Source: an optimization exercise on an open RTL-to-GDS flow (aim: small area). Production flows keep margins and buffers that such runs may drop. RTL that was checked went through simulation tests only; none was proved equivalent to the original. Some runs may be left out. An edit can pass the tests and still lose a function that they never use. For runs 2, 5 and 6, only the layout was checked, not whether the RTL still works. In runs 10 to 12 the design's own scripts or RTL, not TritonCTS, make the clock network. The flow treats the clock pin as an ideal source. Dropping or thinning the clock tree relies on that and would not hold on a real chip. Power is estimated from default activity; no workload was simulated.

[design/flow/run.sh]
#!/bin/bash
# synth_recipe.tcl (not shown) runs the flow's synth.tcl, then flattens the netlist and writes it again
# the make line also repeats each setting of config.mk as NAME=value (left out here)
make -C /OpenROAD-flow-scripts/flow DESIGN_CONFIG=/design/flow/config.mk WORK_HOME=/design/flow/orfs CLKGATE_MAP_FILE= SYNTH_SCRIPT=/design/flow/synth_recipe.tcl finish
[design/flow/config.mk]
export PLATFORM = sky130hd
export DESIGN_NAME = game
export DESIGN_NICKNAME = game
export VERILOG_FILES = /design/flow/design.v
export SDC_FILE = /design/flow/constraint.sdc
export NUM_CORES = 4
export LEC_CHECK = 0
export ABC_AREA = 1
export CAP_MARGIN = 20
export CORE_MARGIN = 2
export CORE_UTILIZATION = 40
export SLEW_MARGIN = 20
[design/flow/constraint.sdc]
create_clock -name core_clock -period 20.0 [get_ports {clk}]
set_input_delay 4.0000 -clock core_clock [delete_from_list [all_inputs] [get_ports {clk}]]
set_output_delay 4.0000 -clock core_clock [all_outputs]
set_load 0.01 [all_outputs]
[design/flow/design.v]
`timescale 1ns / 1ps
module clock_divider(
	input clk,
	input rst,
	output timer_tick,
	output display_tick
);
	reg temp_display;
	reg temp_timer;
	integer cycles;
	always @ (posedge clk) begin
		if (rst) begin
			cycles <= 0;
			temp_display <= 1'b0;
			temp_timer <= 1'b0;
		end
		else begin
			cycles <= cycles + 1;
			if (cycles % 10 == 0) begin   
				temp_display <= ~temp_display;
			end
			if (cycles == 5_000) begin  
				temp_timer <= ~temp_timer;
				cycles <= 0;
			end
		end
	end
	assign display_tick = !rst && (cycles % 10 == 0) && !temp_display;
	assign timer_tick = !rst && (cycles == 5_000) && !temp_timer;
endmodule
`timescale 1ns / 1ps
module comparator(
   clk,
   rst,
  	sw,  
   number,
   is_equal
);
  	input clk;
   input rst;
   input [7:0]   sw;
  	input [7:0]	number;
   output reg is_equal;
   always@ (posedge clk) begin
        if (rst)
            is_equal <= 0;
        else if (sw == number)
            is_equal <= 1;
        else
            is_equal <= 0;
    end
endmodule
`timescale 1ns / 1ps
module random_number(
	clk,
	rst,
	is_equal,
   randnum
);
  input clk;
  input rst;
  input is_equal;
  output reg [7:0] randnum;  
  reg [7:0] ctr;
  always @(posedge clk) begin
	  if (rst) begin
		  ctr <= 0;
		  randnum <= 0;
	  end
	  else begin
		  ctr <= ctr + 1;
		  if (is_equal) begin
			 randnum <= ctr + 1;
		  end
	  end
  end
endmodule
`timescale 1ns / 1ps
module score_counter(
	clk,
	rst,
	is_equal,
	game_end,
	score
);
	input clk;
	input rst;
	input is_equal;
	input game_end;
	output reg [3:0] score;
	always @ (posedge clk) begin
		if (rst)
			score <= 0;
		else if (game_end)
			score <= score;
		else if (is_equal)
			score <= score + 1;
	end
endmodule
`timescale 1ns / 1ps
module timer(
	clk,
	timer_tick,
	rst,
	time_remaining,
	game_end
);
	input clk;
	input timer_tick;
	input rst;
	output reg [5:0] time_remaining;
	output reg game_end;
	wire [5:0] next_time = (time_remaining > 0) ? time_remaining - 6'd1 : time_remaining;
	always @ (posedge clk) begin
		if (rst) begin
			time_remaining <= 40;
			game_end <= 1'b0;
		end
		else if (timer_tick) begin
			time_remaining <= next_time;
			game_end <= (next_time == 0);
		end
	end
endmodule
`timescale 1ns / 1ps
module number_display (
	clk,
	rst,
	display_tick,
	number,
	game_end,
	score,
   seg,
	an
);
	input clk;
	input rst;
	input display_tick;
	input [7:0] number;  
	input game_end;
	input [3:0] score;
	 output reg [3:0] an;     
    output reg [6:0] seg;    
	 reg [3:0] LED_BCD;
    reg [1:0] LED_activating_counter;
    wire is_neg = number[7];  
    wire [7:0] absolute_value = is_neg ? (~number + 8'b1) : number;
    always @(posedge clk) begin
        if (rst)
            LED_activating_counter <= 0;
        else if (display_tick) begin
            if (LED_activating_counter == 3)
                LED_activating_counter <= 0;
            else
                LED_activating_counter <= LED_activating_counter + 1;
        end
    end
    always @(*) begin
		  if (game_end) begin
			case(LED_activating_counter)
			  2'b00: begin
					an = 4'b0111;
					LED_BCD = 5;
			  end
			  2'b01: begin
					an = 4'b1011;
					LED_BCD = 4'b1011;
					end
			  2'b10: begin
					an = 4'b1101;
					LED_BCD = (score / 10);
					end
			  default: begin
					an = 4'b1110;
					LED_BCD = score % 10;
					end
			  endcase
		  end
		  else begin
			  case(LED_activating_counter)
			  2'b00: begin
					an = 4'b0111;
					if (is_neg == 1)
						 LED_BCD = 4'b1010;
					else
						LED_BCD = 4'b1111;  
			  end
			  2'b01: begin
					an = 4'b1011;
					LED_BCD = (absolute_value/100)%10;
					end
			  2'b10: begin
					an = 4'b1101;
					LED_BCD = (absolute_value/10)%10;
					end
			  default: begin
					an = 4'b1110;
					LED_BCD = absolute_value%10;
					end
			  endcase
			end
    end
    always @(*) begin
    case(LED_BCD)
        4'b0000: seg = 7'b0000001;  
        4'b0001: seg = 7'b1001111;  
        4'b0010: seg = 7'b0010010;  
        4'b0011: seg = 7'b0000110;  
        4'b0100: seg = 7'b1001100;  
        4'b0101: seg = 7'b0100100;  
        4'b0110: seg = 7'b0100000;  
        4'b0111: seg = 7'b0001111;  
        4'b1000: seg = 7'b0000000;  
        4'b1001: seg = 7'b0000100;  
        4'b1010: seg = 7'b1111110;  
		  4'b1011: seg = 7'b1110110;  
        default: seg = 7'b1111111;  
        endcase
    end
endmodule
`timescale 1ns / 1ps
module timer_display(
	clk,
	rst,
	display_tick,
	time_remaining,   
	timer_seg,
	timer_anode
);
	input clk;
	input rst;
	input display_tick;
	input [5:0] time_remaining;
	output reg [6:0] timer_seg;
	output reg timer_anode;
	reg [3:0] LED_BCD;
	always @(posedge clk) begin
		if (rst)
			timer_anode <= 1'b0;
		else if (display_tick)
			timer_anode <= ~timer_anode;
	end
	always @(*) begin
		if (timer_anode == 1)
			LED_BCD = time_remaining % 10;
		else
			LED_BCD = (time_remaining / 10);
    end
    always @(*) begin
    case(LED_BCD)
        4'b0000: timer_seg = 7'b0111111;  
        4'b0001: timer_seg = 7'b0110000;  
        4'b0010: timer_seg = 7'b1011011;  
        4'b0011: timer_seg = 7'b1111001;  
        4'b0100: timer_seg = 7'b1110100;  
        4'b0101: timer_seg = 7'b1101101;  
        4'b0110: timer_seg = 7'b1101111;  
        4'b0111: timer_seg = 7'b0111000;  
        4'b1000: timer_seg = 7'b1111111;  
        4'b1001: timer_seg = 7'b1111101;  
        4'b1010: timer_seg = 7'b1111110;  
        default: timer_seg = 7'b0000000;  
        endcase
    end
endmodule
`timescale 1ns / 1ps
module game(
	clk,
	sw,
	btnR,
	an,
	seg,
	timer_seg,
	timer_anode
);
	input clk;
	input [7:0] sw;
	input btnR;
	output [3:0] an;
	output [6:0] seg;
	output [6:0] timer_seg;
	output timer_anode;
	wire timer_tick;
	wire display_tick;
	wire [7:0] randnum;
	wire is_equal;
	wire [3:0] score;
	wire [5:0] time_remaining;
	wire game_end;
	wire rst = btnR;
	clock_divider clk_div(
		.clk(clk),
		.rst(rst),
		.timer_tick(timer_tick),
		.display_tick(display_tick)
	);
	random_number rand_gen(
		.clk(clk),
		.rst(rst),
		.is_equal(is_equal),
		.randnum(randnum)
	);
	timer time_ctr(
		.clk(clk),
		.timer_tick(timer_tick),
		.rst(rst),
		.time_remaining(time_remaining),
		.game_end(game_end)
	);
	score_counter scorer(
		.clk(clk),
		.rst(rst),
		.is_equal(is_equal),
		.game_end(game_end),
		.score(score)
	);
	comparator compare(
		.clk(clk),
		.rst(rst),
		.sw(sw),
		.number(randnum),
		.is_equal(is_equal)
	);
	number_display num_display(
		.clk(clk),
		.rst(rst),
		.display_tick(display_tick),
		.number(randnum),
		.game_end(game_end),
		.score(score),
		.seg(seg),
		.an(an)
	);
	timer_display time_display(
		.clk(clk),
		.rst(rst),
		.display_tick(display_tick),
		.time_remaining(time_remaining),
		.timer_seg(timer_seg),
		.timer_anode(timer_anode)
	);
endmodule
==> qor.tcl, run 1 <==
set qor(drcViolationCount) 0
set qor(die-height_um) 159
set qor(cts_made_buffers) 9
set qor(ys_seq_elements) 65
set qor(power.ir.vdd_worst_mv) 0.0350
set qor(maxSlewViolCount) 0
set qor(nFillCells) 2536
set qor(worst_ep_arrival_ns) 13.47
set qor(gp_routability_congestion) 0.829
set qor(synthesis.nets) 1741
set qor(maxClockFrequency_ghz) 0.0572
set qor(post_cts.repair.setup_buffers) 0
set qor(cp-end-kind) {primary output}
set qor(hold_path_class) {register to register}
set qor(via_count) 9748
set qor(critPathLaunchType) {register}
set qor(report.final.hold_viol_count) 0
set qor(drt-wirelength-per-cell_um) 10.7
set qor(num-nets-final) 1768
set qor(layout-area-overhead-vs-synth_pct) 9.52
set qor(grt-ovfl-total) 0
set qor(antenna_found_initial) 0
set qor(number_of_global_route_vias_before_repair) 8623
set qor(ctsHtreeMaxLevel) 3
set qor(timing.final.crit_share) 0.873
set qor(floorplan.die_area_um2) 25100
set qor(num_antenna_cells) 0
set qor(drt-vias-per-instance) 4.85
set qor(cts.path.max_buffers) 2
set qor(design.portCount) 29
set qor(start_util) 0.407
set qor(power.density_cell_area_nw_per_um2) 51.5
set qor(cp.buffers_inverters) 17
set qor(summed_instance_area_of_the_synthesized_netlist_um2) 9550
set qor(wire_length_reported_by_the_detailed_router_mm) 21.4
set qor(layout.cells.most_common_list) {nand2_1 (398), inv_1 (249), nand3_1 (175)}
set qor(ys_seq_area_frac) 0.136
set qor(max_slew_margin) 0.474
set qor(worst_skew_pair.late_latency_ns) 0.34
set qor(cts_resized) 0
set qor(worstMarginPinSlew_ns) 0.783
set qor(detailedRoute.firstPassIterationCount) 5
set qor(avg_cell_area_syn_um2) 5.76
set qor(clock-root-buffer) {clkbuf_16}
set qor(port_buffers) 28
set qor(detailedRoute.firstIterationViolations) 393
set qor(layout-drive-gt1-share) 0.119
set qor(synth_async_sr_flop_share) 0
set qor(clock_sinks) 65
set qor(final_min_period_ns) 17.47
set qor(worst-path-max-fanout) 12
set qor(finalSetupTns_ns) 0
set qor(worst_setup_path_startpoint) {rand_gen.randnum[0]$_SDFFE_PP0P_}
set qor(cts.reportedPaths.clkPinSlew_ns) 0.05
set qor(timing.rr.start) {clk_div.cycles[0]$_SDFF_PP0_}
set qor(unrepaired_setup_endpoints_after_global_routing) {no}
set qor(slowest_cell_on_the_critical_path) {clkdlybuf4s50_1}
set qor(layout_commonest_cell) {nand2_1}
set qor(post_route_skew_ns) 0.00836
set qor(maxCapViolCount) 0
set qor(floorplan.rows) 56
set qor(ant_nets) 0
set qor(synthesis.instances) 1659
set qor(hpwl_mm) 17.5
set qor(finalSetupViolCount) 0
set qor(chipWidth_um) 159
set qor(worst_hold_path_startpoint) {clk_div.temp_timer$_SDFFE_PP0N_}
set qor(synth-edff-count) 0
set qor(critPathMaxStageDelay_ns) 0.56
set qor(design.core.area_um2) 23500
set qor(grt_max_degree) 32
set qor(ys.warnings.count) 7
set qor(leakage_nw) 5.80
set qor(wire_length_of_the_first_global_routing_pass_mm) 37.0
set qor(yosysUniqueCellTypes) 51
set qor(tritoncts) {built}
set qor(status) {finished clean}
set qor(critPathTopFamily) {simple AND/OR/NAND/NOR gates}
set qor(synth_top_flop_cell) {dfxtp_1}
set qor(worst-setup-path-type) {register to primary output}
set qor(pnr_total_power_mw) 0.539
set qor(holdBufCountCts) 0
set qor(critical-path-top-cell-by-count) {inv_1}
set qor(cp_data_required_time_ns) 16.00
[run 1: where the power goes]
part | switching (mW) | total, mW | internal, mW
clock network | 0.0572 | 0.147 | 0.0900
registers | 0.00319 | 0.135 | 0.132
logic | 0.153 | 0.256 | 0.103
[run 1: cells in the mapped netlist (2+ instances only)]
cell type	count	share of area
nand2_1	398	0.16
inv_1	249	0.098
nand3_1	175	0.092
nor2_1	153	0.060
o21ai_0	100	0.052
nand2_2	73	0.048
ha_1	72	0.094
dfxtp_1	65	0.14
xor2_1	57	0.052
a21oi_1	55	0.029
inv_2	48	0.019
nor3_1	30	0.016
nand3_2	27	0.028
nand4_1	24	0.016
nand2_4	12	0.014
clkbuf_1	11	0.0043
nor4_1	10	0.0065
o21ai_1	10	0.0052
o31ai_1	10	0.0079
nor2_2	8	0.0052
o211ai_1	8	0.0063
or2_2	8	0.0052
xnor2_1	7	0.0064
o2111ai_1	5	0.0046
nand3b_1	4	0.0031
a211oi_1	3	0.0024
and2_1	3	0.0020
buf_2	3	0.0016
o21a_1	3	0.0024
a31oi_1	2	0.0013
nor2_4	2	0.0024
nor3b_1	2	0.0016
o21ai_2	2	0.0018
o21bai_1	2	0.0016
o22ai_1	2	0.0013
[run 1: kinds of logic after synthesis]
logic type	count (synthesis)	synth area share
AND/OR/NAND/NOR	931	0.460
buffers and inverters	314	0.125
AO/OA/AOI/OAI	212	0.126
adder cells (fa/ha/maj)	72	0.0943
flip-flops	65	0.136
XOR/XNOR	64	0.0587
other	1	0.000393
[run 1: layout make-up]
class,count,area [um^2],area share
Clock buffer,13,260,0.0249
Clock inverter,3,15.0,0.00144
Inverter,299,1120,0.107
Multi-Input combinational cell,1280,7060,0.675
Sequential cell,65,1300,0.124
Tap cell,319,399,0.0381
Timing Repair Buffer,31,303,0.0289
[run 1: worst reg2reg max path: cells and delay by family, from the launching register on]
family	cells	cell delay, ns
AOI/OAI and AO/OA	5	0.90
adders and majority gates	2	0.46
buffers and inverters	11	0.79
and+or+nand+nor	114	9.88
DFF	1	0.34
[run 1: through the flow]
step | cell area (um^2) | worst slack [ns] | cells | hold slack, ns
2_1_floorplan | 9550 | 4.66 | 1659 | 0.429
3_3_place_gp | 10200 | 3.46 | 1994 | 0.446
3_5_place_dp | 10200 | 2.93 | 1994 | 0.445
4_1_cts | 10500 | 2.54 | 2010 | 0.456
5_1_grt | 10500 | 0.817 | 2010 | 0.492
6_report | 10500 | 2.53 | 2010 | 0.451
[run 1: per-layer routing]
layer / vias up / GRT usage / part of all wire / wire length [um]
met3: 21 / 0.0215 / 0.019 / 401
met5: - / 0 / 0 / 0
li1: 5390 / - / - / -
met4: 0 / 0.0442 / 0.016 / 342
met1: 4258 / 0.225 / 0.50 / 10700
met2: 79 / 0.306 / 0.47 / 9980
[run 1: final timing paths]
kind / to / slack [ns] / cells past startpoint
worst max register to register: num_display.LED_activating_counter[0]$_SDFFE_PP0P_ / 7.53 / 132
worst min register to register: clk_div.temp_timer$_SDFFE_PP0N_ / 0.45 / 2
worst max-delay path: seg[3] / 2.53 / 84
worst min-delay path: clk_div.temp_timer$_SDFFE_PP0N_ / 0.45 / 2
[run 1: registers in the layout, summed over array words and instances, names as in the netlist]
signal	cells
num_display.LED_activating_counter	2
clk_div.temp_display	1
clk_div.cycles	32
time_ctr.game_end	1
time_ctr.time_remaining	6
rand_gen.randnum	8
rand_gen.ctr	8
compare.is_equal	1
clk_div.temp_timer	1
scorer.score	4
time_display.timer_anode	1
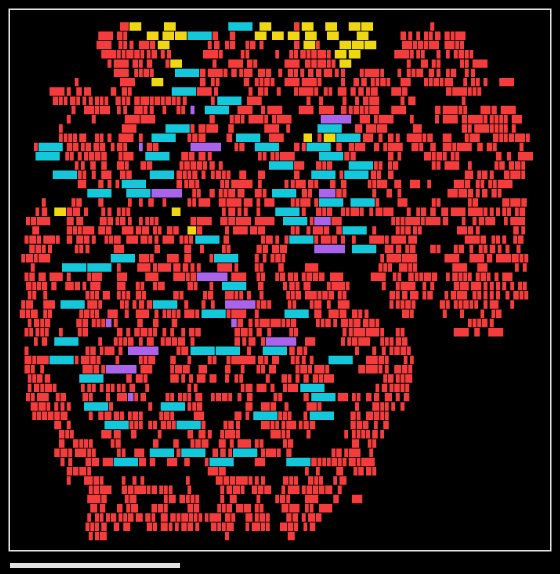
Run 1: placed cells, one colour a class
Bar = 50 um.
- combinational and other logic: red (cells 1579; share of their area 81%)
- other buffers and delay cells: yellow (cells 31; share of their area 3.0%)
- flops: cyan (cells 65; share of their area 13%)
- clock drivers and dummy loads: purple (cells 16; share of their area 2.7%)

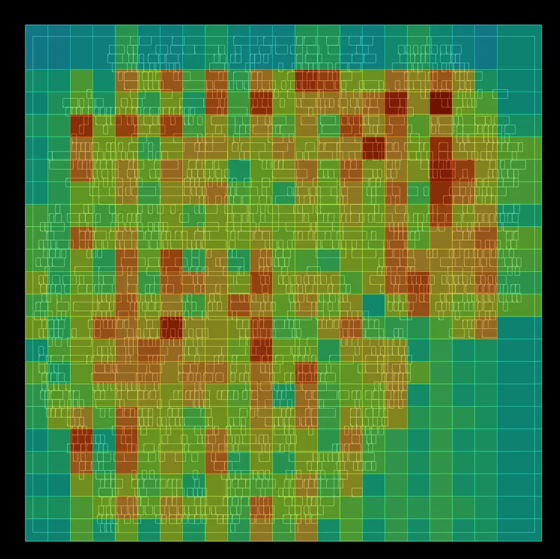
Run 1: track usage over the die
fraction of the core area covered by cells at the end of the flow: 0.446
global routing met1 resource utilization: 0.225
Most Used Layer, Global Route: met2
met3 global-route usage: 0.0215
total track usage: 0.174

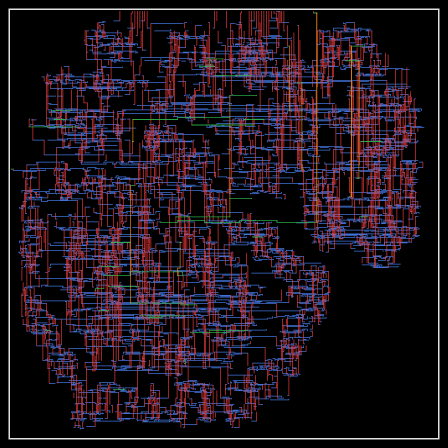
Run 1: signal wires by layer
- metal 3: green (wire length 401 um)
- metal 4: orange (wire length 342 um)
- metal 1: blue (wire length 10700 um)
- metal 2: red (wire length 9980 um)

==> run 1 -> run 2 <==
==> design/flow/design.v (replaced) <==
`timescale 1ns / 1ps
module game(
	input clk,
	input [7:0] sw,
	input btnR,
	output [3:0] an,
	output reg [6:0] seg,
	output reg [6:0] timer_seg,
	output timer_anode
);
	reg [3:0] l;
	reg [8:0] h;
	reg T;
	reg [1:0] k;
	reg [5:0] t;
	reg [7:0] ctr;
	reg [7:0] N;
	reg E;
	reg [3:0] S;
	wire l0 = (l == 4'd0);
	wire l9 = l[3] & l[0];                                
	wire wrap = h[8] & h[7] & h[6] & h[5] & h[4] & h[2];   
	wire dtick = l0 & (T == h[0]);
	wire ttick = wrap & ~T;
	wire G = (t == 6'd0);
	always @(posedge clk) begin
		if (btnR) begin
			l <= 0; h <= 0; T <= 0; k <= 0; t <= 6'd40;
			ctr <= 0; N <= 0; E <= 0; S <= 0;
		end else begin
			if (wrap) begin
				l <= 0; h <= 0; T <= ~T;
			end else if (l9) begin
				l <= 0; h <= h + 9'd1;
			end else
				l <= l + 4'd1;
			if (dtick) k <= k + 2'd1;
			if (ttick && !G) t <= t - 6'd1;
			ctr <= ctr + 8'd1;
			if (E) N <= ctr + 8'd1;
			E <= (sw == N);
			if (!G && E) S <= S + 4'd1;
		end
	end
	assign an = ~(4'b1000 >> k);
	assign timer_anode = k[0];
	wire [7:0] M = N[7] ? (~N + 8'd1) : N;
	function [3:0] a3; input [3:0] x; a3 = (x >= 4'd5) ? x + 4'd3 : x; endfunction
	wire [3:0] s1 = a3({1'b0, M[7:5]});
	wire [3:0] s2 = a3({s1[2:0], M[4]});
	wire [3:0] s3 = a3({s2[2:0], M[3]});
	wire [3:0] s4 = a3({s3[2:0], M[2]});
	wire [3:0] s5 = a3({s4[2:0], M[1]});
	wire [3:0] r2 = a3({1'b0, s1[3], s2[3], s3[3]});
	wire [3:0] r3 = a3({r2[2:0], s4[3]});
	wire hd = r3[3];
	wire [3:0] td = {r3[2:0], s5[3]};
	wire [3:0] ud = {s5[2:0], M[0]};
	wire [3:0] tt = (t >= 6'd40) ? 4'd4 : (t >= 6'd30) ? 4'd3 : (t >= 6'd20) ? 4'd2 : (t >= 6'd10) ? 4'd1 : 4'd0;
	wire [5:0] tm = t - tt * 6'd10;
	wire [3:0] tu = tm[3:0];
	reg [3:0] L;
	always @(*) begin
		if (G)
			case (k)
				2'd0: L = 4'd5;
				2'd1: L = 4'd11;
				2'd2: L = S[3] & (S[2] | S[1]) ? 4'd1 : 4'd0;
				default: L = S[3] & (S[2] | S[1]) ? S - 4'd10 : S;
			endcase
		else
			case (k)
				2'd0: L = N[7] ? 4'd10 : 4'd15;
				2'd1: L = {3'b0, hd};
				2'd2: L = td;
				default: L = ud;
			endcase
	end
	always @(*) begin
		case (L)
			4'd0: seg = 7'b0000001;
			4'd1: seg = 7'b1001111;
			4'd2: seg = 7'b0010010;
			4'd3: seg = 7'b0000110;
			4'd4: seg = 7'b1001100;
			4'd5: seg = 7'b0100100;
			4'd6: seg = 7'b0100000;
			4'd7: seg = 7'b0001111;
			4'd8: seg = 7'b0000000;
			4'd9: seg = 7'b0000100;
			4'd10: seg = 7'b1111110;
			4'd11: seg = 7'b1110110;
			default: seg = 7'b1111111;
		endcase
	end
	wire [3:0] TL = k[0] ? tu : tt;
	always @(*) begin
		case (TL)
			4'd0: timer_seg = 7'b0111111;
			4'd1: timer_seg = 7'b0110000;
			4'd2: timer_seg = 7'b1011011;
			4'd3: timer_seg = 7'b1111001;
			4'd4: timer_seg = 7'b1110100;
			4'd5: timer_seg = 7'b1101101;
			4'd6: timer_seg = 7'b1101111;
			4'd7: timer_seg = 7'b0111000;
			4'd8: timer_seg = 7'b1111111;
			4'd9: timer_seg = 7'b1111101;
			4'd10: timer_seg = 7'b1111110;
			default: timer_seg = 7'b0000000;
		endcase
	end
endmodule
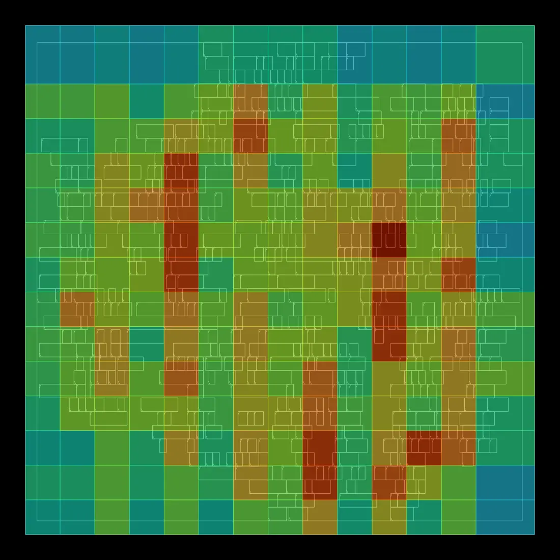
Run 2: track usage over the die
met2 Resource Use GR: 0.292
fraction of the core area covered by cells at the end of the flow: 0.463
met3 global-route usage: 0.0235
DR WL/cell: 10.8 um

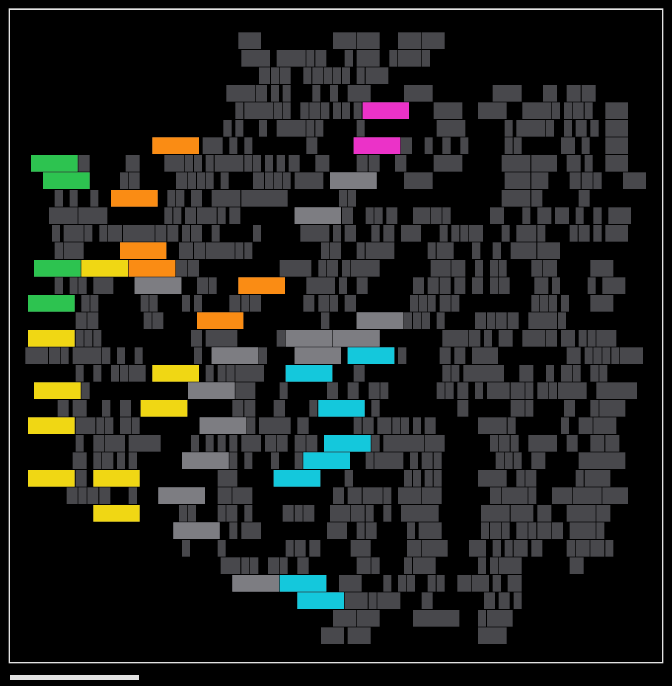
Run 2: sequential cells grouped by signal name
Bar = 20 um. Other sequential cells in the stronger grey, the rest of the logic in the fainter grey.
- `l`: green (placed flops 4)
- `N`: cyan (placed flops 8)
- `k`: magenta (placed flops 2)
- `t`: orange (placed flops 6)
- `h`: yellow (placed flops 9; where west)
- not coloured: 14
reported sequential group power: 0.0896 mW
sequential cell area share: 0.202
sequential cell area in the final layout: 861 um^2

==> run 2 against run 1 <==
Compared with the run above:
- first-iteration DRC count fell by 73%
- sequential share of layout area increased by 7.8 points
- clock power is 67% lower
- combinational power is about 70% lower
- critical endpoint unchanged
- sequential cell count decreased by 22
- non-clock buffer count down 3
- maximum frequency grew 72%
- still clean
- sequential power is 34% lower
==> qor.tcl, run 2 <==
set qor(proportion_of_netlist_area_held_by_the_largest_area_contributor) 0.227 ;# was 0.156
set qor(layout_commonest_cell) {nand2_1} ;# unchanged
set qor(layout-area-overhead-vs-synth_pct) 12.4 ;# was 9.52%
set qor(detailedRoute.firstPassIterationCount) 4 ;# was 5
set qor(r2r_slack_ns) 17.76 ;# was 7.53 ns
set qor(share_of_power_burned_in_the_clock_network) 0.227 ;# was 0.273
set qor(p_sw_mw) 0.0681 ;# was 0.213 mW
set qor(number_of_global_route_vias_before_repair) 3249 ;# was 8623
set qor(clock_sinks) 43 ;# was 65
set qor(cp-end-kind) {primary output} ;# unchanged
set qor(pnr_total_power_mw) 0.214 ;# was 0.539 mW
set qor(critPathMaxStageDelay_ns) 0.52 ;# was 0.56 ns
set qor(report.final.hold_viol_count) 0 ;# unchanged
set qor(cts_made_buffers) 5 ;# was 9
set qor(ys_seq_area_frac) 0.227 ;# was 0.136
set qor(avg_cell_area_syn_um2) 6.76 ;# was 5.76 um^2
set qor(post_cts.repair.setup_buffers) 0 ;# unchanged
set qor(layout-drive-gt1-share) 0.127 ;# was 0.119
set qor(worst_skew_pair.late_latency_ns) 0.28 ;# was 0.34 ns
set qor(p_comb_frac) 0.355 ;# was 0.475
set qor(worst_ep_arrival_ns) 6.13 ;# was 13.47 ns
set qor(gp_routability_congestion) 0.878 ;# was 0.829
set qor(synth-edff-count) 0 ;# unchanged
set qor(maxClockFrequency_ghz) 0.0987 ;# was 0.0572 GHz
set qor(drcViolationCount) 0 ;# unchanged
set qor(summed_instance_area_of_the_synthesized_netlist_um2) 3790 ;# was 9550 um^2
set qor(yosysUniqueCellTypes) 43 ;# was 51
set qor(critical-path-top-cell-by-count) {nand2_1} ;# was inv_1
set qor(worst-path-max-fanout) 6 ;# was 12
set qor(hpwl_mm) 6.20 ;# was 17.5 mm
set qor(holdBufCountCts) 0 ;# unchanged
set qor(final_area_um2) 4260 ;# was 10500 um^2
set qor(grt-ovfl-total) 0 ;# unchanged
set qor(cts.path.max_buffers) 2 ;# unchanged
set qor(maxCapViolCount) 0 ;# unchanged
set qor(worst_slack_ns) 9.87 ;# was 2.53 ns
set qor(gr-usage-all-layers) 0.158 ;# was 0.174
set qor(unrepaired_setup_endpoints_after_global_routing) {no} ;# unchanged
set qor(p_int_mw) 0.146 ;# was 0.325 mW
set qor(post_route_skew_ns) 0.00524 ;# was 0.00836 ns
set qor(final_min_period_ns) 10.13 ;# was 17.47 ns
set qor(worst_hold_path_startpoint) {h[7]$_SDFFE_PP0P_} ;# was clk_div.temp_timer$_SDFFE_PP0N_
set qor(timing.final.crit_share) 0.507 ;# was 0.873
set qor(wire_length_reported_by_the_detailed_router_mm) 7.55 ;# was 21.4 mm
set qor(worst_setup_path_startpoint) {N[0]$_SDFFE_PP0P_} ;# was rand_gen.randnum[0]$_SDFFE_PP0P_
set qor(power.density_cell_area_nw_per_um2) 50.3 ;# was 51.5 nW/um^2
set qor(placedCellCount) 695 ;# was 1994
set qor(drt-vias-per-instance) 4.89 ;# was 4.85
set qor(synthesis.nets) 610 ;# was 1741
set qor(post_layout_nonfiller_instances) 701 ;# was 2010
set qor(clock-root-buffer) {clkbuf_8} ;# was clkbuf_16
set qor(status) {finished clean} ;# unchanged
set qor(start_util) 0.412 ;# was 0.407
set qor(hold_path_class) {register to register} ;# unchanged
set qor(design.portCount) 29 ;# unchanged
set qor(design.core.area_um2) 9200 ;# was 23500 um^2
set qor(worst-setup-path-type) {register to primary output} ;# unchanged
set qor(port_buffers) 28 ;# unchanged
set qor(ys.warnings.count) 1 ;# was 7
set qor(floorplan.die_area_um2) 10300 ;# was 25100 um^2
set qor(timing.rr.start) {t[1]$_SDFFE_PP0P_} ;# was clk_div.cycles[0]$_SDFF_PP0_
set qor(layout.cells.most_common_list) {nand2_1 (108), inv_1 (97), dfxtp_1 (43), nor2_1 (43), ha_1 (38)} ;# was nand2_1 (398), inv_1 (249), nand3_1 (175)
set qor(ant_nets) 0 ;# unchanged
set qor(wire_length_of_the_first_global_routing_pass_mm) 13.6 ;# was 37.0 mm
set qor(library_cell_with_the_highest_instance_count_after_synthesis) {nand2_1} ;# unchanged
set qor(ys_seq_elements) 43 ;# was 65
set qor(regMostFlops) {h} ;# was clk_div.cycles
set qor(tritoncts) {built} ;# unchanged
set qor(cp_data_required_time_ns) 16.00 ;# about the same
set qor(maxSlewViolCount) 0 ;# unchanged
set qor(cts.reportedPaths.clkPinSlew_ns) 0.07 ;# was 0.05 ns
set qor(worstMarginPinSlew_ns) 0.656 ;# was 0.783 ns
set qor(max_slew_margin) 0.562 ;# was 0.474
set qor(synth_async_sr_flop_share) 0 ;# unchanged
set qor(power.ir.vdd_worst_mv) 0.0306 ;# was 0.0350 mV
set qor(synthTopCellsByCount) {nand2_1 (108), inv_1 (97), dfxtp_1 (43), nor2_1 (43), ha_1 (38)} ;# was nand2_1 (398), inv_1 (249), nand3_1 (175)
set qor(detailedRoute.firstIterationViolations) 108 ;# was 393
set qor(slowest_cell_on_the_critical_path) {clkdlybuf4s50_1} ;# unchanged
set qor(finalSetupTns_ns) 0 ;# unchanged
set qor(grt_max_degree) 20 ;# was 32
set qor(antenna_found_initial) 0 ;# unchanged
set qor(largest_register_ff_count) 9 ;# was 32
set qor(power.share.switching) 0.318 ;# was 0.396
set qor(floorplan.rows) 35 ;# was 56
set qor(chipWidth_um) 101 ;# was 159 um
set qor(synth_largest_area_cell) {dfxtp_1} ;# was nand2_1
set qor(synthesis.instances) 561 ;# was 1659
set qor(dpl_worst_slack_ns) 10.22 ;# was 2.93 ns
set qor(die-height_um) 101 ;# was 159 um
set qor(finalSetupViolCount) 0 ;# unchanged
set qor(leakage_nw) 2.10 ;# was 5.80 nW
set qor(num_antenna_cells) 0 ;# unchanged
set qor(largestRegisters) {h (9), N (8), ctr (8)} ;# was clk_div.cycles (32), rand_gen.ctr (8), rand_gen.randnum (8)
set qor(power_frac_seq) 0.418 ;# was 0.252
set qor(placedInstanceArea_um2) 4190 ;# was 10200 um^2
set qor(critPathLaunchType) {register} ;# unchanged
set qor(fin_worst_hold_slack_ns) 0.475 ;# was 0.451 ns
set qor(num-nets-final) 640 ;# was 1768
set qor(cts_resized) 0 ;# unchanged
run 2: cell types whose count changed after synthesis, sizes merged, moves of 10 or more:
cell,change
a21oi,-21
dfxtp,-22
ha,-34
inv,-189
nand2,-342
nand3,-155
nand4,-16
nor2,-117
nor3,-24
o21ai,-70
o31ai,-10
xor2,-44
run 2: final cells by class:
type / instances / area (um^2)
clock buffer: 6 / 72.6
fill: 960 / 4940
inverter: 108 / 408
multi-input combinational: 405 / 2500
sequential: 43 / 861
tap: 111 / 139
timing repair buffer: 28 / 280
run 2: logic make-up (layout without fill, tap and decap cells):
| logic type | count (synthesis) | after routing | synth area share |
|---|---|---|---|
| AND/OR/NAND/NOR | 261 | 261 | 0.360 |
| buffers and inverters | 113 | 142 | 0.114 |
| adder cells (fa/ha/maj) | 39 | 39 | 0.131 |
| flip-flops | 43 | 43 | 0.227 |
| XOR/XNOR | 16 | 16 | 0.0390 |
| AO/OA/AOI/OAI | 89 | 89 | 0.130 |
run 2: path summary, 6_finish.rpt:
kind / to / depth (start not counted)
max: seg[3] / 46
min: h[7]$_SDFFE_PP0P_ / 2
max reg2reg: t[3]$_SDFFE_PP1P_ / 9
min reg2reg: h[7]$_SDFFE_PP0P_ / 2
run 2: critical path: cells and delay by family (launching register included):
kind                       cells  cell delay [ns]
adders and majority gates      6             1.17
and+or+nand+nor               30             3.14
buffers and inverters         10             1.19
DFF                            1             0.36
run 2: power by group through the flow:
stage | combinational [mW] | sequential (mW) | clock [mW]
floorplan | 0.0460 | 0.0911 | 0
global placement | 0.0758 | 0.0915 | 0
detailed placement | 0.0768 | 0.0916 | 0
CTS | 0.0770 | 0.0896 | 0.0516
global route | 0.0861 | 0.0900 | 0.0553
finish | 0.0761 | 0.0896 | 0.0486
run 2: per-layer routing:
metal  GRT usage  wire [um]  vias to the layer above  share of wire
met3      0.0235        182                        7          0.024
met1       0.191       3550                     1534           0.47
li1            -          -                     1845              -
met5           0          0                        -              0
met4      0.0395         69                        0         0.0091
met2       0.292       3750                       40           0.50
==> run 2 -> run 3 <==
--- a/design/flow/design.v
+++ b/design/flow/design.v
@@ -13,5 +13,6 @@
 	reg T;
 	reg [1:0] k;
-	reg [5:0] t;
+	reg [2:0] tt;    
+	reg [3:0] tu;    
 	reg [7:0] ctr;
 	reg [7:0] N;
@@ -23,8 +24,8 @@
 	wire dtick = l0 & (T == h[0]);
 	wire ttick = wrap & ~T;
-	wire G = (t == 6'd0);
+	wire G = (tt == 3'd0) & (tu == 4'd0);
 	always @(posedge clk) begin
 		if (btnR) begin
-			l <= 0; h <= 0; T <= 0; k <= 0; t <= 6'd40;
+			l <= 0; h <= 0; T <= 0; k <= 0; tt <= 3'd4; tu <= 4'd0;
 			ctr <= 0; N <= 0; E <= 0; S <= 0;
 		end else begin
@@ -36,5 +37,10 @@
 				l <= l + 4'd1;
 			if (dtick) k <= k + 2'd1;
-			if (ttick && !G) t <= t - 6'd1;
+			if (ttick && !G) begin
+				if (tu == 4'd0) begin
+					tu <= 4'd9; tt <= tt - 3'd1;
+				end else
+					tu <= tu - 4'd1;
+			end
 			ctr <= ctr + 8'd1;
 			if (E) N <= ctr + 8'd1;
@@ -46,5 +52,10 @@
 	assign timer_anode = k[0];
 	wire [7:0] M = N[7] ? (~N + 8'd1) : N;
-	function [3:0] a3; input [3:0] x; a3 = (x >= 4'd5) ? x + 4'd3 : x; endfunction
+	function [3:0] a3; input [3:0] x;
+		a3 = {x[3] | x[2]&x[1] | x[2]&x[0],
+		      x[2]&~x[1]&~x[0] | x[3]&x[0],
+		      ~x[2]&x[1] | x[2]&x[1]&x[0] | x[3]&~x[0],
+		      ~x[3]&~x[2]&x[0] | x[2]&x[1]&~x[0] | x[3]&~x[0]};
+	endfunction
 	wire [3:0] s1 = a3({1'b0, M[7:5]});
 	wire [3:0] s2 = a3({s1[2:0], M[4]});
@@ -57,7 +68,4 @@
 	wire [3:0] td = {r3[2:0], s5[3]};
 	wire [3:0] ud = {s5[2:0], M[0]};
-	wire [3:0] tt = (t >= 6'd40) ? 4'd4 : (t >= 6'd30) ? 4'd3 : (t >= 6'd20) ? 4'd2 : (t >= 6'd10) ? 4'd1 : 4'd0;
-	wire [5:0] tm = t - tt * 6'd10;
-	wire [3:0] tu = tm[3:0];
 	reg [3:0] L;
 	always @(*) begin
@@ -94,5 +102,5 @@
 		endcase
 	end
-	wire [3:0] TL = k[0] ? tu : tt;
+	wire [3:0] TL = k[0] ? tu : {1'b0, tt};
 	always @(*) begin
 		case (TL)
@@ -107,5 +115,4 @@
 			4'd8: timer_seg = 7'b1111111;
 			4'd9: timer_seg = 7'b1111101;
-			4'd10: timer_seg = 7'b1111110;
 			default: timer_seg = 7'b0000000;
 		endcase
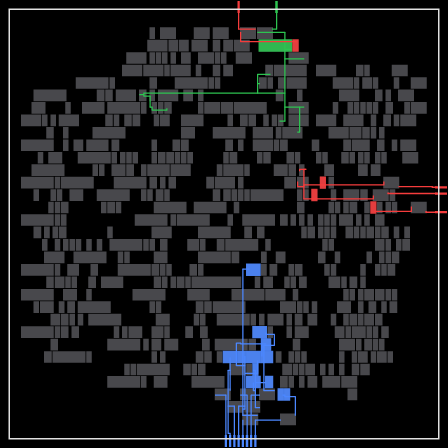
Run 3: port wiring
- `an`: red (direction output; end cells 4; buffers 4; wire 97.7 um)
- `timer_anode`: green (direction output; end cells 1; buffers 1; wire 95.1 um)
- `sw`: blue (direction input; end cells 12; buffers 8; wire 194 um)
top-level port count: 29
port buffer count: 28

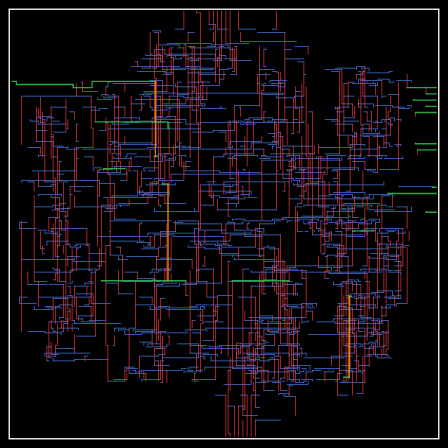
Run 3: signal wires by layer
- metal 3: green (wire length 137 um)
- metal 4: orange (wire length 55.1 um)
- metal 1: blue (wire length 3190 um)
- metal 2: red (wire length 3080 um)
total track usage: 0.161
wire length reported by the detailed router: 6.46 mm

==> run 3 against run 2 <==
Compared with the run above:
- still clean
- worst hold slack better by 0.0029 ns
- register-to-register slack better by 0.21 ns
- core utilization up 1.8 points
- clock power up 45%
- non-clock buffer count up 1
- cell count down 11%
- critical path depth down 20
- area after synthesis down 16%
- first-iteration DRC count down 29%
- sequential share of layout area up 3.5 points
- via count down 15%
- critical endpoint unchanged
==> qor.tcl, run 3 <==
set qor(finalSetupViolCount) 0 ;# unchanged
set qor(drt-wirelength-per-cell_um) 10.3 ;# was 10.8 um
set qor(synth_top_family_by_area) {simple AND/OR/NAND/NOR gates} ;# unchanged
set qor(leakage_nw) 1.72 ;# was 2.10 nW
set qor(avg_cell_area_syn_um2) 6.51 ;# was 6.76 um^2
set qor(worstMarginPinSlew_ns) 0.572 ;# was 0.656 ns
set qor(ys_seq_elements) 44 ;# was 43
set qor(number_of_global_route_vias_before_repair) 2819 ;# was 3249
set qor(post_cts.repair.setup_buffers) 0 ;# unchanged
set qor(proportion_of_netlist_area_held_by_the_largest_area_contributor) 0.275 ;# was 0.227
set qor(antenna_found_initial) 0 ;# unchanged
set qor(placedInstanceArea_um2) 3600 ;# was 4190 um^2
set qor(slowest_cell_on_the_critical_path) {clkdlybuf4s50_1} ;# unchanged
set qor(post_synth_fa_ha_maj_area_fraction) 0.109 ;# was 0.131
set qor(library_cell_with_the_highest_instance_count_after_synthesis) {nand2_1} ;# unchanged
set qor(hold_path_class) {register to register} ;# unchanged
set qor(status) {finished clean} ;# unchanged
set qor(drt-vias-per-instance) 4.68 ;# was 4.89
set qor(pnr_total_power_mw) 0.237 ;# was 0.214 mW
set qor(grt_max_degree) 21 ;# was 20
set qor(holdBufCountCts) 0 ;# unchanged
set qor(synth-edff-count) 0 ;# unchanged
set qor(synthesis.nets) 530 ;# was 610
set qor(clock-root-buffer) {clkbuf_8} ;# unchanged
set qor(synth_async_sr_flop_share) 0 ;# unchanged
set qor(layout_commonest_cell) {nand2_1} ;# unchanged
set qor(wire_length_of_the_first_global_routing_pass_mm) 11.7 ;# was 13.6 mm
set qor(layout.cells.most_common_list) {nand2_1 (111), inv_1 (79), nor2_1 (46)} ;# was nand2_1 (108), inv_1 (97), dfxtp_1 (43), nor2_1 (43), ha_1 (38)
set qor(nFillCells) 802 ;# was 960
set qor(maxClockFrequency_ghz) 0.128 ;# was 0.0987 GHz
set qor(finalSetupTns_ns) 0 ;# unchanged
set qor(ys_seq_area_frac) 0.275 ;# was 0.227
set qor(synth.area.top_cells) {dfxtp_1 (28%), nand2_1 (13%), ha_1 (11%)} ;# was dfxtp_1 (23%), ha_1 (13%), nand2_1 (11%)
set qor(detailedRoute.firstPassIterationCount) 4 ;# unchanged
set qor(gp_routability_congestion) 0.858 ;# was 0.878
set qor(synth_compound_area_frac) 0.143 ;# was 0.130
set qor(maxSlewViolCount) 0 ;# unchanged
set qor(critPathLaunchType) {register} ;# unchanged
set qor(synth_largest_area_cell) {dfxtp_1} ;# unchanged
set qor(cts.path.max_buffers) 2 ;# unchanged
set qor(ys.warnings.count) 1 ;# unchanged
set qor(synth_xor_area_frac) 0.0438 ;# was 0.0390
set qor(worst_ep_arrival_ns) 3.81 ;# was 6.13 ns
set qor(critical-path-top-cell-by-count) {nand2_1} ;# unchanged
set qor(cts.reportedPaths.clkPinSlew_ns) 0.08 ;# was 0.07 ns
set qor(multiplexer_fraction_of_the_synthesized_cell_area) 0 ;# unchanged
set qor(hpwl_mm) 5.19 ;# was 6.20 mm
set qor(drcViolationCount) 0 ;# unchanged
set qor(critPathMaxStageDelay_ns) 0.52 ;# about the same
set qor(clock_sinks) 44 ;# was 43
set qor(cts_made_buffers) 5 ;# unchanged
set qor(maxCapViolCount) 0 ;# unchanged
set qor(max_slew_margin) 0.615 ;# was 0.562
set qor(synthTopCellsByCount) {nand2_1 (111), inv_1 (79), nor2_1 (46)} ;# was nand2_1 (108), inv_1 (97), dfxtp_1 (43), nor2_1 (43), ha_1 (38)
set qor(floorplan.rows) 32 ;# was 35
set qor(summed_instance_area_of_the_synthesized_netlist_um2) 3200 ;# was 3790 um^2
set qor(worst-setup-path-type) {register to primary output} ;# unchanged
set qor(detailedRoute.firstIterationViolations) 77 ;# was 108
set qor(synth_top_flop_cell) {dfxtp_1} ;# unchanged
set qor(chipWidth_um) 93.5 ;# was 101 um
set qor(grt-ovfl-total) 0 ;# unchanged
set qor(layout-area-overhead-vs-synth_pct) 16.1 ;# was 12.4%
set qor(design.core.area_um2) 7730 ;# was 9200 um^2
set qor(cp-end-kind) {primary output} ;# unchanged
set qor(cts_resized) 0 ;# unchanged
set qor(final_min_period_ns) 7.81 ;# was 10.13 ns
set qor(num-nets-final) 561 ;# was 640
set qor(die-height_um) 93.5 ;# was 101 um
set qor(worst-path-max-fanout) 4 ;# was 6
set qor(unrepaired_setup_endpoints_after_global_routing) {no} ;# unchanged
set qor(start_util) 0.414 ;# was 0.412
set qor(ctsHtreeMaxLevel) 2 ;# unchanged
set qor(tritoncts) {built} ;# unchanged
set qor(power.density_cell_area_nw_per_um2) 63.7 ;# was 50.3 nW/um^2
set qor(num_antenna_cells) 0 ;# unchanged
set qor(critPathTopFamily) {simple AND/OR/NAND/NOR gates} ;# unchanged
set qor(layout-drive-gt1-share) 0.0897 ;# was 0.127
set qor(floorplan.die_area_um2) 8730 ;# was 10300 um^2
set qor(yosysUniqueCellTypes) 36 ;# was 43
set qor(via_count) 2929 ;# was 3426
set qor(cp.buffers_inverters) 4 ;# was 10
set qor(largest_register_ff_count) 9 ;# unchanged
set qor(postLayoutCoreUtil) 0.481 ;# was 0.463
set qor(final_area_um2) 3720 ;# was 4260 um^2
set qor(regMostFlops) {h} ;# unchanged
set qor(largestRegisters) {h (9), N (8), ctr (8)} ;# unchanged
set qor(multi_input_area_um2) 1970 ;# was 2500 um^2
set qor(timing.final.crit_share) 0.391 ;# was 0.507
set qor(post_route_skew_ns) 0.00587 ;# was 0.00524 ns
set qor(synthesis.instances) 492 ;# was 561
set qor(dpl_worst_slack_ns) 12.53 ;# was 10.22 ns
set qor(worst_slack_ns) 12.19 ;# was 9.87 ns
set qor(power.ir.vdd_worst_mv) 0.0451 ;# was 0.0306 mV
set qor(synth_simple_gate_area_frac) 0.319 ;# was 0.360
set qor(worst_skew_pair.late_latency_ns) 0.29 ;# was 0.28 ns
set qor(report.final.hold_viol_count) 0 ;# unchanged
set qor(ant_nets) 0 ;# unchanged
set qor(cp_data_required_time_ns) 16.00 ;# about the same
set qor(seq_area_um2) 881 ;# was 861 um^2
==> run 3: layout make-up <==
cell class	count	share of cell area
multi-input combinational	356	0.530
sequential	44	0.237
inverter	87	0.0885
timing repair buffer	29	0.0774
tap	102	0.0343
clock buffer	6	0.0222
clock inverter	2	0.0104
==> run 3: path summary, 6_finish.rpt <==
check                                        start  cells past startpoint  slack, ns                  to
worst min-delay path             ctr[0]$_SDFF_PP0_                      1       0.48   ctr[0]$_SDFF_PP0_
worst max register to register  tt[0]$_SDFFE_PP0P_                     10      17.97  tt[1]$_SDFFE_PP0P_
worst max-delay path             N[1]$_SDFFE_PP0P_                     26      12.19              seg[3]
worst min register to register   ctr[0]$_SDFF_PP0_                      1       0.48   ctr[0]$_SDFF_PP0_
==> run 3: cells by family after synthesis <==
| logic type | count (synthesis) |
|---|---|
| and+or+nand+nor | 228 |
| buffers and inverters | 92 |
| AOI/OAI and AO/OA | 84 |
| DFF | 44 |
| adders and majority gates | 28 |
| xor gates and xnor gates | 16 |
==> run 3: power by group <==
part | total (mW) | internal, mW | switching, mW
Sequential | 0.0915 | 0.0893 | 0.00225
Combinational | 0.0747 | 0.0360 | 0.0388
Clock | 0.0707 | 0.0408 | 0.0299
Total | 0.237 | 0.166 | 0.0709
==> run 3: metrics by stage <==
step                std cells  hold slack [ns]
finish                    626            0.478
global route              626            0.502
CTS                       626            0.479
detailed placement        618            0.457
global placement          618            0.453
floorplan                 492            0.430
==> run 3: per-layer routing <==
layer	global-route usage	vias to the layer above	wire (um)
li1	-	1611	-
met1	0.195	1288	3190
met2	0.293	24	3080
met3	0.0282	6	136
met4	0.0380	0	55
met5	0	-	0
==> run 3 -> run 4 <==
==> design/flow/flow/run.sh (new file) <==
#!/bin/bash
# Own layout flow: the standard synthesis, then an area re-mapping of its combinational
# logic (flip-flops untouched), then the standard layout steps with port buffers of the
# smallest buffer cell. Each tool's output goes to a log file in this folder.
set -euo pipefail
R=orfs/results/$FLOW_PLATFORM/game/base
LIB=$FLOW_HOME/platforms/$FLOW_PLATFORM/lib/sky130_fd_sc_hd__tt_025C_1v80.lib
bash standard.sh synth > 1_standard_synth.log 2>&1
cp $R/1_2_yosys.v $R/1_2_yosys_standard.v
sed -e "s|@IN@|$R/1_2_yosys_standard.v|; s|@OUT@|$R/1_2_yosys.v|; s|@ABC@|flow/area.abc|; s|@LIB@|$LIB|g; s|@TOP@|$FLOW_TOP|g" flow/reopt.ys > reopt_run.ys
yosys -s reopt_run.ys > 2_reopt_yosys.log 2>&1
rm -f $R/1_synth.odb
bash standard.sh "BUFFER_PORTS_ARGS=-buffer_cell sky130_fd_sc_hd__buf_1" "CTS_ARGS=-sink_clustering_enable -repair_clock_nets -dont_use_dummy_load -sink_clustering_size 50 -sink_clustering_max_diameter 500 -buf_list sky130_fd_sc_hd__clkbuf_8 -root_buf sky130_fd_sc_hd__clkbuf_8" finish > 3_standard_layout.log 2>&1
==> design/flow/flow/area.abc (new file) <==
strash
balance -l; resub -K 6 -l; rewrite -l; resub -K 6 -N 2 -l; refactor -l; resub -K 8 -l; balance -l; resub -K 8 -N 2 -l; rewrite -l; resub -K 10 -l; rewrite -z -l; resub -K 10 -N 2 -l; balance -l; resub -K 12 -l; refactor -z -l; resub -K 12 -N 2 -l; rewrite -z -l; balance -l
dch -f
amap
topo
==> design/flow/flow/reopt.ys (new file) <==
# Re-map the combinational logic of the standard synthesis netlist for area.
# The flip-flops (and their instance names) are kept as they are.
read_liberty -ignore_miss_func @LIB@
read_verilog @IN@
hierarchy -top @TOP@
setattr -mod -set keep_hierarchy 1 sky130_fd_sc_hd__dfxtp_1
flatten
rename -hide w:*.*
opt_clean -purge
opt -fast
abc -script @ABC@ -liberty @LIB@ -dont_use *probe* -dont_use *lpflow* -dont_use *clkdly* -dont_use *dlygate* -dont_use *dlymetal*
opt_clean -purge
hilomap -singleton -hicell sky130_fd_sc_hd__conb_1 HI -locell sky130_fd_sc_hd__conb_1 LO
splitnets
opt_clean -purge
select @TOP@
tee -o reopt_stat.txt stat -liberty @LIB@
write_verilog -noattr -selected @OUT@
==> design/flow/standard.sh (new file) <==
#!/bin/bash
# synth_recipe.tcl (not shown) runs the flow's synth.tcl, then flattens the netlist and writes it again
# the make line also repeats each setting of config.mk as NAME=value (left out here)
make -C /OpenROAD-flow-scripts/flow DESIGN_CONFIG=/design/flow/config.mk WORK_HOME=/design/flow/orfs CLKGATE_MAP_FILE= SYNTH_SCRIPT=/design/flow/synth_recipe.tcl "${@:-finish}"
removed: design/flow/run.sh
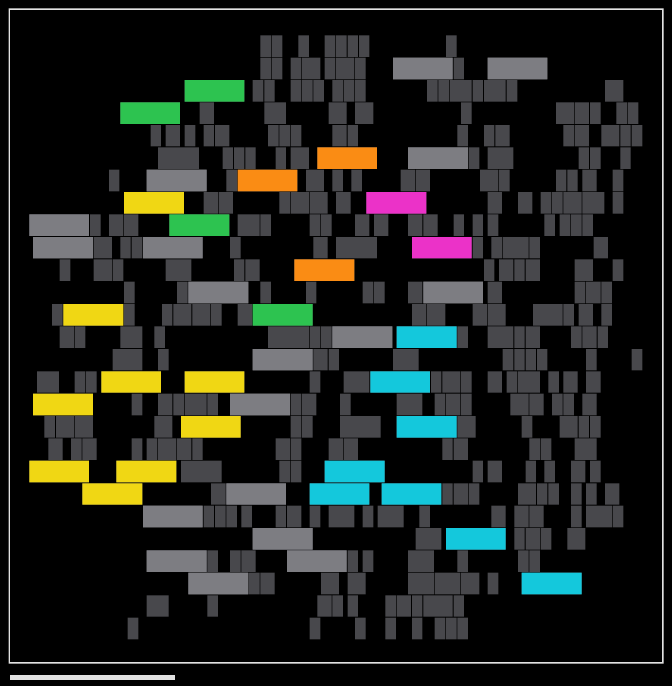
Run 4: sequential cells grouped by signal name
Bar = 20 um. Other sequential cells in the stronger grey, the rest of the logic in the fainter grey.
- `N`: cyan (placed flops 8)
- `tu`: green (placed flops 4)
- `k`: magenta (placed flops 2)
- `h`: yellow (placed flops 9)
- `tt`: orange (placed flops 3)

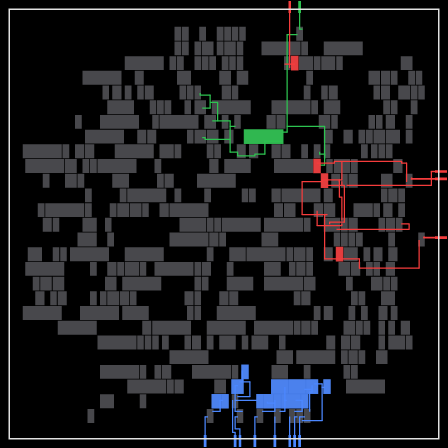
Run 4: port wiring

==> run 4 against run 3 <==
Compared with the run above:
- first-iteration DRC count shrank 12%
- register-to-register slack lost 0.45 ns
- core utilization shrank 1.8 points
- via count shrank 23%
- setup slack lost 2.5 ns
- die area shrank 28%
==> qor.tcl, run 4 <==
set qor(status) {finished clean} ;# unchanged
set qor(avg_cell_area_syn_um2) 6.77 ;# was 6.51 um^2
set qor(worst_ep_arrival_ns) 6.35 ;# was 3.81 ns
set qor(dpl_worst_slack_ns) 10.06 ;# was 12.53 ns
set qor(hold_path_class) {register to register} ;# unchanged
set qor(endpoint) {seg[2]} ;# was seg[3]
set qor(cp-end-kind) {primary output} ;# unchanged
set qor(unrepaired_setup_endpoints_after_global_routing) {no} ;# unchanged
set qor(worst_skew_pair.late_latency_ns) 0.29 ;# about the same
set qor(critical-path-top-cell-by-count) {nor2_1} ;# was nand2_1
set qor(maxCapViolCount) 0 ;# unchanged
set qor(maxSlewViolCount) 0 ;# unchanged
set qor(nFillCells) 592 ;# was 802
set qor(p_sw_mw) 0.0554 ;# was 0.0709 mW
set qor(via_count) 2265 ;# was 2929
set qor(start_util) 0.413 ;# was 0.414
set qor(largestRegisters) {h (9), N (8), ctr (8)} ;# unchanged
set qor(slowest_cell_on_the_critical_path) {o21ai_0} ;# was clkdlybuf4s50_1
set qor(cts.reportedPaths.clkPinSlew_ns) 0.07 ;# was 0.08 ns
set qor(regMostFlops) {h} ;# unchanged
set qor(gr-usage-all-layers) 0.170 ;# was 0.161
set qor(num-nets-final) 380 ;# was 561
set qor(share_of_power_burned_in_the_clock_network) 0.269 ;# was 0.298
set qor(postLayoutCoreUtil) 0.463 ;# was 0.481
set qor(floorplan.rows) 27 ;# was 32
set qor(detailedRoute.firstPassIterationCount) 4 ;# unchanged
set qor(grt-ovfl-total) 0 ;# unchanged
set qor(number_of_global_route_vias_before_repair) 2012 ;# was 2819
set qor(worst-path-max-fanout) 9 ;# was 4
set qor(layout-area-overhead-vs-synth_pct) 12.0 ;# was 16.1%
set qor(ant_nets) 0 ;# unchanged
set qor(power.share.switching) 0.306 ;# was 0.299
set qor(finalSetupViolCount) 0 ;# unchanged
set qor(reg2regPathDepth) 13 ;# was 10
set qor(largest_register_ff_count) 9 ;# unchanged
set qor(final_min_period_ns) 10.35 ;# was 7.81 ns
set qor(worst_slack_ns) 9.65 ;# was 12.19 ns
set qor(drcViolationCount) 0 ;# unchanged
set qor(summed_instance_area_of_the_synthesized_netlist_um2) 2260 ;# was 3200 um^2
set qor(wire_length_reported_by_the_detailed_router_mm) 4.82 ;# was 6.46 mm
set qor(layout_commonest_cell) {nor2_1} ;# was nand2_1
set qor(grt_max_degree) 28 ;# was 21
set qor(hpwl_mm) 3.69 ;# was 5.19 mm
set qor(cp.depth) 42 ;# was 26
set qor(post_cts.repair.setup_buffers) 0 ;# unchanged
set qor(detailedRoute.firstIterationViolations) 68 ;# was 77
set qor(worst_setup_path_startpoint) {N[7]$_SDFFE_PP0P_} ;# was N[1]$_SDFFE_PP0P_
set qor(antenna_found_initial) 0 ;# unchanged
set qor(synthesis.instances) 334 ;# was 492
set qor(tritoncts) {built} ;# unchanged
set qor(critPathMaxStageDelay_ns) 0.38 ;# was 0.52 ns
set qor(timing.final.crit_share) 0.518 ;# was 0.391
set qor(drt-wirelength-per-cell_um) 11.0 ;# was 10.3 um
set qor(wire_length_of_the_first_global_routing_pass_mm) 8.72 ;# was 11.7 mm
set qor(drt-vias-per-instance) 5.15 ;# was 4.68
set qor(cp.buffers_inverters) 6 ;# was 4
set qor(cts.path.max_buffers) 2 ;# unchanged
set qor(cp_data_required_time_ns) 16.00 ;# about the same
set qor(gp_routability_congestion) 0.816 ;# was 0.858
set qor(p_comb_frac) 0.230 ;# was 0.315
set qor(num_antenna_cells) 0 ;# unchanged
set qor(power_frac_seq) 0.501 ;# was 0.386
set qor(ctsHtreeMaxLevel) 2 ;# unchanged
set qor(floorplan.die_area_um2) 6270 ;# was 8730 um^2
set qor(design.core.area_um2) 5470 ;# was 7730 um^2
set qor(leakage_nw) 0.903 ;# was 1.72 nW
set qor(worst-setup-path-type) {register to primary output} ;# unchanged
set qor(clock_sinks) 44 ;# unchanged
set qor(critPathLaunchType) {register} ;# unchanged
set qor(synthesis.nets) 344 ;# was 530
set qor(timing.rr.end) {tt[2]$_SDFFE_PP1P_} ;# was tt[1]$_SDFFE_PP0P_
set qor(p_int_mw) 0.126 ;# was 0.166 mW
set qor(die-height_um) 79.2 ;# was 93.5 um
set qor(chipWidth_um) 79.2 ;# was 93.5 um
set qor(holdBufCountCts) 0 ;# unchanged
set qor(post_route_skew_ns) 0.0157 ;# was 0.00587 ns
set qor(layout.cells.most_common_list) {nor2_1 (85), clkinv_1 (48), dfxtp_1 (44)} ;# was nand2_1 (111), inv_1 (79), nor2_1 (46)
set qor(design.portCount) 29 ;# unchanged
set qor(worstMarginPinSlew_ns) 0.670 ;# was 0.572 ns
set qor(max_slew_margin) 0.547 ;# was 0.615
set qor(timing.rr.start) {tu[1]$_SDFFE_PP0P_} ;# was tt[0]$_SDFFE_PP0P_
set qor(power.ir.vdd_worst_mv) 0.0468 ;# was 0.0451 mV
set qor(port_buffers) 28 ;# unchanged
set qor(maxClockFrequency_ghz) 0.0966 ;# was 0.128 GHz
set qor(finalSetupTns_ns) 0 ;# unchanged
set qor(critPathTopFamily) {simple AND/OR/NAND/NOR gates} ;# unchanged
set qor(r2r_slack_ns) 17.52 ;# was 17.97 ns
set qor(clock-root-buffer) {clkbuf_8} ;# unchanged
set qor(report.final.hold_viol_count) 0 ;# unchanged
set qor(ys.warnings.count) 1 ;# unchanged
set qor(cts_resized) 0 ;# unchanged
set qor(cts_made_buffers) 5 ;# unchanged
set qor(layout-drive-gt1-share) 0.0163 ;# was 0.0897
set qor(power.density_cell_area_nw_per_um2) 71.5 ;# was 63.7 nW/um^2
==> run 4: worst min path at each step <==
stage,startpoint,endpoint,slack (ns),cells past startpoint
2_1_floorplan,ctr[0]$_SDFF_PP0_,ctr[0]$_SDFF_PP0_,0.41,1
3_3_place_gp,ctr[0]$_SDFF_PP0_,ctr[0]$_SDFF_PP0_,0.43,1
6_report,ctr[0]$_SDFF_PP0_,ctr[0]$_SDFF_PP0_,0.45,1
3_5_place_dp,ctr[0]$_SDFF_PP0_,ctr[0]$_SDFF_PP0_,0.43,1
5_1_grt,ctr[0]$_SDFF_PP0_,ctr[0]$_SDFF_PP0_,0.46,1
4_1_cts,ctr[0]$_SDFF_PP0_,ctr[0]$_SDFF_PP0_,0.45,1
==> run 4: power groups by stage <==
stage / registers [mW] / logic, mW / clock network, mW
floorplan: 0.0924 / 0.0285 / 0
global placement: 0.0927 / 0.0413 / 0
detailed placement: 0.0927 / 0.0416 / 0
CTS: 0.0907 / 0.0417 / 0.0510
global route: 0.0909 / 0.0479 / 0.0546
finish: 0.0907 / 0.0417 / 0.0486
==> run 4: cell type report <==
class | count | area, um^2 | share of cell area
Sequential cell | 44 | 881 | 0.348
Inverter | 48 | 180 | 0.0711
Clock buffer | 5 | 68.8 | 0.0272
Multi-Input combinational cell | 242 | 1200 | 0.474
Tap cell | 72 | 90.1 | 0.0356
Timing Repair Buffer | 29 | 113 | 0.0445
==> run 4: stage by stage <==
stage          instance area (um^2)  std cells  power [mW]  hold slack [ns]
2_1_floorplan                  2260        334       0.121            0.407
3_3_place_gp                   2460        435       0.134            0.427
3_5_place_dp                   2460        435       0.134            0.431
4_1_cts                        2530        440       0.183            0.449
5_1_grt                        2530        440       0.193            0.460
6_report                       2530        440       0.181            0.446
==> run 4: routing by layer <==
layer	up-vias	GRT usage	part of all wire
met5	-	0	0
met3	7	0.0307	0.032
met2	34	0.284	0.45
met1	995	0.222	0.50
met4	0	0.0569	0.012
li1	1229	-	-
==> run 4 -> run 5 <==
--- a/design/flow/design.v
+++ b/design/flow/design.v
@@ -25,8 +25,14 @@
 	wire ttick = wrap & ~T;
 	wire G = (tt == 3'd0) & (tu == 4'd0);
+	wire [7:0] ctr_n = btnR ? 8'd0 : ctr + 8'd1;
+	always @(posedge clk) begin
+		ctr <= ctr_n;
+		if (E | btnR) N <= ctr_n;
+		E <= ~btnR & (sw == N);
+	end
 	always @(posedge clk) begin
 		if (btnR) begin
 			l <= 0; h <= 0; T <= 0; k <= 0; tt <= 3'd4; tu <= 4'd0;
-			ctr <= 0; N <= 0; E <= 0; S <= 0;
+			S <= 0;
 		end else begin
 			if (wrap) begin
@@ -43,7 +49,4 @@
 					tu <= tu - 4'd1;
 			end
-			ctr <= ctr + 8'd1;
-			if (E) N <= ctr + 8'd1;
-			E <= (sw == N);
 			if (!G && E) S <= S + 4'd1;
 		end
@@ -79,5 +82,5 @@
 		else
 			case (k)
-				2'd0: L = N[7] ? 4'd10 : 4'd15;
+				2'd0: L = N[7] ? 4'd15 : 4'd10;
 				2'd1: L = {3'b0, hd};
 				2'd2: L = td;
@@ -97,6 +100,10 @@
 			4'd8: seg = 7'b0000000;
 			4'd9: seg = 7'b0000100;
-			4'd10: seg = 7'b1111110;
+			4'd10: seg = 7'b1111111;
 			4'd11: seg = 7'b1110110;
+			4'd12: seg = 7'b1001100;
+			4'd13: seg = 7'b0100100;
+			4'd14: seg = 7'b1111101;
+			4'd15: seg = 7'b1111110;
 			default: seg = 7'b1111111;
 		endcase
==> design/flow/flow/area.abc (replaced) <==
strash
balance -l; resub -K 6 -l; rewrite -l; resub -K 6 -N 2 -l; refactor -l; resub -K 8 -l; balance -l; resub -K 8 -N 2 -l; rewrite -l; resub -K 10 -l; rewrite -z -l; resub -K 10 -N 2 -l; balance -l; resub -K 12 -l; refactor -z -l; resub -K 12 -N 2 -l; rewrite -z -l; balance -l
&get -n
&deepsyn -T 60
&put
balance -l; resub -K 6 -l; rewrite -l; resub -K 6 -N 2 -l; refactor -l; resub -K 8 -l; balance -l; resub -K 8 -N 2 -l; rewrite -l; resub -K 10 -l; rewrite -z -l; resub -K 10 -N 2 -l; balance -l; resub -K 12 -l; refactor -z -l; resub -K 12 -N 2 -l; rewrite -z -l; balance -l
dch -f
amap
topo
--- a/design/flow/config.mk
+++ b/design/flow/config.mk
@@ -9,4 +9,4 @@
 export CAP_MARGIN = 20
 export CORE_MARGIN = 2
-export CORE_UTILIZATION = 40
+export CORE_UTILIZATION = 65
 export SLEW_MARGIN = 20
==> run 5 against run 4 <==
Compared with the run above:
- the flow now stops in 1_synth
==> qor.tcl, run 5 <==
set qor(ys.warnings.count) 1 ;# unchanged
set qor(flow.stopped_at) {1_synth}
set qor(status) {aborted with a tool error} ;# was finished clean
set qor(error) {[ERROR STA-0171] /design/flow/orfs/results/sky130hd/game/base/1_2_yosys.v line 244, syntax error}
==> run 5 -> run 6 <==
--- a/design/flow/config.mk
+++ b/design/flow/config.mk
@@ -9,4 +9,4 @@
 export CAP_MARGIN = 20
 export CORE_MARGIN = 2
-export CORE_UTILIZATION = 65
+export CORE_UTILIZATION = 40
 export SLEW_MARGIN = 20
==> run 6 against run 5 <==
Compared with the run above:
- the run again fails in 1_synth
==> qor.tcl, run 6 <==
set qor(status) {aborted with a tool error} ;# unchanged
set qor(flow.stopped_at) {1_synth} ;# unchanged
set qor(error) {[ERROR STA-0171] /design/flow/orfs/results/sky130hd/game/base/1_2_yosys.v line 244, syntax error} ;# unchanged
set qor(ys.warnings.count) 1 ;# unchanged
==> run 6 -> run 7 <==
--- a/design/flow/design.v
+++ b/design/flow/design.v
@@ -25,14 +25,8 @@
 	wire ttick = wrap & ~T;
 	wire G = (tt == 3'd0) & (tu == 4'd0);
-	wire [7:0] ctr_n = btnR ? 8'd0 : ctr + 8'd1;
-	always @(posedge clk) begin
-		ctr <= ctr_n;
-		if (E | btnR) N <= ctr_n;
-		E <= ~btnR & (sw == N);
-	end
 	always @(posedge clk) begin
 		if (btnR) begin
 			l <= 0; h <= 0; T <= 0; k <= 0; tt <= 3'd4; tu <= 4'd0;
-			S <= 0;
+			ctr <= 0; N <= 0; E <= 0; S <= 0;
 		end else begin
 			if (wrap) begin
@@ -49,4 +43,7 @@
 					tu <= tu - 4'd1;
 			end
+			ctr <= ctr + 8'd1;
+			if (E) N <= ctr + 8'd1;
+			E <= (sw == N);
 			if (!G && E) S <= S + 4'd1;
 		end
@@ -82,5 +79,5 @@
 		else
 			case (k)
-				2'd0: L = N[7] ? 4'd15 : 4'd10;
+				2'd0: L = N[7] ? 4'd10 : 4'd15;
 				2'd1: L = {3'b0, hd};
 				2'd2: L = td;
@@ -100,10 +97,6 @@
 			4'd8: seg = 7'b0000000;
 			4'd9: seg = 7'b0000100;
-			4'd10: seg = 7'b1111111;
+			4'd10: seg = 7'b1111110;
 			4'd11: seg = 7'b1110110;
-			4'd12: seg = 7'b1001100;
-			4'd13: seg = 7'b0100100;
-			4'd14: seg = 7'b1111101;
-			4'd15: seg = 7'b1111110;
 			default: seg = 7'b1111111;
 		endcase
--- a/design/flow/flow/run.sh
+++ b/design/flow/flow/run.sh
@@ -11,3 +11,3 @@
 yosys -s reopt_run.ys > 2_reopt_yosys.log 2>&1
 rm -f $R/1_synth.odb
-bash standard.sh "BUFFER_PORTS_ARGS=-buffer_cell sky130_fd_sc_hd__buf_1" "CTS_ARGS=-sink_clustering_enable -repair_clock_nets -dont_use_dummy_load -sink_clustering_size 50 -sink_clustering_max_diameter 500 -buf_list sky130_fd_sc_hd__clkbuf_8 -root_buf sky130_fd_sc_hd__clkbuf_8" finish > 3_standard_layout.log 2>&1
+bash standard.sh "BUFFER_PORTS_ARGS=-buffer_cell sky130_fd_sc_hd__buf_1" finish > 3_standard_layout.log 2>&1
==> design/flow/flow/area.abc (replaced) <==
strash
balance -l; resub -K 6 -l; rewrite -l; resub -K 6 -N 2 -l; refactor -l; resub -K 8 -l; balance -l; resub -K 8 -N 2 -l; rewrite -l; resub -K 10 -l; rewrite -z -l; resub -K 10 -N 2 -l; balance -l; resub -K 12 -l; refactor -z -l; resub -K 12 -N 2 -l; rewrite -z -l; balance -l
dch -f
amap
topo
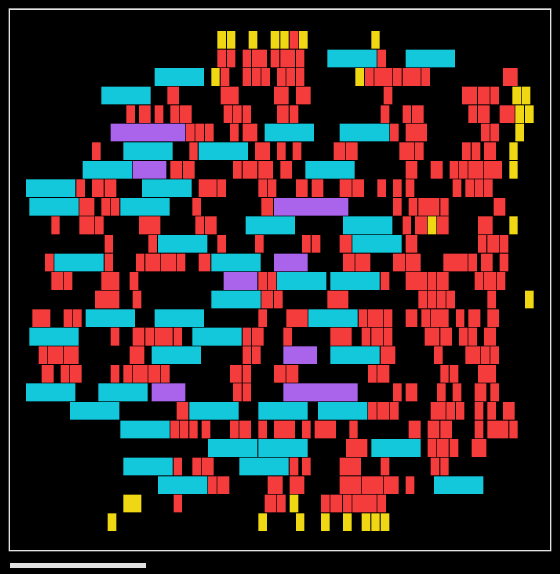
Run 7: placed cells, one colour a class
Bar = 20 um.
- combinational and other logic: red (cells 290; share of their area 54%)
- other buffers and delay cells: yellow (cells 29; share of their area 4.4%)
- flops: cyan (cells 44; share of their area 35%)
- clock drivers and dummy loads: purple (cells 8; share of their area 6.3%)

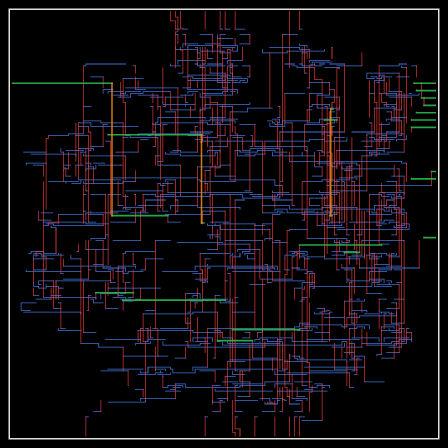
Run 7: signal wires by layer
count of vias placed by the detailed router: 2251
DR WL/cell: 11.0 um
wire length reported by the detailed router: 4.86 mm
total track usage: 0.171

==> run 7 against run 6 <==
Compared with the run above:
- now clean on timing, DRC and antenna
==> qor.tcl, run 7 <==
set qor(status) {finished clean} ;# was aborted with a tool error
set qor(maxSlewViolCount) 0
set qor(p_sw_mw) 0.0588
set qor(grt-ovfl-total) 0
set qor(num-nets-final) 380
set qor(num_antenna_cells) 0
set qor(finalSetupViolCount) 0
set qor(wire_length_of_the_first_global_routing_pass_mm) 8.76
set qor(layout_commonest_cell) {nor2_1}
set qor(ant_nets) 0
set qor(design.portCount) 29
set qor(drcViolationCount) 0
set qor(nFillCells) 579
set qor(detailedRoute.firstPassIterationCount) 4
set qor(regMostFlops) {h}
set qor(ctsHtreeMaxLevel) 2
set qor(share_of_power_burned_in_the_clock_network) 0.410
set qor(maxClockFrequency_ghz) 0.0962
set qor(drt-vias-per-instance) 5.08
set qor(synthesis.instances) 334
set qor(largest_register_ff_count) 9
set qor(tritoncts) {built}
set qor(worst-path-max-fanout) 9
set qor(layout-area-overhead-vs-synth_pct) 16.0
set qor(gp_routability_congestion) 0.816
set qor(timing.final.crit_share) 0.520
set qor(start_util) 0.413
set qor(floorplan.rows) 27
set qor(cts.path.max_buffers) 2
set qor(worst-setup-path-type) {register to primary output}
set qor(layout.cells.most_common_list) {nor2_1 (85), clkinv_1 (48), dfxtp_1 (44)}
set qor(avg_cell_area_syn_um2) 6.77
set qor(chipWidth_um) 79.2
set qor(power.ir.vdd_worst_mv) 0.0529
set qor(worstMarginPinSlew_ns) 0.669
set qor(report.final.hold_viol_count) 0
set qor(holdBufCountCts) 0
set qor(die-height_um) 79.2
set qor(hpwl_mm) 3.69
set qor(critPathMaxStageDelay_ns) 0.38
set qor(max_slew_margin) 0.548
set qor(critPathLaunchType) {register}
set qor(unrepaired_setup_endpoints_after_global_routing) {no}
set qor(antenna_found_initial) 0
set qor(p_int_mw) 0.165
set qor(p_comb_frac) 0.186
set qor(number_of_global_route_vias_before_repair) 2034
set qor(clock-root-buffer) {clkbuf_8}
set qor(design.core.area_um2) 5470
set qor(worst_skew_pair.late_latency_ns) 0.29
set qor(detailedRoute.firstIterationViolations) 80
set qor(ys.warnings.count) 1 ;# unchanged
set qor(critical-path-top-cell-by-count) {nor2_1}
set qor(power.density_cell_area_nw_per_um2) 85.5
set qor(cts_made_buffers) 5
set qor(final_min_period_ns) 10.40
set qor(power.share.switching) 0.262
set qor(leakage_nw) 0.945
set qor(grt_max_degree) 28
set qor(finalSetupTns_ns) 0
set qor(cp_data_required_time_ns) 16.00
set qor(floorplan.die_area_um2) 6270
set qor(synthesis.nets) 344
set qor(clock_sinks) 44
set qor(post_cts.repair.setup_buffers) 0
set qor(postLayoutCoreUtil) 0.479
set qor(summed_instance_area_of_the_synthesized_netlist_um2) 2260
set qor(maxCapViolCount) 0
set qor(hold_path_class) {register to register}
set qor(worst_ep_arrival_ns) 6.40
set qor(cts_resized) 0
set qor(layout-drive-gt1-share) 0.0243
set qor(post_route_skew_ns) 0.00688
set qor(cts.reportedPaths.clkPinSlew_ns) 0.08
set qor(cp-end-kind) {primary output}
set qor(largestRegisters) {h (9), N (8), ctr (8)}
set qor(power_frac_seq) 0.404
set qor(port_buffers) 28
set qor(slowest_cell_on_the_critical_path) {o21ai_0}
## run 7: path summary, 6_finish.rpt
check / start / end / slack (ns) / depth (start not counted)
setup reg to reg: tu[1]$_SDFFE_PP0P_ / tt[2]$_SDFFE_PP1P_ / 17.52 / 13
setup / recovery: N[7]$_SDFFE_PP0P_ / seg[2] / 9.60 / 42
hold / removal: ctr[0]$_SDFF_PP0_ / ctr[0]$_SDFF_PP0_ / 0.45 / 1
hold reg to reg: ctr[0]$_SDFF_PP0_ / ctr[0]$_SDFF_PP0_ / 0.45 / 1
## run 7: cell type report
| cell class | count | area [um^2] | share of cell area |
|---|---|---|---|
| clock buffer | 5 | 68.8 | 0.0262 |
| clock inverter | 3 | 90.1 | 0.0344 |
| inverter | 48 | 180 | 0.0687 |
| multi-input combinational | 242 | 1200 | 0.458 |
| sequential | 44 | 881 | 0.336 |
| tap | 72 | 90.1 | 0.0344 |
| timing repair buffer | 29 | 113 | 0.0429 |
## run 7: layer usage
metal | vias up | track usage | share of wire
li1 | 1229 | - | -
met3 | 6 | 0.0307 | 0.029
met4 | 0 | 0.0569 | 0.012
met1 | 987 | 0.224 | 0.50
met2 | 29 | 0.284 | 0.46
met5 | - | 0 | 0
## run 7: worst max-delay path, delay by kind of cell, from the launching register on
| family | cells | cell delay [ns] |
|---|---|---|
| DFF | 1 | 0.35 |
| buffers and inverters | 6 | 0.80 |
| and+or+nand+nor | 24 | 2.94 |
| AOI/OAI and AO/OA | 12 | 1.99 |
## run 7: power groups by stage
stage          clock, mW  combinational (mW)  sequential [mW]
6_report          0.0918              0.0417           0.0906
5_1_grt           0.0983              0.0479           0.0909
4_1_cts           0.0944              0.0418           0.0906
3_5_place_dp           0              0.0416           0.0927
3_3_place_gp           0              0.0413           0.0927
2_1_floorplan          0              0.0285           0.0924
## run 7: per-stage QoR
| stage | area [um^2] | cells | setup WS [ns] | power (mW) | hold WS (ns) |
|---|---|---|---|---|---|
| global route | 2620 | 443 | 8.61 | 0.237 | 0.463 |
| CTS | 2620 | 443 | 9.69 | 0.227 | 0.452 |
| floorplan | 2260 | 334 | 10.71 | 0.121 | 0.407 |
| detailed placement | 2460 | 435 | 10.06 | 0.134 | 0.431 |
| finish | 2620 | 443 | 9.60 | 0.224 | 0.448 |
| global placement | 2460 | 435 | 10.25 | 0.134 | 0.427 |
## Run 8: files that changed since run 7, shown whole
==> design/flow/design.v <==
`timescale 1ns / 1ps
module game(
	input clk,
	input [7:0] sw,
	input btnR,
	output [3:0] an,
	output reg [6:0] seg,
	output reg [6:0] timer_seg,
	output timer_anode
);
	reg [3:0] l;
	reg [8:0] h;
	reg T;
	reg [1:0] k;
	reg [2:0] tt;    
	reg [3:0] tu;    
	reg [7:0] ctr;
	reg [7:0] N;
	reg E;
	reg [3:0] S;
	wire l0 = (l == 4'd0);
	wire l9 = l[3] & l[0];                                
	wire wrap = h[8] & h[7] & h[6] & h[5] & h[4] & h[2];   
	wire dtick = l0 & (T == h[0]);
	wire ttick = wrap & ~T;
	wire G = (tt == 3'd0) & (tu == 4'd0);
	always @(posedge clk) begin
		if (btnR) begin
			l <= 0; h <= 0; T <= 0; k <= 0; tt <= 3'd4; tu <= 4'd0;
			ctr <= 0; N <= 0; E <= 0; S <= 0;
		end else begin
			if (wrap) begin
				l <= 0; h <= 0; T <= ~T;
			end else if (l9) begin
				l <= 0; h <= h + 9'd1;
			end else
				l <= l + 4'd1;
			if (dtick) k <= k + 2'd1;
			if (ttick && !G) begin
				if (tu == 4'd0) begin
					tu <= 4'd9; tt <= tt - 3'd1;
				end else
					tu <= tu - 4'd1;
			end
			ctr <= ctr + 8'd1;
			if (E) N <= ctr + 8'd1;
			E <= (sw == N);
			if (!G && E) S <= S + 4'd1;
		end
	end
	assign an = ~(4'b1000 >> k);
	assign timer_anode = k[0];
	wire [7:0] M = N[7] ? (~N + 8'd1) : N;
	function [3:0] a3; input [3:0] x;
		a3 = {x[3] | x[2]&x[1] | x[2]&x[0],
		      x[2]&~x[1]&~x[0] | x[3]&x[0],
		      ~x[2]&x[1] | x[2]&x[1]&x[0] | x[3]&~x[0],
		      ~x[3]&~x[2]&x[0] | x[2]&x[1]&~x[0] | x[3]&~x[0]};
	endfunction
	wire [3:0] s2 = a3(M[7:4]);
	wire [3:0] s3 = a3({s2[2:0], M[3]});
	wire [3:0] s4 = a3({s3[2:0], M[2]});
	wire [3:0] s5 = a3({s4[2:0], M[1]});
	wire [3:0] r3 = a3({1'b0, s2[3], s3[3], s4[3]});
	wire hd = r3[3];
	wire [3:0] td = {r3[2:0], s5[3]};
	wire [3:0] ud = {s5[2:0], M[0]};
	reg [3:0] L;
	always @(*) begin
		if (G)
			case (k)
				2'd0: L = 4'd5;
				2'd1: L = 4'd11;
				2'd2: L = S[3] & (S[2] | S[1]) ? 4'd1 : 4'd0;
				default: L = S[3] & (S[2] | S[1]) ? S - 4'd10 : S;
			endcase
		else
			case (k)
				2'd0: L = N[7] ? 4'd10 : 4'd15;
				2'd1: L = {3'b0, hd};
				2'd2: L = td;
				default: L = ud;
			endcase
	end
	always @(*) begin
		case (L)
			4'd0: seg = 7'b0000001;
			4'd1: seg = 7'b1001111;
			4'd2: seg = 7'b0010010;
			4'd3: seg = 7'b0000110;
			4'd4: seg = 7'b1001100;
			4'd5: seg = 7'b0100100;
			4'd6: seg = 7'b0100000;
			4'd7: seg = 7'b0001111;
			4'd8: seg = 7'b0000000;
			4'd9: seg = 7'b0000100;
			4'd10: seg = 7'b1111110;
			4'd11: seg = 7'b1110110;
			4'd12: seg = 7'b1001100;
			4'd13: seg = 7'b0100100;
			4'd14: seg = 7'b1111100;
			4'd15: seg = 7'b1111111;
			default: seg = 7'b1111111;
		endcase
	end
	wire [3:0] TL = k[0] ? tu : {1'b0, tt};
	always @(*) begin
		case (TL)
			4'd0: timer_seg = 7'b0111111;
			4'd1: timer_seg = 7'b0110000;
			4'd2: timer_seg = 7'b1011011;
			4'd3: timer_seg = 7'b1111001;
			4'd4: timer_seg = 7'b1110100;
			4'd5: timer_seg = 7'b1101101;
			4'd6: timer_seg = 7'b1101111;
			4'd7: timer_seg = 7'b0111000;
			4'd8: timer_seg = 7'b1111111;
			4'd9: timer_seg = 7'b1111101;
			default: timer_seg = 7'b0000000;
		endcase
	end
endmodule
==> design/flow/flow/run.sh <==
#!/bin/bash
# Own layout flow:
#  1. the standard synthesis (standard.sh synth), unchanged;
#  2. an area re-mapping of its combinational logic with Yosys/ABC (reopt.ys, area.abc);
#     the flip-flops, their names and cell types are kept as the standard synthesis made them;
#  3. the standard floorplan and placement, with the smallest buffer cell on each port;
#  4. a small manual clock tree (mycts.tcl) in place of TritonCTS, picked by trial runs;
#  5. the standard flow from CTS (repair, routing) to the finished layout.
# Each tool's output goes to its own log file in this folder.
set -euo pipefail
R=orfs/results/$FLOW_PLATFORM/game/base
LIB=$FLOW_HOME/platforms/$FLOW_PLATFORM/lib/sky130_fd_sc_hd__tt_025C_1v80.lib
export CKT_DIR=$PWD/flow

bash standard.sh synth > 1_standard_synth.log 2>&1

cp $R/1_2_yosys.v $R/1_2_yosys_standard.v
sed -e "s|@IN@|$R/1_2_yosys_standard.v|; s|@OUT@|$R/1_2_yosys.v|; s|@ABC@|flow/area.abc|; s|@LIB@|$LIB|g; s|@TOP@|$FLOW_TOP|g" flow/reopt.ys > reopt_run.ys
yosys -s reopt_run.ys > 2_reopt_yosys.log 2>&1
rm -f $R/1_synth.odb

ARGS=("BUFFER_PORTS_ARGS=-buffer_cell sky130_fd_sc_hd__buf_1" "PRE_CTS_TCL=$CKT_DIR/ckt_hook.tcl")
bash standard.sh "${ARGS[@]}" place > 3_standard_place.log 2>&1

choice=""
for cfg in "2 sky130_fd_sc_hd__clkbuf_8" "3 sky130_fd_sc_hd__clkbuf_8" "2 sky130_fd_sc_hd__clkbuf_16" \
           "4 sky130_fd_sc_hd__clkbuf_8" "3 sky130_fd_sc_hd__clkbuf_16" "4 sky130_fd_sc_hd__clkbuf_16"; do
  set -- $cfg
  echo "== trial $cfg" >> 4_clock_trials.log
  s=$(CKT_DB=$R/3_place.odb CKT_SDC=$R/3_place.sdc CKT_N=$1 CKT_CELL=$2 \
      openroad -no_init -exit flow/ckt_trial.tcl 2>&1 | tee -a 4_clock_trials.log | awk '/^CKT_SLEW/{print $2}')
  if [ -n "$s" ] && awk -v s="$s" 'BEGIN { exit !(s <= 0.105) }'; then choice="$cfg"; break; fi
done
[ -n "$choice" ] || choice="4 sky130_fd_sc_hd__clkbuf_16"
echo "$choice" > ckt_choice.txt
echo "chosen: $choice" >> 4_clock_trials.log

bash standard.sh "${ARGS[@]}" finish > 5_standard_layout.log 2>&1
==> design/flow/flow/area.abc <==
strash
balance -l; resub -K 6 -l; rewrite -l; resub -K 6 -N 2 -l; refactor -l; resub -K 8 -l; balance -l; resub -K 8 -N 2 -l; rewrite -l; resub -K 10 -l; rewrite -z -l; resub -K 10 -N 2 -l; balance -l; resub -K 12 -l; refactor -z -l; resub -K 12 -N 2 -l; rewrite -z -l; balance -l
&get -n
&deepsyn -T 60
&put
balance -l; resub -K 6 -l; rewrite -l; resub -K 6 -N 2 -l; refactor -l; resub -K 8 -l; balance -l; resub -K 8 -N 2 -l; rewrite -l; resub -K 10 -l; rewrite -z -l; resub -K 10 -N 2 -l; balance -l; resub -K 12 -l; refactor -z -l; resub -K 12 -N 2 -l; rewrite -z -l; balance -l
dch -f
amap
topo
==> design/flow/flow/ckt_hook.tcl <==
# PRE_CTS_TCL hook: replaces clock_tree_synthesis by the manual tree chosen in ckt_choice.txt.
source $::env(CKT_DIR)/mycts.tcl
set ckt_f [open $::env(CKT_DIR)/../ckt_choice.txt r]
set ckt_choice [string trim [read $ckt_f]]
close $ckt_f
rename clock_tree_synthesis orfs_clock_tree_synthesis
proc clock_tree_synthesis {args} {
  global ckt_choice
  my_apply_tree {*}$ckt_choice
}
==> design/flow/flow/ckt_trial.tcl <==
# One trial of a manual clock tree on the placed design: prints the worst clock slew.
set plat $::env(FLOW_HOME)/platforms/$::env(FLOW_PLATFORM)
read_liberty $plat/lib/sky130_fd_sc_hd__tt_025C_1v80.lib
read_db $::env(CKT_DB)
read_sdc $::env(CKT_SDC)
source $plat/setRC.tcl
source $::env(CKT_DIR)/mycts.tcl
my_apply_tree $::env(CKT_N) $::env(CKT_CELL)
detailed_placement
puts "CKT_SLEW [my_ckt_worst_slew]"
==> design/flow/flow/mycts.tcl <==
# Manual clock tree, used in place of clock_tree_synthesis: the clock port drives a few clock
# buffers straight away, and each buffer drives one group of flip-flops. The groups come from a
# k-means split of the flip-flop positions. The smallest tree (by cell area) whose worst
# flip-flop clock slew, estimated from the placement, stays under a target is picked by
# trial runs (ckt_trial.tcl), one per candidate tree.
proc my_ckt_sinks {} {
  set block [ord::get_db_block]
  set pts {}
  foreach it [[$block findNet clk] getITerms] {
    set inst [$it getInst]
    set bb [$inst getBBox]
    lappend pts [list [expr {([$bb xMin] + [$bb xMax]) / 2.0}] \
      [expr {([$bb yMin] + [$bb yMax]) / 2.0}] [$inst getName] [[$it getMTerm] getName]]
  }
  return $pts
}

proc my_ckt_kmeans {pts ngroups} {
  set n [llength $pts]
  set sorted [lsort -real -index 0 $pts]
  set cent {}
  for {set g 0} {$g < $ngroups} {incr g} {
    set p [lindex $sorted [expr {int(($g + 0.5) * $n / $ngroups)}]]
    lappend cent [list [lindex $p 0] [lindex $p 1]]
  }
  for {set iter 0} {$iter < 100} {incr iter} {
    set sx {}; set sy {}; set cnt {}
    for {set g 0} {$g < $ngroups} {incr g} { lappend sx 0.0; lappend sy 0.0; lappend cnt 0 }
    set asg {}
    foreach p $pts {
      set best 0; set bd 1e30
      for {set g 0} {$g < $ngroups} {incr g} {
        set c [lindex $cent $g]
        set d [expr {abs([lindex $p 0] - [lindex $c 0]) + abs([lindex $p 1] - [lindex $c 1])}]
        if {$d < $bd} { set bd $d; set best $g }
      }
      lappend asg $best
      lset sx $best [expr {[lindex $sx $best] + [lindex $p 0]}]
      lset sy $best [expr {[lindex $sy $best] + [lindex $p 1]}]
      lset cnt $best [expr {[lindex $cnt $best] + 1}]
    }
    for {set g 0} {$g < $ngroups} {incr g} {
      if {[lindex $cnt $g] > 0} {
        lset cent $g [list [expr {[lindex $sx $g] / [lindex $cnt $g]}] [expr {[lindex $sy $g] / [lindex $cnt $g]}]]
      }
    }
  }
  return [list $asg $cent]
}

proc my_ckt_worst_slew {} {
  estimate_parasitics -placement
  set worst 0
  foreach p [get_pins -hierarchical */CLK] {
    set s [get_property $p slew_max]
    if {$s > $worst} { set worst $s }
  }
  return $worst
}

proc my_apply_tree {ngroups cell} {
  set dbu [[ord::get_db_block] getDbUnitsPerMicron]
  set pts [my_ckt_sinks]
  lassign [my_ckt_kmeans $pts $ngroups] asg cent
  for {set g 0} {$g < $ngroups} {incr g} {
    set loads {}
    foreach p $pts a $asg {
      if {$a == $g} { lappend loads [get_pins "[lindex $p 2]/[lindex $p 3]"] }
    }
    if {[llength $loads] == 0} continue
    set c [lindex $cent $g]
    set x [expr {[lindex $c 0] / $dbu}]; set y [expr {[lindex $c 1] / $dbu}]
    puts "my_apply_tree: group $g, [llength $loads] flip-flops, $cell at $x $y"
    insert_buffer -buffer_cell $cell -net clk -load_pins $loads -location [list $x $y] \
      -buffer_name clkbuf_leaf_${g}_ -net_name clknet_leaf_${g}_
  }
  set_propagated_clock [all_clocks]
}
==> design/flow/flow/reopt.ys <==
# Re-map the combinational logic of the standard synthesis netlist for area.
# The flip-flops (and their instance names) are kept as they are.
read_liberty -ignore_miss_func @LIB@
read_verilog @IN@
hierarchy -top @TOP@
setattr -mod -set keep_hierarchy 1 sky130_fd_sc_hd__*df* sky130_fd_sc_hd__*dl*
flatten
rename -hide w:*.*
opt_clean -purge
opt -fast
abc -script @ABC@ -liberty @LIB@ -dont_use *probe* -dont_use *lpflow* -dont_use *clkdly* -dont_use *dlygate* -dont_use *dlymetal*
opt_clean -purge
hilomap -singleton -hicell sky130_fd_sc_hd__conb_1 HI -locell sky130_fd_sc_hd__conb_1 LO
splitnets
opt_clean -purge
select @TOP@
tee -o reopt_stat.txt stat -liberty @LIB@
write_verilog -noattr -selected @OUT@
==> run 8 against run 7 <==
Compared with the run above:
- area after synthesis fell by 0.89%
- synthesized cell count fell by 3.6%
- the flow now stops in 4_1_cts
==> qor.tcl, run 8 <==
set qor(status) {aborted with a tool error} ;# was finished clean
set qor(design.portCount) 29 ;# unchanged
set qor(placedInstanceArea_um2) 2440 ;# was 2460 um^2
set qor(error) {Error: cts.tcl, 36 can't read "ckt_choice": no such variable}
set qor(gp_routability_congestion) 0.800 ;# was 0.816
set qor(port_buffers) 28 ;# unchanged
set qor(ys.warnings.count) 1 ;# unchanged
set qor(hpwl_mm) 3.79 ;# was 3.69 mm
set qor(floorplan.rows) 27 ;# unchanged
set qor(placedCellCount) 422 ;# was 435
set qor(synthesis.nets) 332 ;# was 344
set qor(start_util) 0.409 ;# was 0.413
set qor(die-height_um) 78.9 ;# was 79.2 um
set qor(avg_cell_area_syn_um2) 6.96 ;# was 6.77 um^2
set qor(synthesis.instances) 322 ;# was 334
set qor(flow.stopped_at) {4_1_cts}
set qor(summed_instance_area_of_the_synthesized_netlist_um2) 2240 ;# was 2260 um^2
set qor(chipWidth_um) 78.9 ;# was 79.2 um
run 8: worst min-delay path by stage:
stage / from / end / slack [ns] / cells past startpoint
after floorplan: ctr[0]$_SDFF_PP0_ / ctr[0]$_SDFF_PP0_ / 0.42 / 1
after global placement: h[3]$_SDFFE_PP0P_ / h[3]$_SDFFE_PP0P_ / 0.43 / 1
after detailed placement: h[3]$_SDFFE_PP0P_ / h[3]$_SDFFE_PP0P_ / 0.44 / 1
run 8: power by group through the flow:
stage | Sequential (mW) | Clock (mW) | Combinational (mW)
3_5_place_dp | 0.0926 | 0 | 0.0348
2_1_floorplan | 0.0923 | 0 | 0.0240
3_3_place_gp | 0.0926 | 0 | 0.0347
run 8: metrics by stage:
| step | utilization | worst slack, ns |
|---|---|---|
| global placement | 0.445 | 11.63 |
| detailed placement | 0.445 | 11.32 |
| floorplan | - | 11.81 |
==> run 8 -> run 9 <==
--- a/design/flow/config.mk
+++ b/design/flow/config.mk
@@ -9,4 +9,4 @@
 export CAP_MARGIN = 20
 export CORE_MARGIN = 2
-export CORE_UTILIZATION = 40
+export CORE_UTILIZATION = 65
 export SLEW_MARGIN = 20
==> run 9 against run 8 <==
Compared with the run above:
- the flow again stops in 4_1_cts
- area after synthesis unchanged
- synthesized cell count stayed put
==> qor.tcl, run 9 <==
set qor(status) {aborted with a tool error} ;# unchanged
set qor(flow.stopped_at) {4_1_cts} ;# unchanged
set qor(error) {Error: cts.tcl, 36 can't read "ckt_choice": no such variable} ;# unchanged
set qor(summed_instance_area_of_the_synthesized_netlist_um2) 2240 ;# unchanged
set qor(chipWidth_um) 62.7 ;# was 78.9 um
set qor(placedCellCount) 396 ;# was 422
set qor(start_util) 0.677 ;# was 0.409
set qor(synthesis.nets) 332 ;# unchanged
set qor(hpwl_mm) 3.56 ;# was 3.79 mm
set qor(synthesis.instances) 322 ;# unchanged
set qor(port_buffers) 28 ;# unchanged
set qor(placedInstanceArea_um2) 2400 ;# was 2440 um^2
set qor(ys.warnings.count) 1 ;# unchanged
set qor(floorplan.rows) 21 ;# was 27
set qor(die-height_um) 62.7 ;# was 78.9 um
set qor(gp_routability_congestion) 0.881 ;# was 0.800
set qor(avg_cell_area_syn_um2) 6.96 ;# unchanged
set qor(design.portCount) 29 ;# unchanged
[run 9: worst min path at each step]
stage	startpoint	endpoint	slack [ns]	cells after the start
2_1_floorplan	ctr[0]$_SDFF_PP0_	ctr[0]$_SDFF_PP0_	0.42	1
3_3_place_gp	h[3]$_SDFFE_PP0P_	h[3]$_SDFFE_PP0P_	0.44	1
3_5_place_dp	h[3]$_SDFFE_PP0P_	h[3]$_SDFFE_PP0P_	0.44	1
[run 9: per-stage QoR]
step                worst slack [ns]   util  total power [mW]  hold WS, ns
floorplan                      11.81      -             0.116        0.420
global placement               11.65  0.726             0.127        0.436
detailed placement             11.41  0.726             0.127        0.440
[run 9: power groups by stage]
stage | sequential, mW | combinational, mW | clock, mW
floorplan | 0.0923 | 0.0240 | 0
global placement | 0.0925 | 0.0343 | 0
detailed placement | 0.0926 | 0.0346 | 0
==> run 9 -> run 10 <==
==> design/flow/flow/ckt_hook.tcl (replaced) <==
# PRE_CTS_TCL hook: replaces clock_tree_synthesis by the manual tree chosen in ckt_choice.txt.
source $::env(CKT_DIR)/mycts.tcl
set ckt_f [open $::env(CKT_DIR)/../ckt_choice.txt r]
set ::ckt_choice [string trim [read $ckt_f]]
close $ckt_f
rename clock_tree_synthesis orfs_clock_tree_synthesis
proc clock_tree_synthesis {args} {
  puts "manual clock tree: $::ckt_choice"
  my_apply_tree {*}$::ckt_choice
}
--- a/design/flow/config.mk
+++ b/design/flow/config.mk
@@ -9,4 +9,4 @@
 export CAP_MARGIN = 20
 export CORE_MARGIN = 2
-export CORE_UTILIZATION = 65
+export CORE_UTILIZATION = 40
 export SLEW_MARGIN = 20
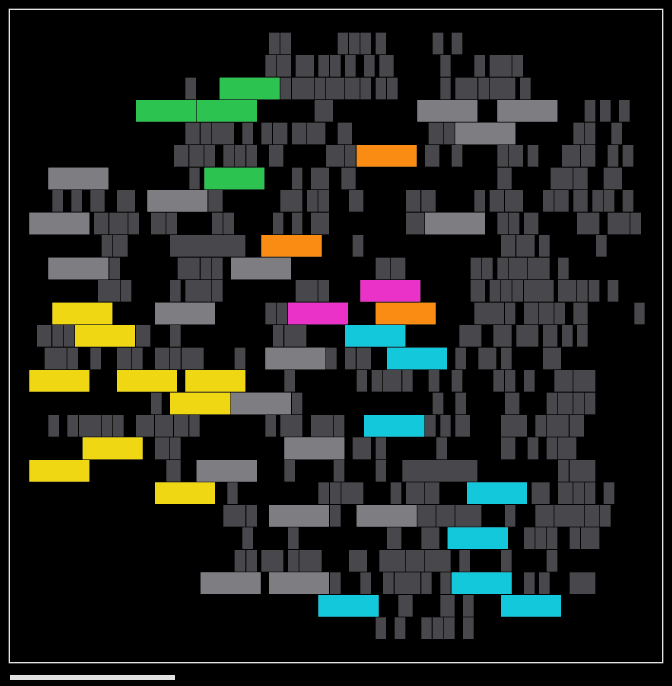
Run 10: sequential cells grouped by signal name
Bar = 20 um. Other sequential cells in the stronger grey, the rest of the logic in the fainter grey.
- `h`: yellow (placed flops 9; where west)
- `tt`: orange (placed flops 3)
- `k`: magenta (placed flops 2)
- `N`: cyan (placed flops 8)
- `tu`: green (placed flops 4)
fraction of the core area covered by cells at the end of the flow: 0.454
sequential cell area share: 0.354
reported sequential group power: 0.0906 mW
sequential cell area in the final layout: 881 um^2

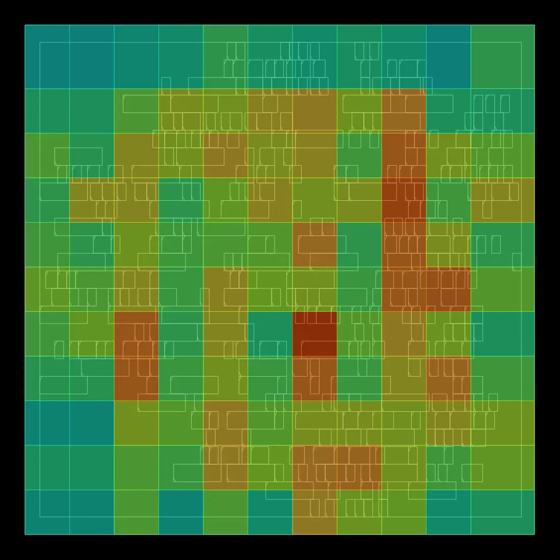
Run 10: track usage over the die
met2 Resource Use GR: 0.296
total track usage: 0.159

==> run 10 against run 9 <==
Compared with the run above:
- the run now finishes clean
- synthesized cell count did not move
- area after synthesis did not move
==> qor.tcl, run 10 <==
set qor(port_buffers) 28 ;# unchanged
set qor(post_cts.repair.setup_buffers) 0
set qor(via_count) 2223
set qor(worst_slack_ns) 11.07
set qor(largest_register_ff_count) 9
set qor(holdBufCountCts) 0
set qor(max_slew_margin) 0.577
set qor(timing.rr.end) {tt[1]$_SDFFE_PP0P_}
set qor(maxCapViolCount) 0
set qor(grt_max_degree) 24
set qor(maxSlewViolCount) 0
set qor(wire_length_reported_by_the_detailed_router_mm) 4.79
set qor(post_route_skew_ns) 0.00547
set qor(avg_cell_area_syn_um2) 6.96 ;# unchanged
set qor(num-nets-final) 364
set qor(worstMarginPinSlew_ns) 0.635
set qor(worst_ep_arrival_ns) 4.93
set qor(worst_skew_pair.late_latency_ns) 0.15
set qor(fin_worst_hold_slack_ns) 0.455
set qor(floorplan.die_area_um2) 6220
set qor(nFillCells) 604
set qor(largestRegisters) {h (9), N (8), ctr (8)}
set qor(hold_path_class) {register to register}
set qor(detailedRoute.firstPassIterationCount) 4
set qor(placedCellCount) 422 ;# was 396
set qor(chipWidth_um) 78.9 ;# was 62.7 um
set qor(grt-ovfl-total) 0
set qor(r2r_slack_ns) 18.09
set qor(post_layout_nonfiller_instances) 424
set qor(worstHoldPathCells) 1
set qor(timing.final.crit_share) 0.446
set qor(leakage_nw) 0.811
set qor(timing.rr.start) {h[6]$_SDFFE_PP0P_}
set qor(drcViolationCount) 0
set qor(layout-drive-gt1-share) 0.00568
set qor(maxClockFrequency_ghz) 0.112
set qor(worst-path-max-fanout) 5
set qor(synthesis.nets) 332 ;# unchanged
set qor(report.final.hold_viol_count) 0
set qor(floorplan.rows) 27 ;# was 21
set qor(design.core.area_um2) 5470
set qor(unrepaired_setup_endpoints_after_global_routing) {no}
set qor(whs_endpoint) {h[3]$_SDFFE_PP0P_}
set qor(num_antenna_cells) 0
set qor(multi_input_area_um2) 1150
set qor(layout.cells.most_common_list) {nor2_1 (61), clkinv_1 (57), dfxtp_1 (44)}
set qor(ys.warnings.count) 1 ;# unchanged
set qor(gp_routability_congestion) 0.800 ;# was 0.881
set qor(layout-area-overhead-vs-synth_pct) 10.9
set qor(detailedRoute.firstIterationViolations) 90
set qor(power.ir.vdd_worst_mv) 0.0466
set qor(cts.reportedPaths.clkPinSlew_ns) 0.09
set qor(wire_length_of_the_first_global_routing_pass_mm) 8.51
set qor(antenna_found_initial) 0
set qor(finalSetupViolCount) 0
set qor(critPathLaunchType) {register}
set qor(drt-wirelength-per-cell_um) 11.3
set qor(worst_hold_path_startpoint) {h[3]$_SDFFE_PP0P_}
set qor(start_util) 0.409 ;# was 0.677
set qor(design.portCount) 29 ;# unchanged
set qor(summed_instance_area_of_the_synthesized_netlist_um2) 2240 ;# unchanged
set qor(power.density_cell_area_nw_per_um2) 66.6
set qor(reg2regPathDepth) 10
set qor(status) {finished clean} ;# was aborted with a tool error
set qor(regMostFlops) {h}
set qor(cts_resized) 0
set qor(number_of_global_route_vias_before_repair) 2014
set qor(finalSetupTns_ns) 0
set qor(die-height_um) 78.9 ;# was 62.7 um
set qor(ant_nets) 0
set qor(worst-setup-path-type) {register to primary output}
set qor(pnr_total_power_mw) 0.166
set qor(cp_data_required_time_ns) 16.00
set qor(drt-vias-per-instance) 5.24
set qor(synthesis.instances) 322 ;# unchanged
set qor(layout_commonest_cell) {nor2_1}
set qor(cp-end-kind) {primary output}
set qor(final_min_period_ns) 8.93
set qor(hpwl_mm) 3.79 ;# was 3.56 mm
set qor(dpl_worst_slack_ns) 11.32 ;# was 11.41 ns
## run 10: worst max-delay path, cell delays in order (launching register included)
cell and delay [ns]:
dfxtp_1 0.36, clkinv_1 0.15, nor2_1 0.19, clkinv_1 0.13, a2111oi_0 0.45, a311o_1 0.25, nor2_1 0.06, a21oi_1 0.16
o41ai_1 0.11, or2_0 0.24, o31ai_1 0.44, clkinv_1 0.19, nor2_1 0.16, o22ai_1 0.10, a311o_1 0.35, o22ai_1 0.30
clkinv_1 0.17, o21ai_0 0.32, nand2_1 0.11, o21ai_0 0.11, or2_0 0.16, o21a_1 0.12, buf_1 0.14
## run 10: routing by layer
layer | global-route usage | part of all wire
met1 | 0.213 | 0.48
met2 | 0.296 | 0.48
met3 | 0.00682 | 0.037
met5 | 0 | 0
met4 | 0.0103 | 0.0083
## run 10: through the flow
step	instance area [um^2]	util
finish	2490	0.454
global route	2490	0.454
CTS	2490	0.454
detailed placement	2440	0.445
global placement	2440	0.445
floorplan	2240	-
## run 10: power breakdown
part	total [mW]	internal, mW	switching, mW	leakage [nW]
Combinational	0.0348	0.0123	0.0226	0.431
Clock	0.0401	0.0183	0.0219	0.0246
Sequential	0.0906	0.0890	0.00163	0.356
## run 10: how the worst max path moves through the flow
stage | depth (start not counted) | from | end | slack [ns]
global placement | 22 | N[6]$_SDFFE_PP0P_ | seg[3] | 11.63
global route | 22 | N[6]$_SDFFE_PP0P_ | seg[3] | 10.41
finish | 22 | N[6]$_SDFFE_PP0P_ | seg[3] | 11.07
floorplan | 21 | N[6]$_SDFFE_PP0P_ | seg[3] | 11.81
CTS | 22 | N[6]$_SDFFE_PP0P_ | seg[3] | 11.12
detailed placement | 22 | N[6]$_SDFFE_PP0P_ | seg[3] | 11.32
## run 10: cell type report, without the clock buffers
cell class / count / share of cell area
flip-flops and latches: 44 / 0.354
multi-input cells: 221 / 0.461
inverters: 57 / 0.0861
repair buffers: 28 / 0.0423
well taps: 72 / 0.0362
==> run 10 -> run 11 <==
--- a/design/flow/config.mk
+++ b/design/flow/config.mk
@@ -9,4 +9,4 @@
 export CAP_MARGIN = 20
 export CORE_MARGIN = 2
-export CORE_UTILIZATION = 40
+export CORE_UTILIZATION = 65
 export SLEW_MARGIN = 20
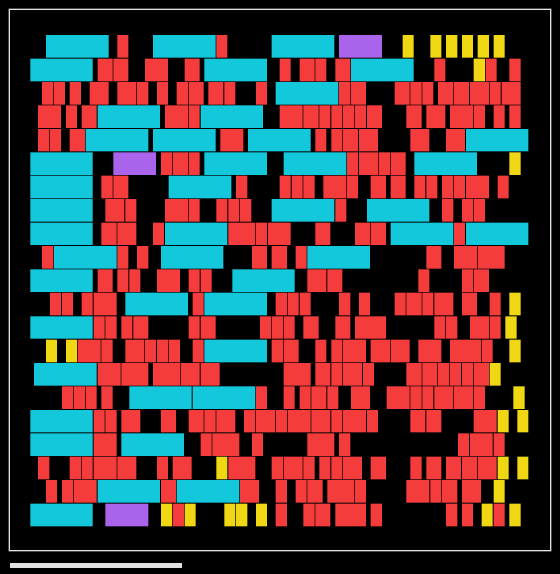
Run 11: placed cells, one colour a class
Bar = 20 um.
- combinational and other logic: red (cells 278; share of their area 57%)
- other buffers and delay cells: yellow (cells 28; share of their area 4.4%)
- flops: cyan (cells 44; share of their area 37%)
- clock drivers: purple (cells 3; share of their area 1.7%)
Row Count: 21
sequential cell area share: 0.360
area of the core: 3310 um^2
fraction of the core area covered by cells at the end of the flow: 0.738

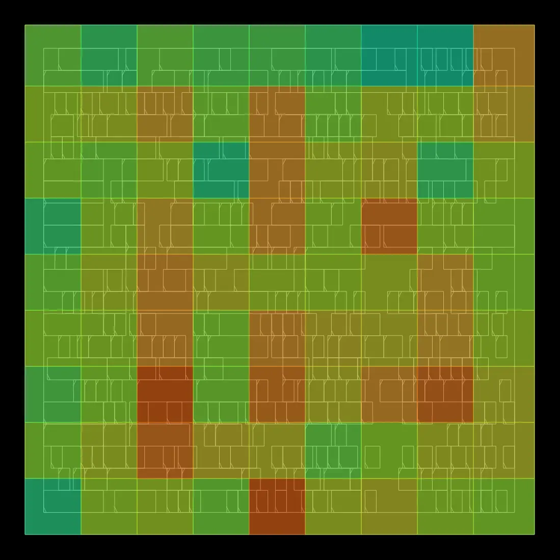
Run 11: track usage over the die
global routing met1 resource utilization: 0.336
DR WL/cell: 11.2 um
total track usage: 0.239

==> run 11 against run 10 <==
Compared with the run above:
- still clean
- clock skew rose by 0.0089 ns
- sequential power barely moved
- worst hold slack better by 0.0076 ns
- setup slack better by 0.11 ns
- critical endpoint unchanged
==> qor.tcl, run 11 <==
set qor(finalSetupTns_ns) 0 ;# unchanged
set qor(worstMarginPinSlew_ns) 0.632 ;# was 0.635 ns
set qor(detailedRoute.firstPassIterationCount) 4 ;# unchanged
set qor(post_cts.repair.setup_buffers) 0 ;# unchanged
set qor(critPathMaxStageDelay_ns) 0.43 ;# was 0.45 ns
set qor(wire_length_reported_by_the_detailed_router_mm) 4.46 ;# was 4.79 mm
set qor(summed_instance_area_of_the_synthesized_netlist_um2) 2240 ;# unchanged
set qor(power.density_cell_area_nw_per_um2) 65.3 ;# was 66.6 nW/um^2
set qor(maxClockFrequency_ghz) 0.113 ;# was 0.112 GHz
set qor(placedInstanceArea_um2) 2400 ;# was 2440 um^2
set qor(maxSlewViolCount) 0 ;# unchanged
set qor(unrepaired_setup_endpoints_after_global_routing) {no} ;# unchanged
set qor(design.portCount) 29 ;# unchanged
set qor(largest_register_ff_count) 9 ;# unchanged
set qor(worst_ep_arrival_ns) 4.82 ;# was 4.93 ns
set qor(slowest_cell_on_the_critical_path) {a2111oi_0} ;# unchanged
set qor(cp-end-kind) {primary output} ;# unchanged
set qor(worst_skew_pair.late_latency_ns) 0.15 ;# about the same
set qor(drcViolationCount) 0 ;# unchanged
set qor(num-nets-final) 365 ;# was 364
set qor(nFillCells) 296 ;# was 604
set qor(drt-vias-per-instance) 5.64 ;# was 5.24
set qor(critPathLaunchType) {register} ;# unchanged
set qor(leakage_nw) 0.808 ;# was 0.811 nW
set qor(critical-path-top-cell-by-count) {clkinv_1} ;# unchanged
set qor(ys.warnings.count) 1 ;# unchanged
set qor(wire_length_of_the_first_global_routing_pass_mm) 8.18 ;# was 8.51 mm
set qor(start_util) 0.677 ;# was 0.409
set qor(layout_commonest_cell) {nor2_1} ;# unchanged
set qor(report.final.hold_viol_count) 0 ;# unchanged
set qor(chipWidth_um) 62.7 ;# was 78.9 um
set qor(layout-drive-gt1-share) 0.00850 ;# was 0.00568
set qor(synthesis.nets) 332 ;# unchanged
set qor(maxCapViolCount) 0 ;# unchanged
set qor(finalSetupViolCount) 0 ;# unchanged
set qor(cp_data_required_time_ns) 16.00 ;# about the same
set qor(hpwl_mm) 3.56 ;# was 3.79 mm
set qor(power.ir.vdd_worst_mv) 0.0657 ;# was 0.0466 mV
set qor(list_of_cells_traversed_by_the_critical_path) {clkinv_1, nor2_1, clkinv_1, a2111oi_0, a311o_1, nor2_1, a21oi_1, o41ai_1, or2_0, o31ai_1, clkinv_1, nor2_1, o22ai_1, a311o_1, o22ai_1, clkinv_1, o21ai_0, nand2_1, o21ai_0, or2_0, o21a_1, buf_1} ;# unchanged
set qor(via_count) 2251 ;# was 2223
set qor(largestRegisters) {h (9), N (8), ctr (8)} ;# unchanged
set qor(cts_resized) 0 ;# unchanged
set qor(worst-path-max-fanout) 5 ;# unchanged
set qor(port_buffers) 28 ;# unchanged
set qor(grt_max_degree) 17 ;# was 24
set qor(hold_path_class) {register to register} ;# unchanged
set qor(max_slew_margin) 0.579 ;# was 0.577
set qor(worst-setup-path-type) {register to primary output} ;# unchanged
set qor(final_area_um2) 2440 ;# was 2490 um^2
set qor(num_antenna_cells) 0 ;# unchanged
set qor(synthesis.instances) 322 ;# unchanged
set qor(final_min_period_ns) 8.82 ;# was 8.93 ns
set qor(ant_nets) 0 ;# unchanged
set qor(avg_cell_area_syn_um2) 6.96 ;# unchanged
set qor(cts.reportedPaths.clkPinSlew_ns) 0.10 ;# was 0.09 ns
set qor(number_of_global_route_vias_before_repair) 2027 ;# was 2014
set qor(die-height_um) 62.7 ;# was 78.9 um
set qor(regMostFlops) {h} ;# unchanged
set qor(post_route_skew_ns) 0.0144 ;# was 0.00547 ns
set qor(grt-ovfl-total) 0 ;# unchanged
set qor(layout-area-overhead-vs-synth_pct) 9.10 ;# was 10.9%
set qor(antenna_found_initial) 0 ;# unchanged
set qor(status) {finished clean} ;# unchanged
set qor(floorplan.die_area_um2) 3930 ;# was 6220 um^2
set qor(timing.final.crit_share) 0.441 ;# was 0.446
set qor(layout.cells.most_common_list) {nor2_1 (61), clkinv_1 (57), dfxtp_1 (44)} ;# unchanged
set qor(gp_routability_congestion) 0.881 ;# was 0.800
set qor(holdBufCountCts) 0 ;# unchanged
set qor(detailedRoute.firstIterationViolations) 136 ;# was 90
==> run 11: changes by cell type in the layout (fill, tap and decap cells not counted) <==
cell,before,now
clkbuf_16,2,0
clkbuf_8,0,3
==> run 11: final timing paths <==
kind	startpoint	endpoint	slack (ns)	cells after the start
worst min-delay path	h[3]$_SDFFE_PP0P_	h[3]$_SDFFE_PP0P_	0.46	1
worst max register to register	l[3]$_SDFF_PP0_	h[8]$_SDFFE_PP0P_	18.12	11
worst min register to register	h[3]$_SDFFE_PP0P_	h[3]$_SDFFE_PP0P_	0.46	1
worst max-delay path	N[6]$_SDFFE_PP0P_	seg[3]	11.18	22
==> run 11: cell type report, without the clock buffers <==
cell class / count / area [um^2] / share of cell area
Multi-Input combinational cell: 221 / 1150 / 0.469
Sequential cell: 44 / 881 / 0.360
Timing Repair Buffer: 28 / 105 / 0.0430
Tap cell: 46 / 57.6 / 0.0235
Inverter: 57 / 214 / 0.0875
==> run 11: per-stage QoR <==
step / hold WS (ns) / total power, mW / std cells / setup WS [ns]
after floorplan: 0.420 / 0.116 / 322 / 11.81
after global placement: 0.436 / 0.127 / 396 / 11.65
after detailed placement: 0.440 / 0.127 / 396 / 11.41
after CTS: 0.461 / 0.160 / 399 / 11.23
after global routing: 0.497 / 0.169 / 399 / 10.59
final: 0.462 / 0.160 / 399 / 11.18
==> run 11: power breakdown <==
part	switching, mW	leakage [nW]	internal [mW]
Combinational	0.0224	0.431	0.0123
Clock	0.0206	0.0216	0.0138
Sequential	0.00158	0.356	0.0890
==> run 11: routing by layer <==
metal,wire [um],vias up,GRT usage,share of wire
li1,-,1199,-,-
met1,2240,1006,0.336,0.50
met4,49,0,0.0222,0.011
met3,156,3,0.00901,0.035
met2,2010,43,0.425,0.45
met5,0,-,0,0
==> run 11: worst max-delay path, delay by kind of cell (launching register included) <==
kind / cells / cell delay [ns]
buffers and inverters: 5 / 0.74
AND/OR/NAND/NOR: 6 / 0.92
flip-flops: 1 / 0.36
AO/OA/AOI/OAI: 11 / 2.66
==> run 11 -> run 12 <==
--- a/design/flow/flow/run.sh
+++ b/design/flow/flow/run.sh
@@ -24,5 +24,7 @@
 
 choice=""
-for cfg in "2 sky130_fd_sc_hd__clkbuf_8" "3 sky130_fd_sc_hd__clkbuf_8" "2 sky130_fd_sc_hd__clkbuf_16" \
+# candidate trees, smallest cell area first
+for cfg in "2 sky130_fd_sc_hd__clkbuf_4" "3 sky130_fd_sc_hd__clkbuf_4" "2 sky130_fd_sc_hd__clkbuf_8" \
+           "4 sky130_fd_sc_hd__clkbuf_4" "3 sky130_fd_sc_hd__clkbuf_8" "2 sky130_fd_sc_hd__clkbuf_16" \
            "4 sky130_fd_sc_hd__clkbuf_8" "3 sky130_fd_sc_hd__clkbuf_16" "4 sky130_fd_sc_hd__clkbuf_16"; do
   set -- $cfg
@@ -30,5 +32,5 @@
   s=$(CKT_DB=$R/3_place.odb CKT_SDC=$R/3_place.sdc CKT_N=$1 CKT_CELL=$2 \
       openroad -no_init -exit flow/ckt_trial.tcl 2>&1 | tee -a 4_clock_trials.log | awk '/^CKT_SLEW/{print $2}')
-  if [ -n "$s" ] && awk -v s="$s" 'BEGIN { exit !(s <= 0.105) }'; then choice="$cfg"; break; fi
+  if [ -n "$s" ] && awk -v s="$s" 'BEGIN { exit !(s <= 0.115) }'; then choice="$cfg"; break; fi
 done
 [ -n "$choice" ] || choice="4 sky130_fd_sc_hd__clkbuf_16"
--- a/design/flow/config.mk
+++ b/design/flow/config.mk
@@ -9,4 +9,4 @@
 export CAP_MARGIN = 20
 export CORE_MARGIN = 2
-export CORE_UTILIZATION = 65
+export CORE_UTILIZATION = 75
 export SLEW_MARGIN = 20
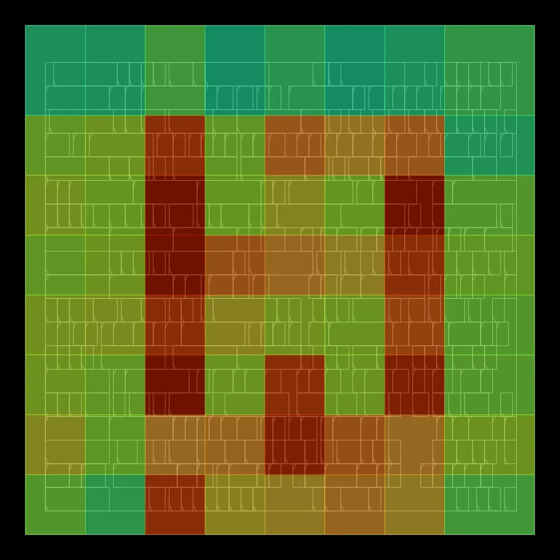
Run 12: track usage over the die
fraction of the core area covered by cells at the end of the flow: 0.865
met3 global-route usage: 0.0242

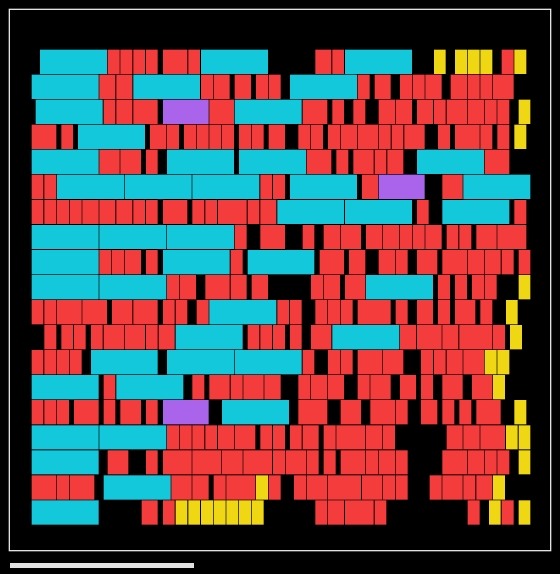
Run 12: placed cells, one colour a class
Bar = 20 um.
area of the core: 2810 um^2
Row Count: 19

==> run 12 against run 11 <==
Compared with the run above:
- first-iteration DRC count is 22% higher
- register-to-register slack got worse by 0.14 ns
- setup slack got worse by 0.099 ns
- core utilization up 13 points
- worst hold slack got worse by 0.0056 ns
- critical path depth stayed put
- total power up 0.42%
- maximum frequency shrank 1.1%
- die area is 13% lower
- cell area down 0.77%
- highest routed layer unchanged
- via count up 6.1%
==> qor.tcl, run 12 <==
set qor(list_of_cells_traversed_by_the_critical_path) {clkinv_1, nor2_1, clkinv_1, a2111oi_0, a311o_1, nor2_1, a21oi_1, o41ai_1, or2_0, o31ai_1, clkinv_1, nor2_1, o22ai_1, a311o_1, o22ai_1, clkinv_1, o21ai_0, nand2_1, o21ai_0, or2_0, o21a_1, buf_1} ;# unchanged
set qor(maxCapViolCount) 0 ;# unchanged
set qor(synthesis.nets) 332 ;# unchanged
set qor(max_slew_margin) 0.577 ;# was 0.579
set qor(post_route_skew_ns) 0.0198 ;# was 0.0144 ns
set qor(gp_routability_congestion) 0.943 ;# was 0.881
set qor(critPathLaunchType) {register} ;# unchanged
set qor(layout-drive-gt1-share) 0.00850 ;# unchanged
set qor(worst_skew_pair.late_latency_ns) 0.15 ;# about the same
set qor(status) {finished clean} ;# unchanged
set qor(ant_nets) 0 ;# unchanged
set qor(cp-end-kind) {primary output} ;# unchanged
set qor(antenna_found_initial) 0 ;# unchanged
set qor(hold_path_class) {register to register} ;# unchanged
set qor(largest_register_ff_count) 9 ;# unchanged
set qor(layout-area-overhead-vs-synth_pct) 8.26 ;# was 9.10%
set qor(timing.final.crit_share) 0.446 ;# was 0.441
set qor(worst-setup-path-type) {register to primary output} ;# unchanged
set qor(finalSetupViolCount) 0 ;# unchanged
set qor(die-height_um) 58.7 ;# was 62.7 um
set qor(worst-path-max-fanout) 5 ;# unchanged
set qor(detailedRoute.firstIterationViolations) 166 ;# was 136
set qor(via_count) 2389 ;# was 2251
set qor(worstMarginPinSlew_ns) 0.635 ;# was 0.632 ns
set qor(floorplan.die_area_um2) 3440 ;# was 3930 um^2
set qor(wire_length_reported_by_the_detailed_router_mm) 5.01 ;# was 4.46 mm
set qor(number_of_global_route_vias_before_repair) 2107 ;# was 2027
set qor(power.density_cell_area_nw_per_um2) 66.1 ;# was 65.3 nW/um^2
set qor(power.ir.vdd_worst_mv) 0.0683 ;# was 0.0657 mV
set qor(synthesis.instances) 322 ;# unchanged
set qor(cp.buffers_inverters) 5 ;# unchanged
set qor(report.final.hold_viol_count) 0 ;# unchanged
set qor(hpwl_mm) 3.84 ;# was 3.56 mm
set qor(grt_max_degree) 19 ;# was 17
set qor(critPathMaxStageDelay_ns) 0.46 ;# was 0.43 ns
set qor(wire_length_of_the_first_global_routing_pass_mm) 8.34 ;# was 8.18 mm
set qor(start_util) 0.799 ;# was 0.677
set qor(worst_slack_ns) 11.09 ;# was 11.18 ns
set qor(drcViolationCount) 0 ;# unchanged
set qor(num-nets-final) 365 ;# unchanged
set qor(critPathTopFamily) {compound AO/OA/AOI/OAI gates} ;# unchanged
set qor(drt-wirelength-per-cell_um) 13.1 ;# was 11.2 um
set qor(grt-ovfl-total) 0 ;# unchanged
set qor(post_cts.repair.setup_buffers) 0 ;# unchanged
set qor(layout_commonest_cell) {nor2_1} ;# unchanged
set qor(chipWidth_um) 58.7 ;# was 62.7 um
set qor(finalSetupTns_ns) 0 ;# unchanged
set qor(maxClockFrequency_ghz) 0.112 ;# was 0.113 GHz
set qor(detailedRoute.firstPassIterationCount) 21 ;# was 4
set qor(ys.warnings.count) 1 ;# unchanged
set qor(drt-vias-per-instance) 6.22 ;# was 5.64
set qor(maxSlewViolCount) 0 ;# unchanged
set qor(summed_instance_area_of_the_synthesized_netlist_um2) 2240 ;# unchanged
set qor(design.portCount) 29 ;# unchanged
set qor(port_buffers) 28 ;# unchanged
set qor(cp_data_required_time_ns) 16.00 ;# about the same
set qor(cts_resized) 0 ;# unchanged
set qor(critical-path-top-cell-by-count) {clkinv_1} ;# unchanged
set qor(avg_cell_area_syn_um2) 6.96 ;# unchanged
set qor(largestRegisters) {h (9), N (8), ctr (8)} ;# unchanged
set qor(layout.cells.most_common_list) {nor2_1 (61), clkinv_1 (57), dfxtp_1 (44)} ;# unchanged
set qor(leakage_nw) 0.808 ;# unchanged
set qor(final_min_period_ns) 8.91 ;# was 8.82 ns
set qor(dpl_worst_slack_ns) 11.40 ;# was 11.41 ns
set qor(worst_ep_arrival_ns) 4.91 ;# was 4.82 ns
set qor(unrepaired_setup_endpoints_after_global_routing) {no} ;# unchanged
set qor(holdBufCountCts) 0 ;# unchanged
set qor(slowest_cell_on_the_critical_path) {a2111oi_0} ;# unchanged
set qor(regMostFlops) {h} ;# unchanged
set qor(num_antenna_cells) 0 ;# unchanged
set qor(gr-usage-all-layers) 0.296 ;# was 0.239
set qor(cts.reportedPaths.clkPinSlew_ns) 0.10 ;# about the same
[run 12: power breakdown]
| part | total, mW | internal, mW | switching, mW |
|---|---|---|---|
| logic | 0.0353 | 0.0123 | 0.0231 |
| registers | 0.0906 | 0.0890 | 0.00166 |
| clock network | 0.0343 | 0.0138 | 0.0205 |
| total | 0.160 | 0.115 | 0.0452 |
[run 12: final timing paths]
path	endpoint	cells after the start	from	slack [ns]
min	h[3]$_SDFFE_PP0P_	1	h[3]$_SDFFE_PP0P_	0.46
max reg2reg	h[8]$_SDFFE_PP0P_	11	l[3]$_SDFF_PP0_	17.98
min reg2reg	h[3]$_SDFFE_PP0P_	1	h[3]$_SDFFE_PP0P_	0.46
max	seg[3]	22	N[6]$_SDFFE_PP0P_	11.09
[run 12: routing by layer]
| layer | global-route usage | routed length (um) | vias up |
|---|---|---|---|
| met5 | 0 | 0 | - |
| met4 | 0.0617 | 48 | 0 |
| met3 | 0.0242 | 325 | 9 |
| met2 | 0.551 | 2470 | 111 |
| met1 | 0.374 | 2170 | 1071 |
| li1 | - | - | 1198 |
[run 12: metrics by stage]
stage          cells  utilization  total power, mW  cell area (um^2)  hold WS [ns]
3_5_place_dp     381        0.850            0.127              2380         0.437
2_1_floorplan    322            -            0.116              2240         0.420
6_report         384        0.865            0.160              2430         0.457
5_1_grt          384        0.865            0.167              2430         0.477
4_1_cts          384        0.865            0.160              2430         0.456
3_3_place_gp     381        0.850            0.126              2380         0.435
[run 12: cell type report, without the clock buffers]
class	count	area (um^2)
multi-input combinational	221	1150
fill	173	379
sequential	44	881
tap	31	38.8
timing repair buffer	28	105
inverter	57	214
[run 12: worst register-to-register path, stage by stage (launching register included)]
cell	delay (ns)
dfxtp_1	0.40
nand2_1	0.11
nor2_1	0.19
nand2_1	0.12
nor2_1	0.21
nand2_1	0.12
nor2_1	0.19
and2_0	0.24
nand2_1	0.11
nor2_1	0.14
nor2_1	0.06
nor2_1	0.09

## Gallery

Signal wires by layer.
shot_01.png
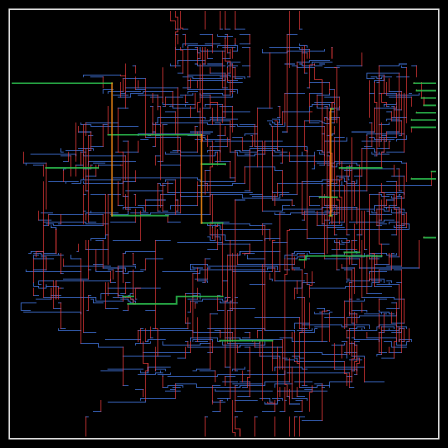
shot_02.png
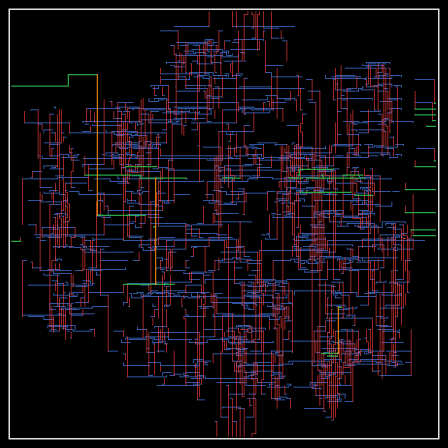
shot_03.png
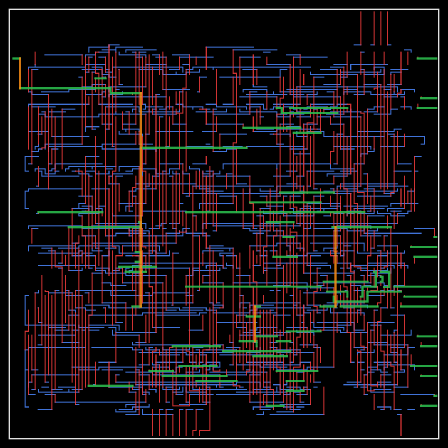
shot_04.png
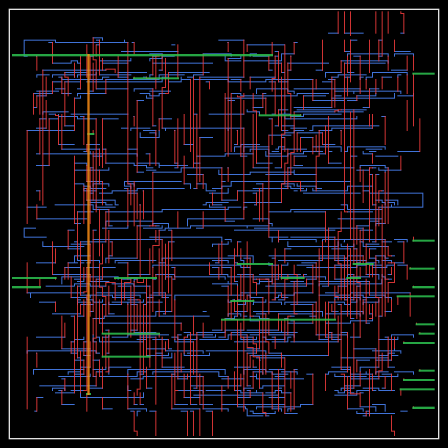
run 11: shot_04.png
run 12: shot_03.png
run 4: shot_01.png
run 2: shot_02.png


==> screenshots <==
Sequential cells grouped by signal name.
Bar = 20 um. Other sequential cells in the stronger grey, the rest of the logic in the fainter grey.
image #1
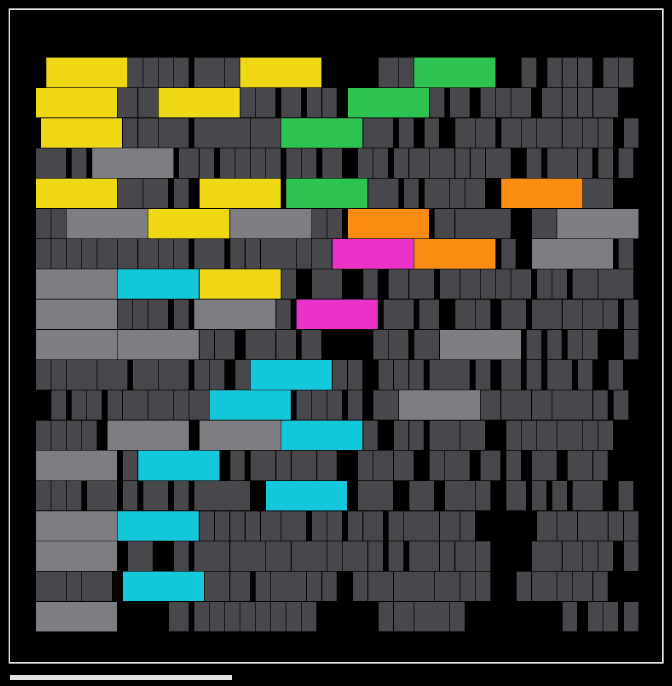
image #2
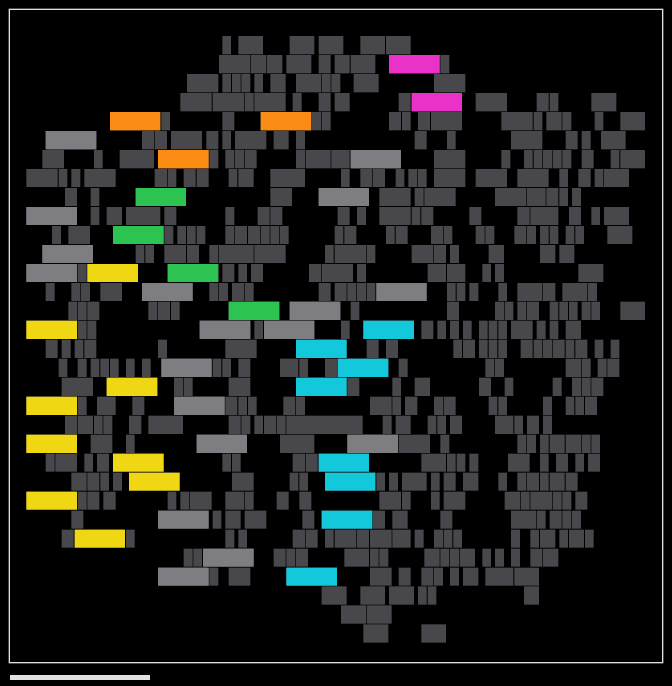
image #3
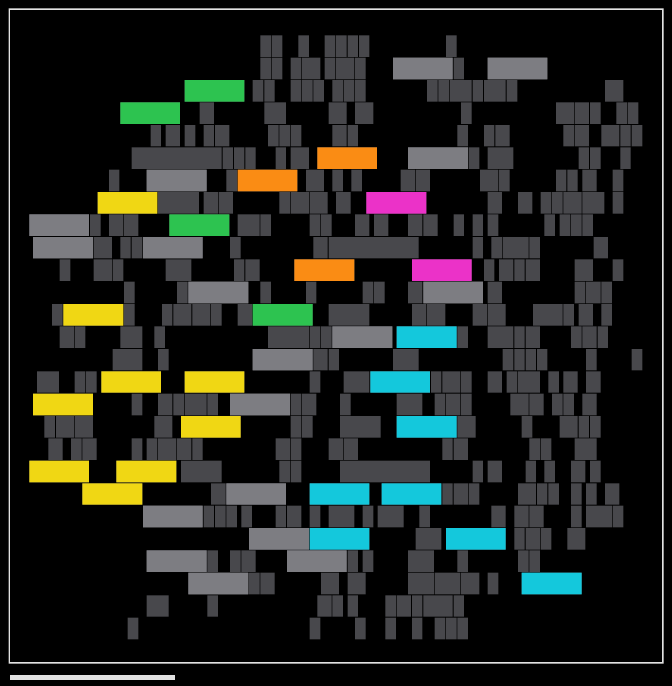
- fewest cells: image #1
image #2: run 3
image #1: run 12
image #3: run 7

port drivers added, routing unchanged:
The results above use ideal ports. As a check the final layouts listed here were re-extracted and re-timed, cells and wires unchanged.
Step 1 sets driving cells, clkbuf_16 on the clock port and buf_2 on the other inputs (assumed; they add their load-dependent delay and slew).
Step 2 also shifts input and output timing later by t, the mid clock arrival at the registers, as if the neighbouring blocks saw the same clock.
a / b / c = ideal / step 1 / step 2; a / b = the first two.
run	shift t [ns]	setup WS [ns]	worst setup path after step 2	cell pins on the clock port's net
run 1	0.379	2.532 / 2.485 / 2.864	register to output	1
run 2	0.309	9.868 / 9.840 / 10.149	register to output	1
run 3	0.316	12.185 / 12.160 / 12.476	register to output	1
run 4	0.312	9.649 / 9.622 / 9.934	register to output	1
run 7	0.315	9.600 / 9.574 / 9.888	register to output	1
run 10	0.195	11.072 / 11.026 / 11.221	register to output	2
run 11	0.193	11.184 / 11.138 / 11.331	register to output	3
run 12	0.187	11.085 / 11.042 / 11.229	register to output	3
After both steps every run listed still meets setup and hold.
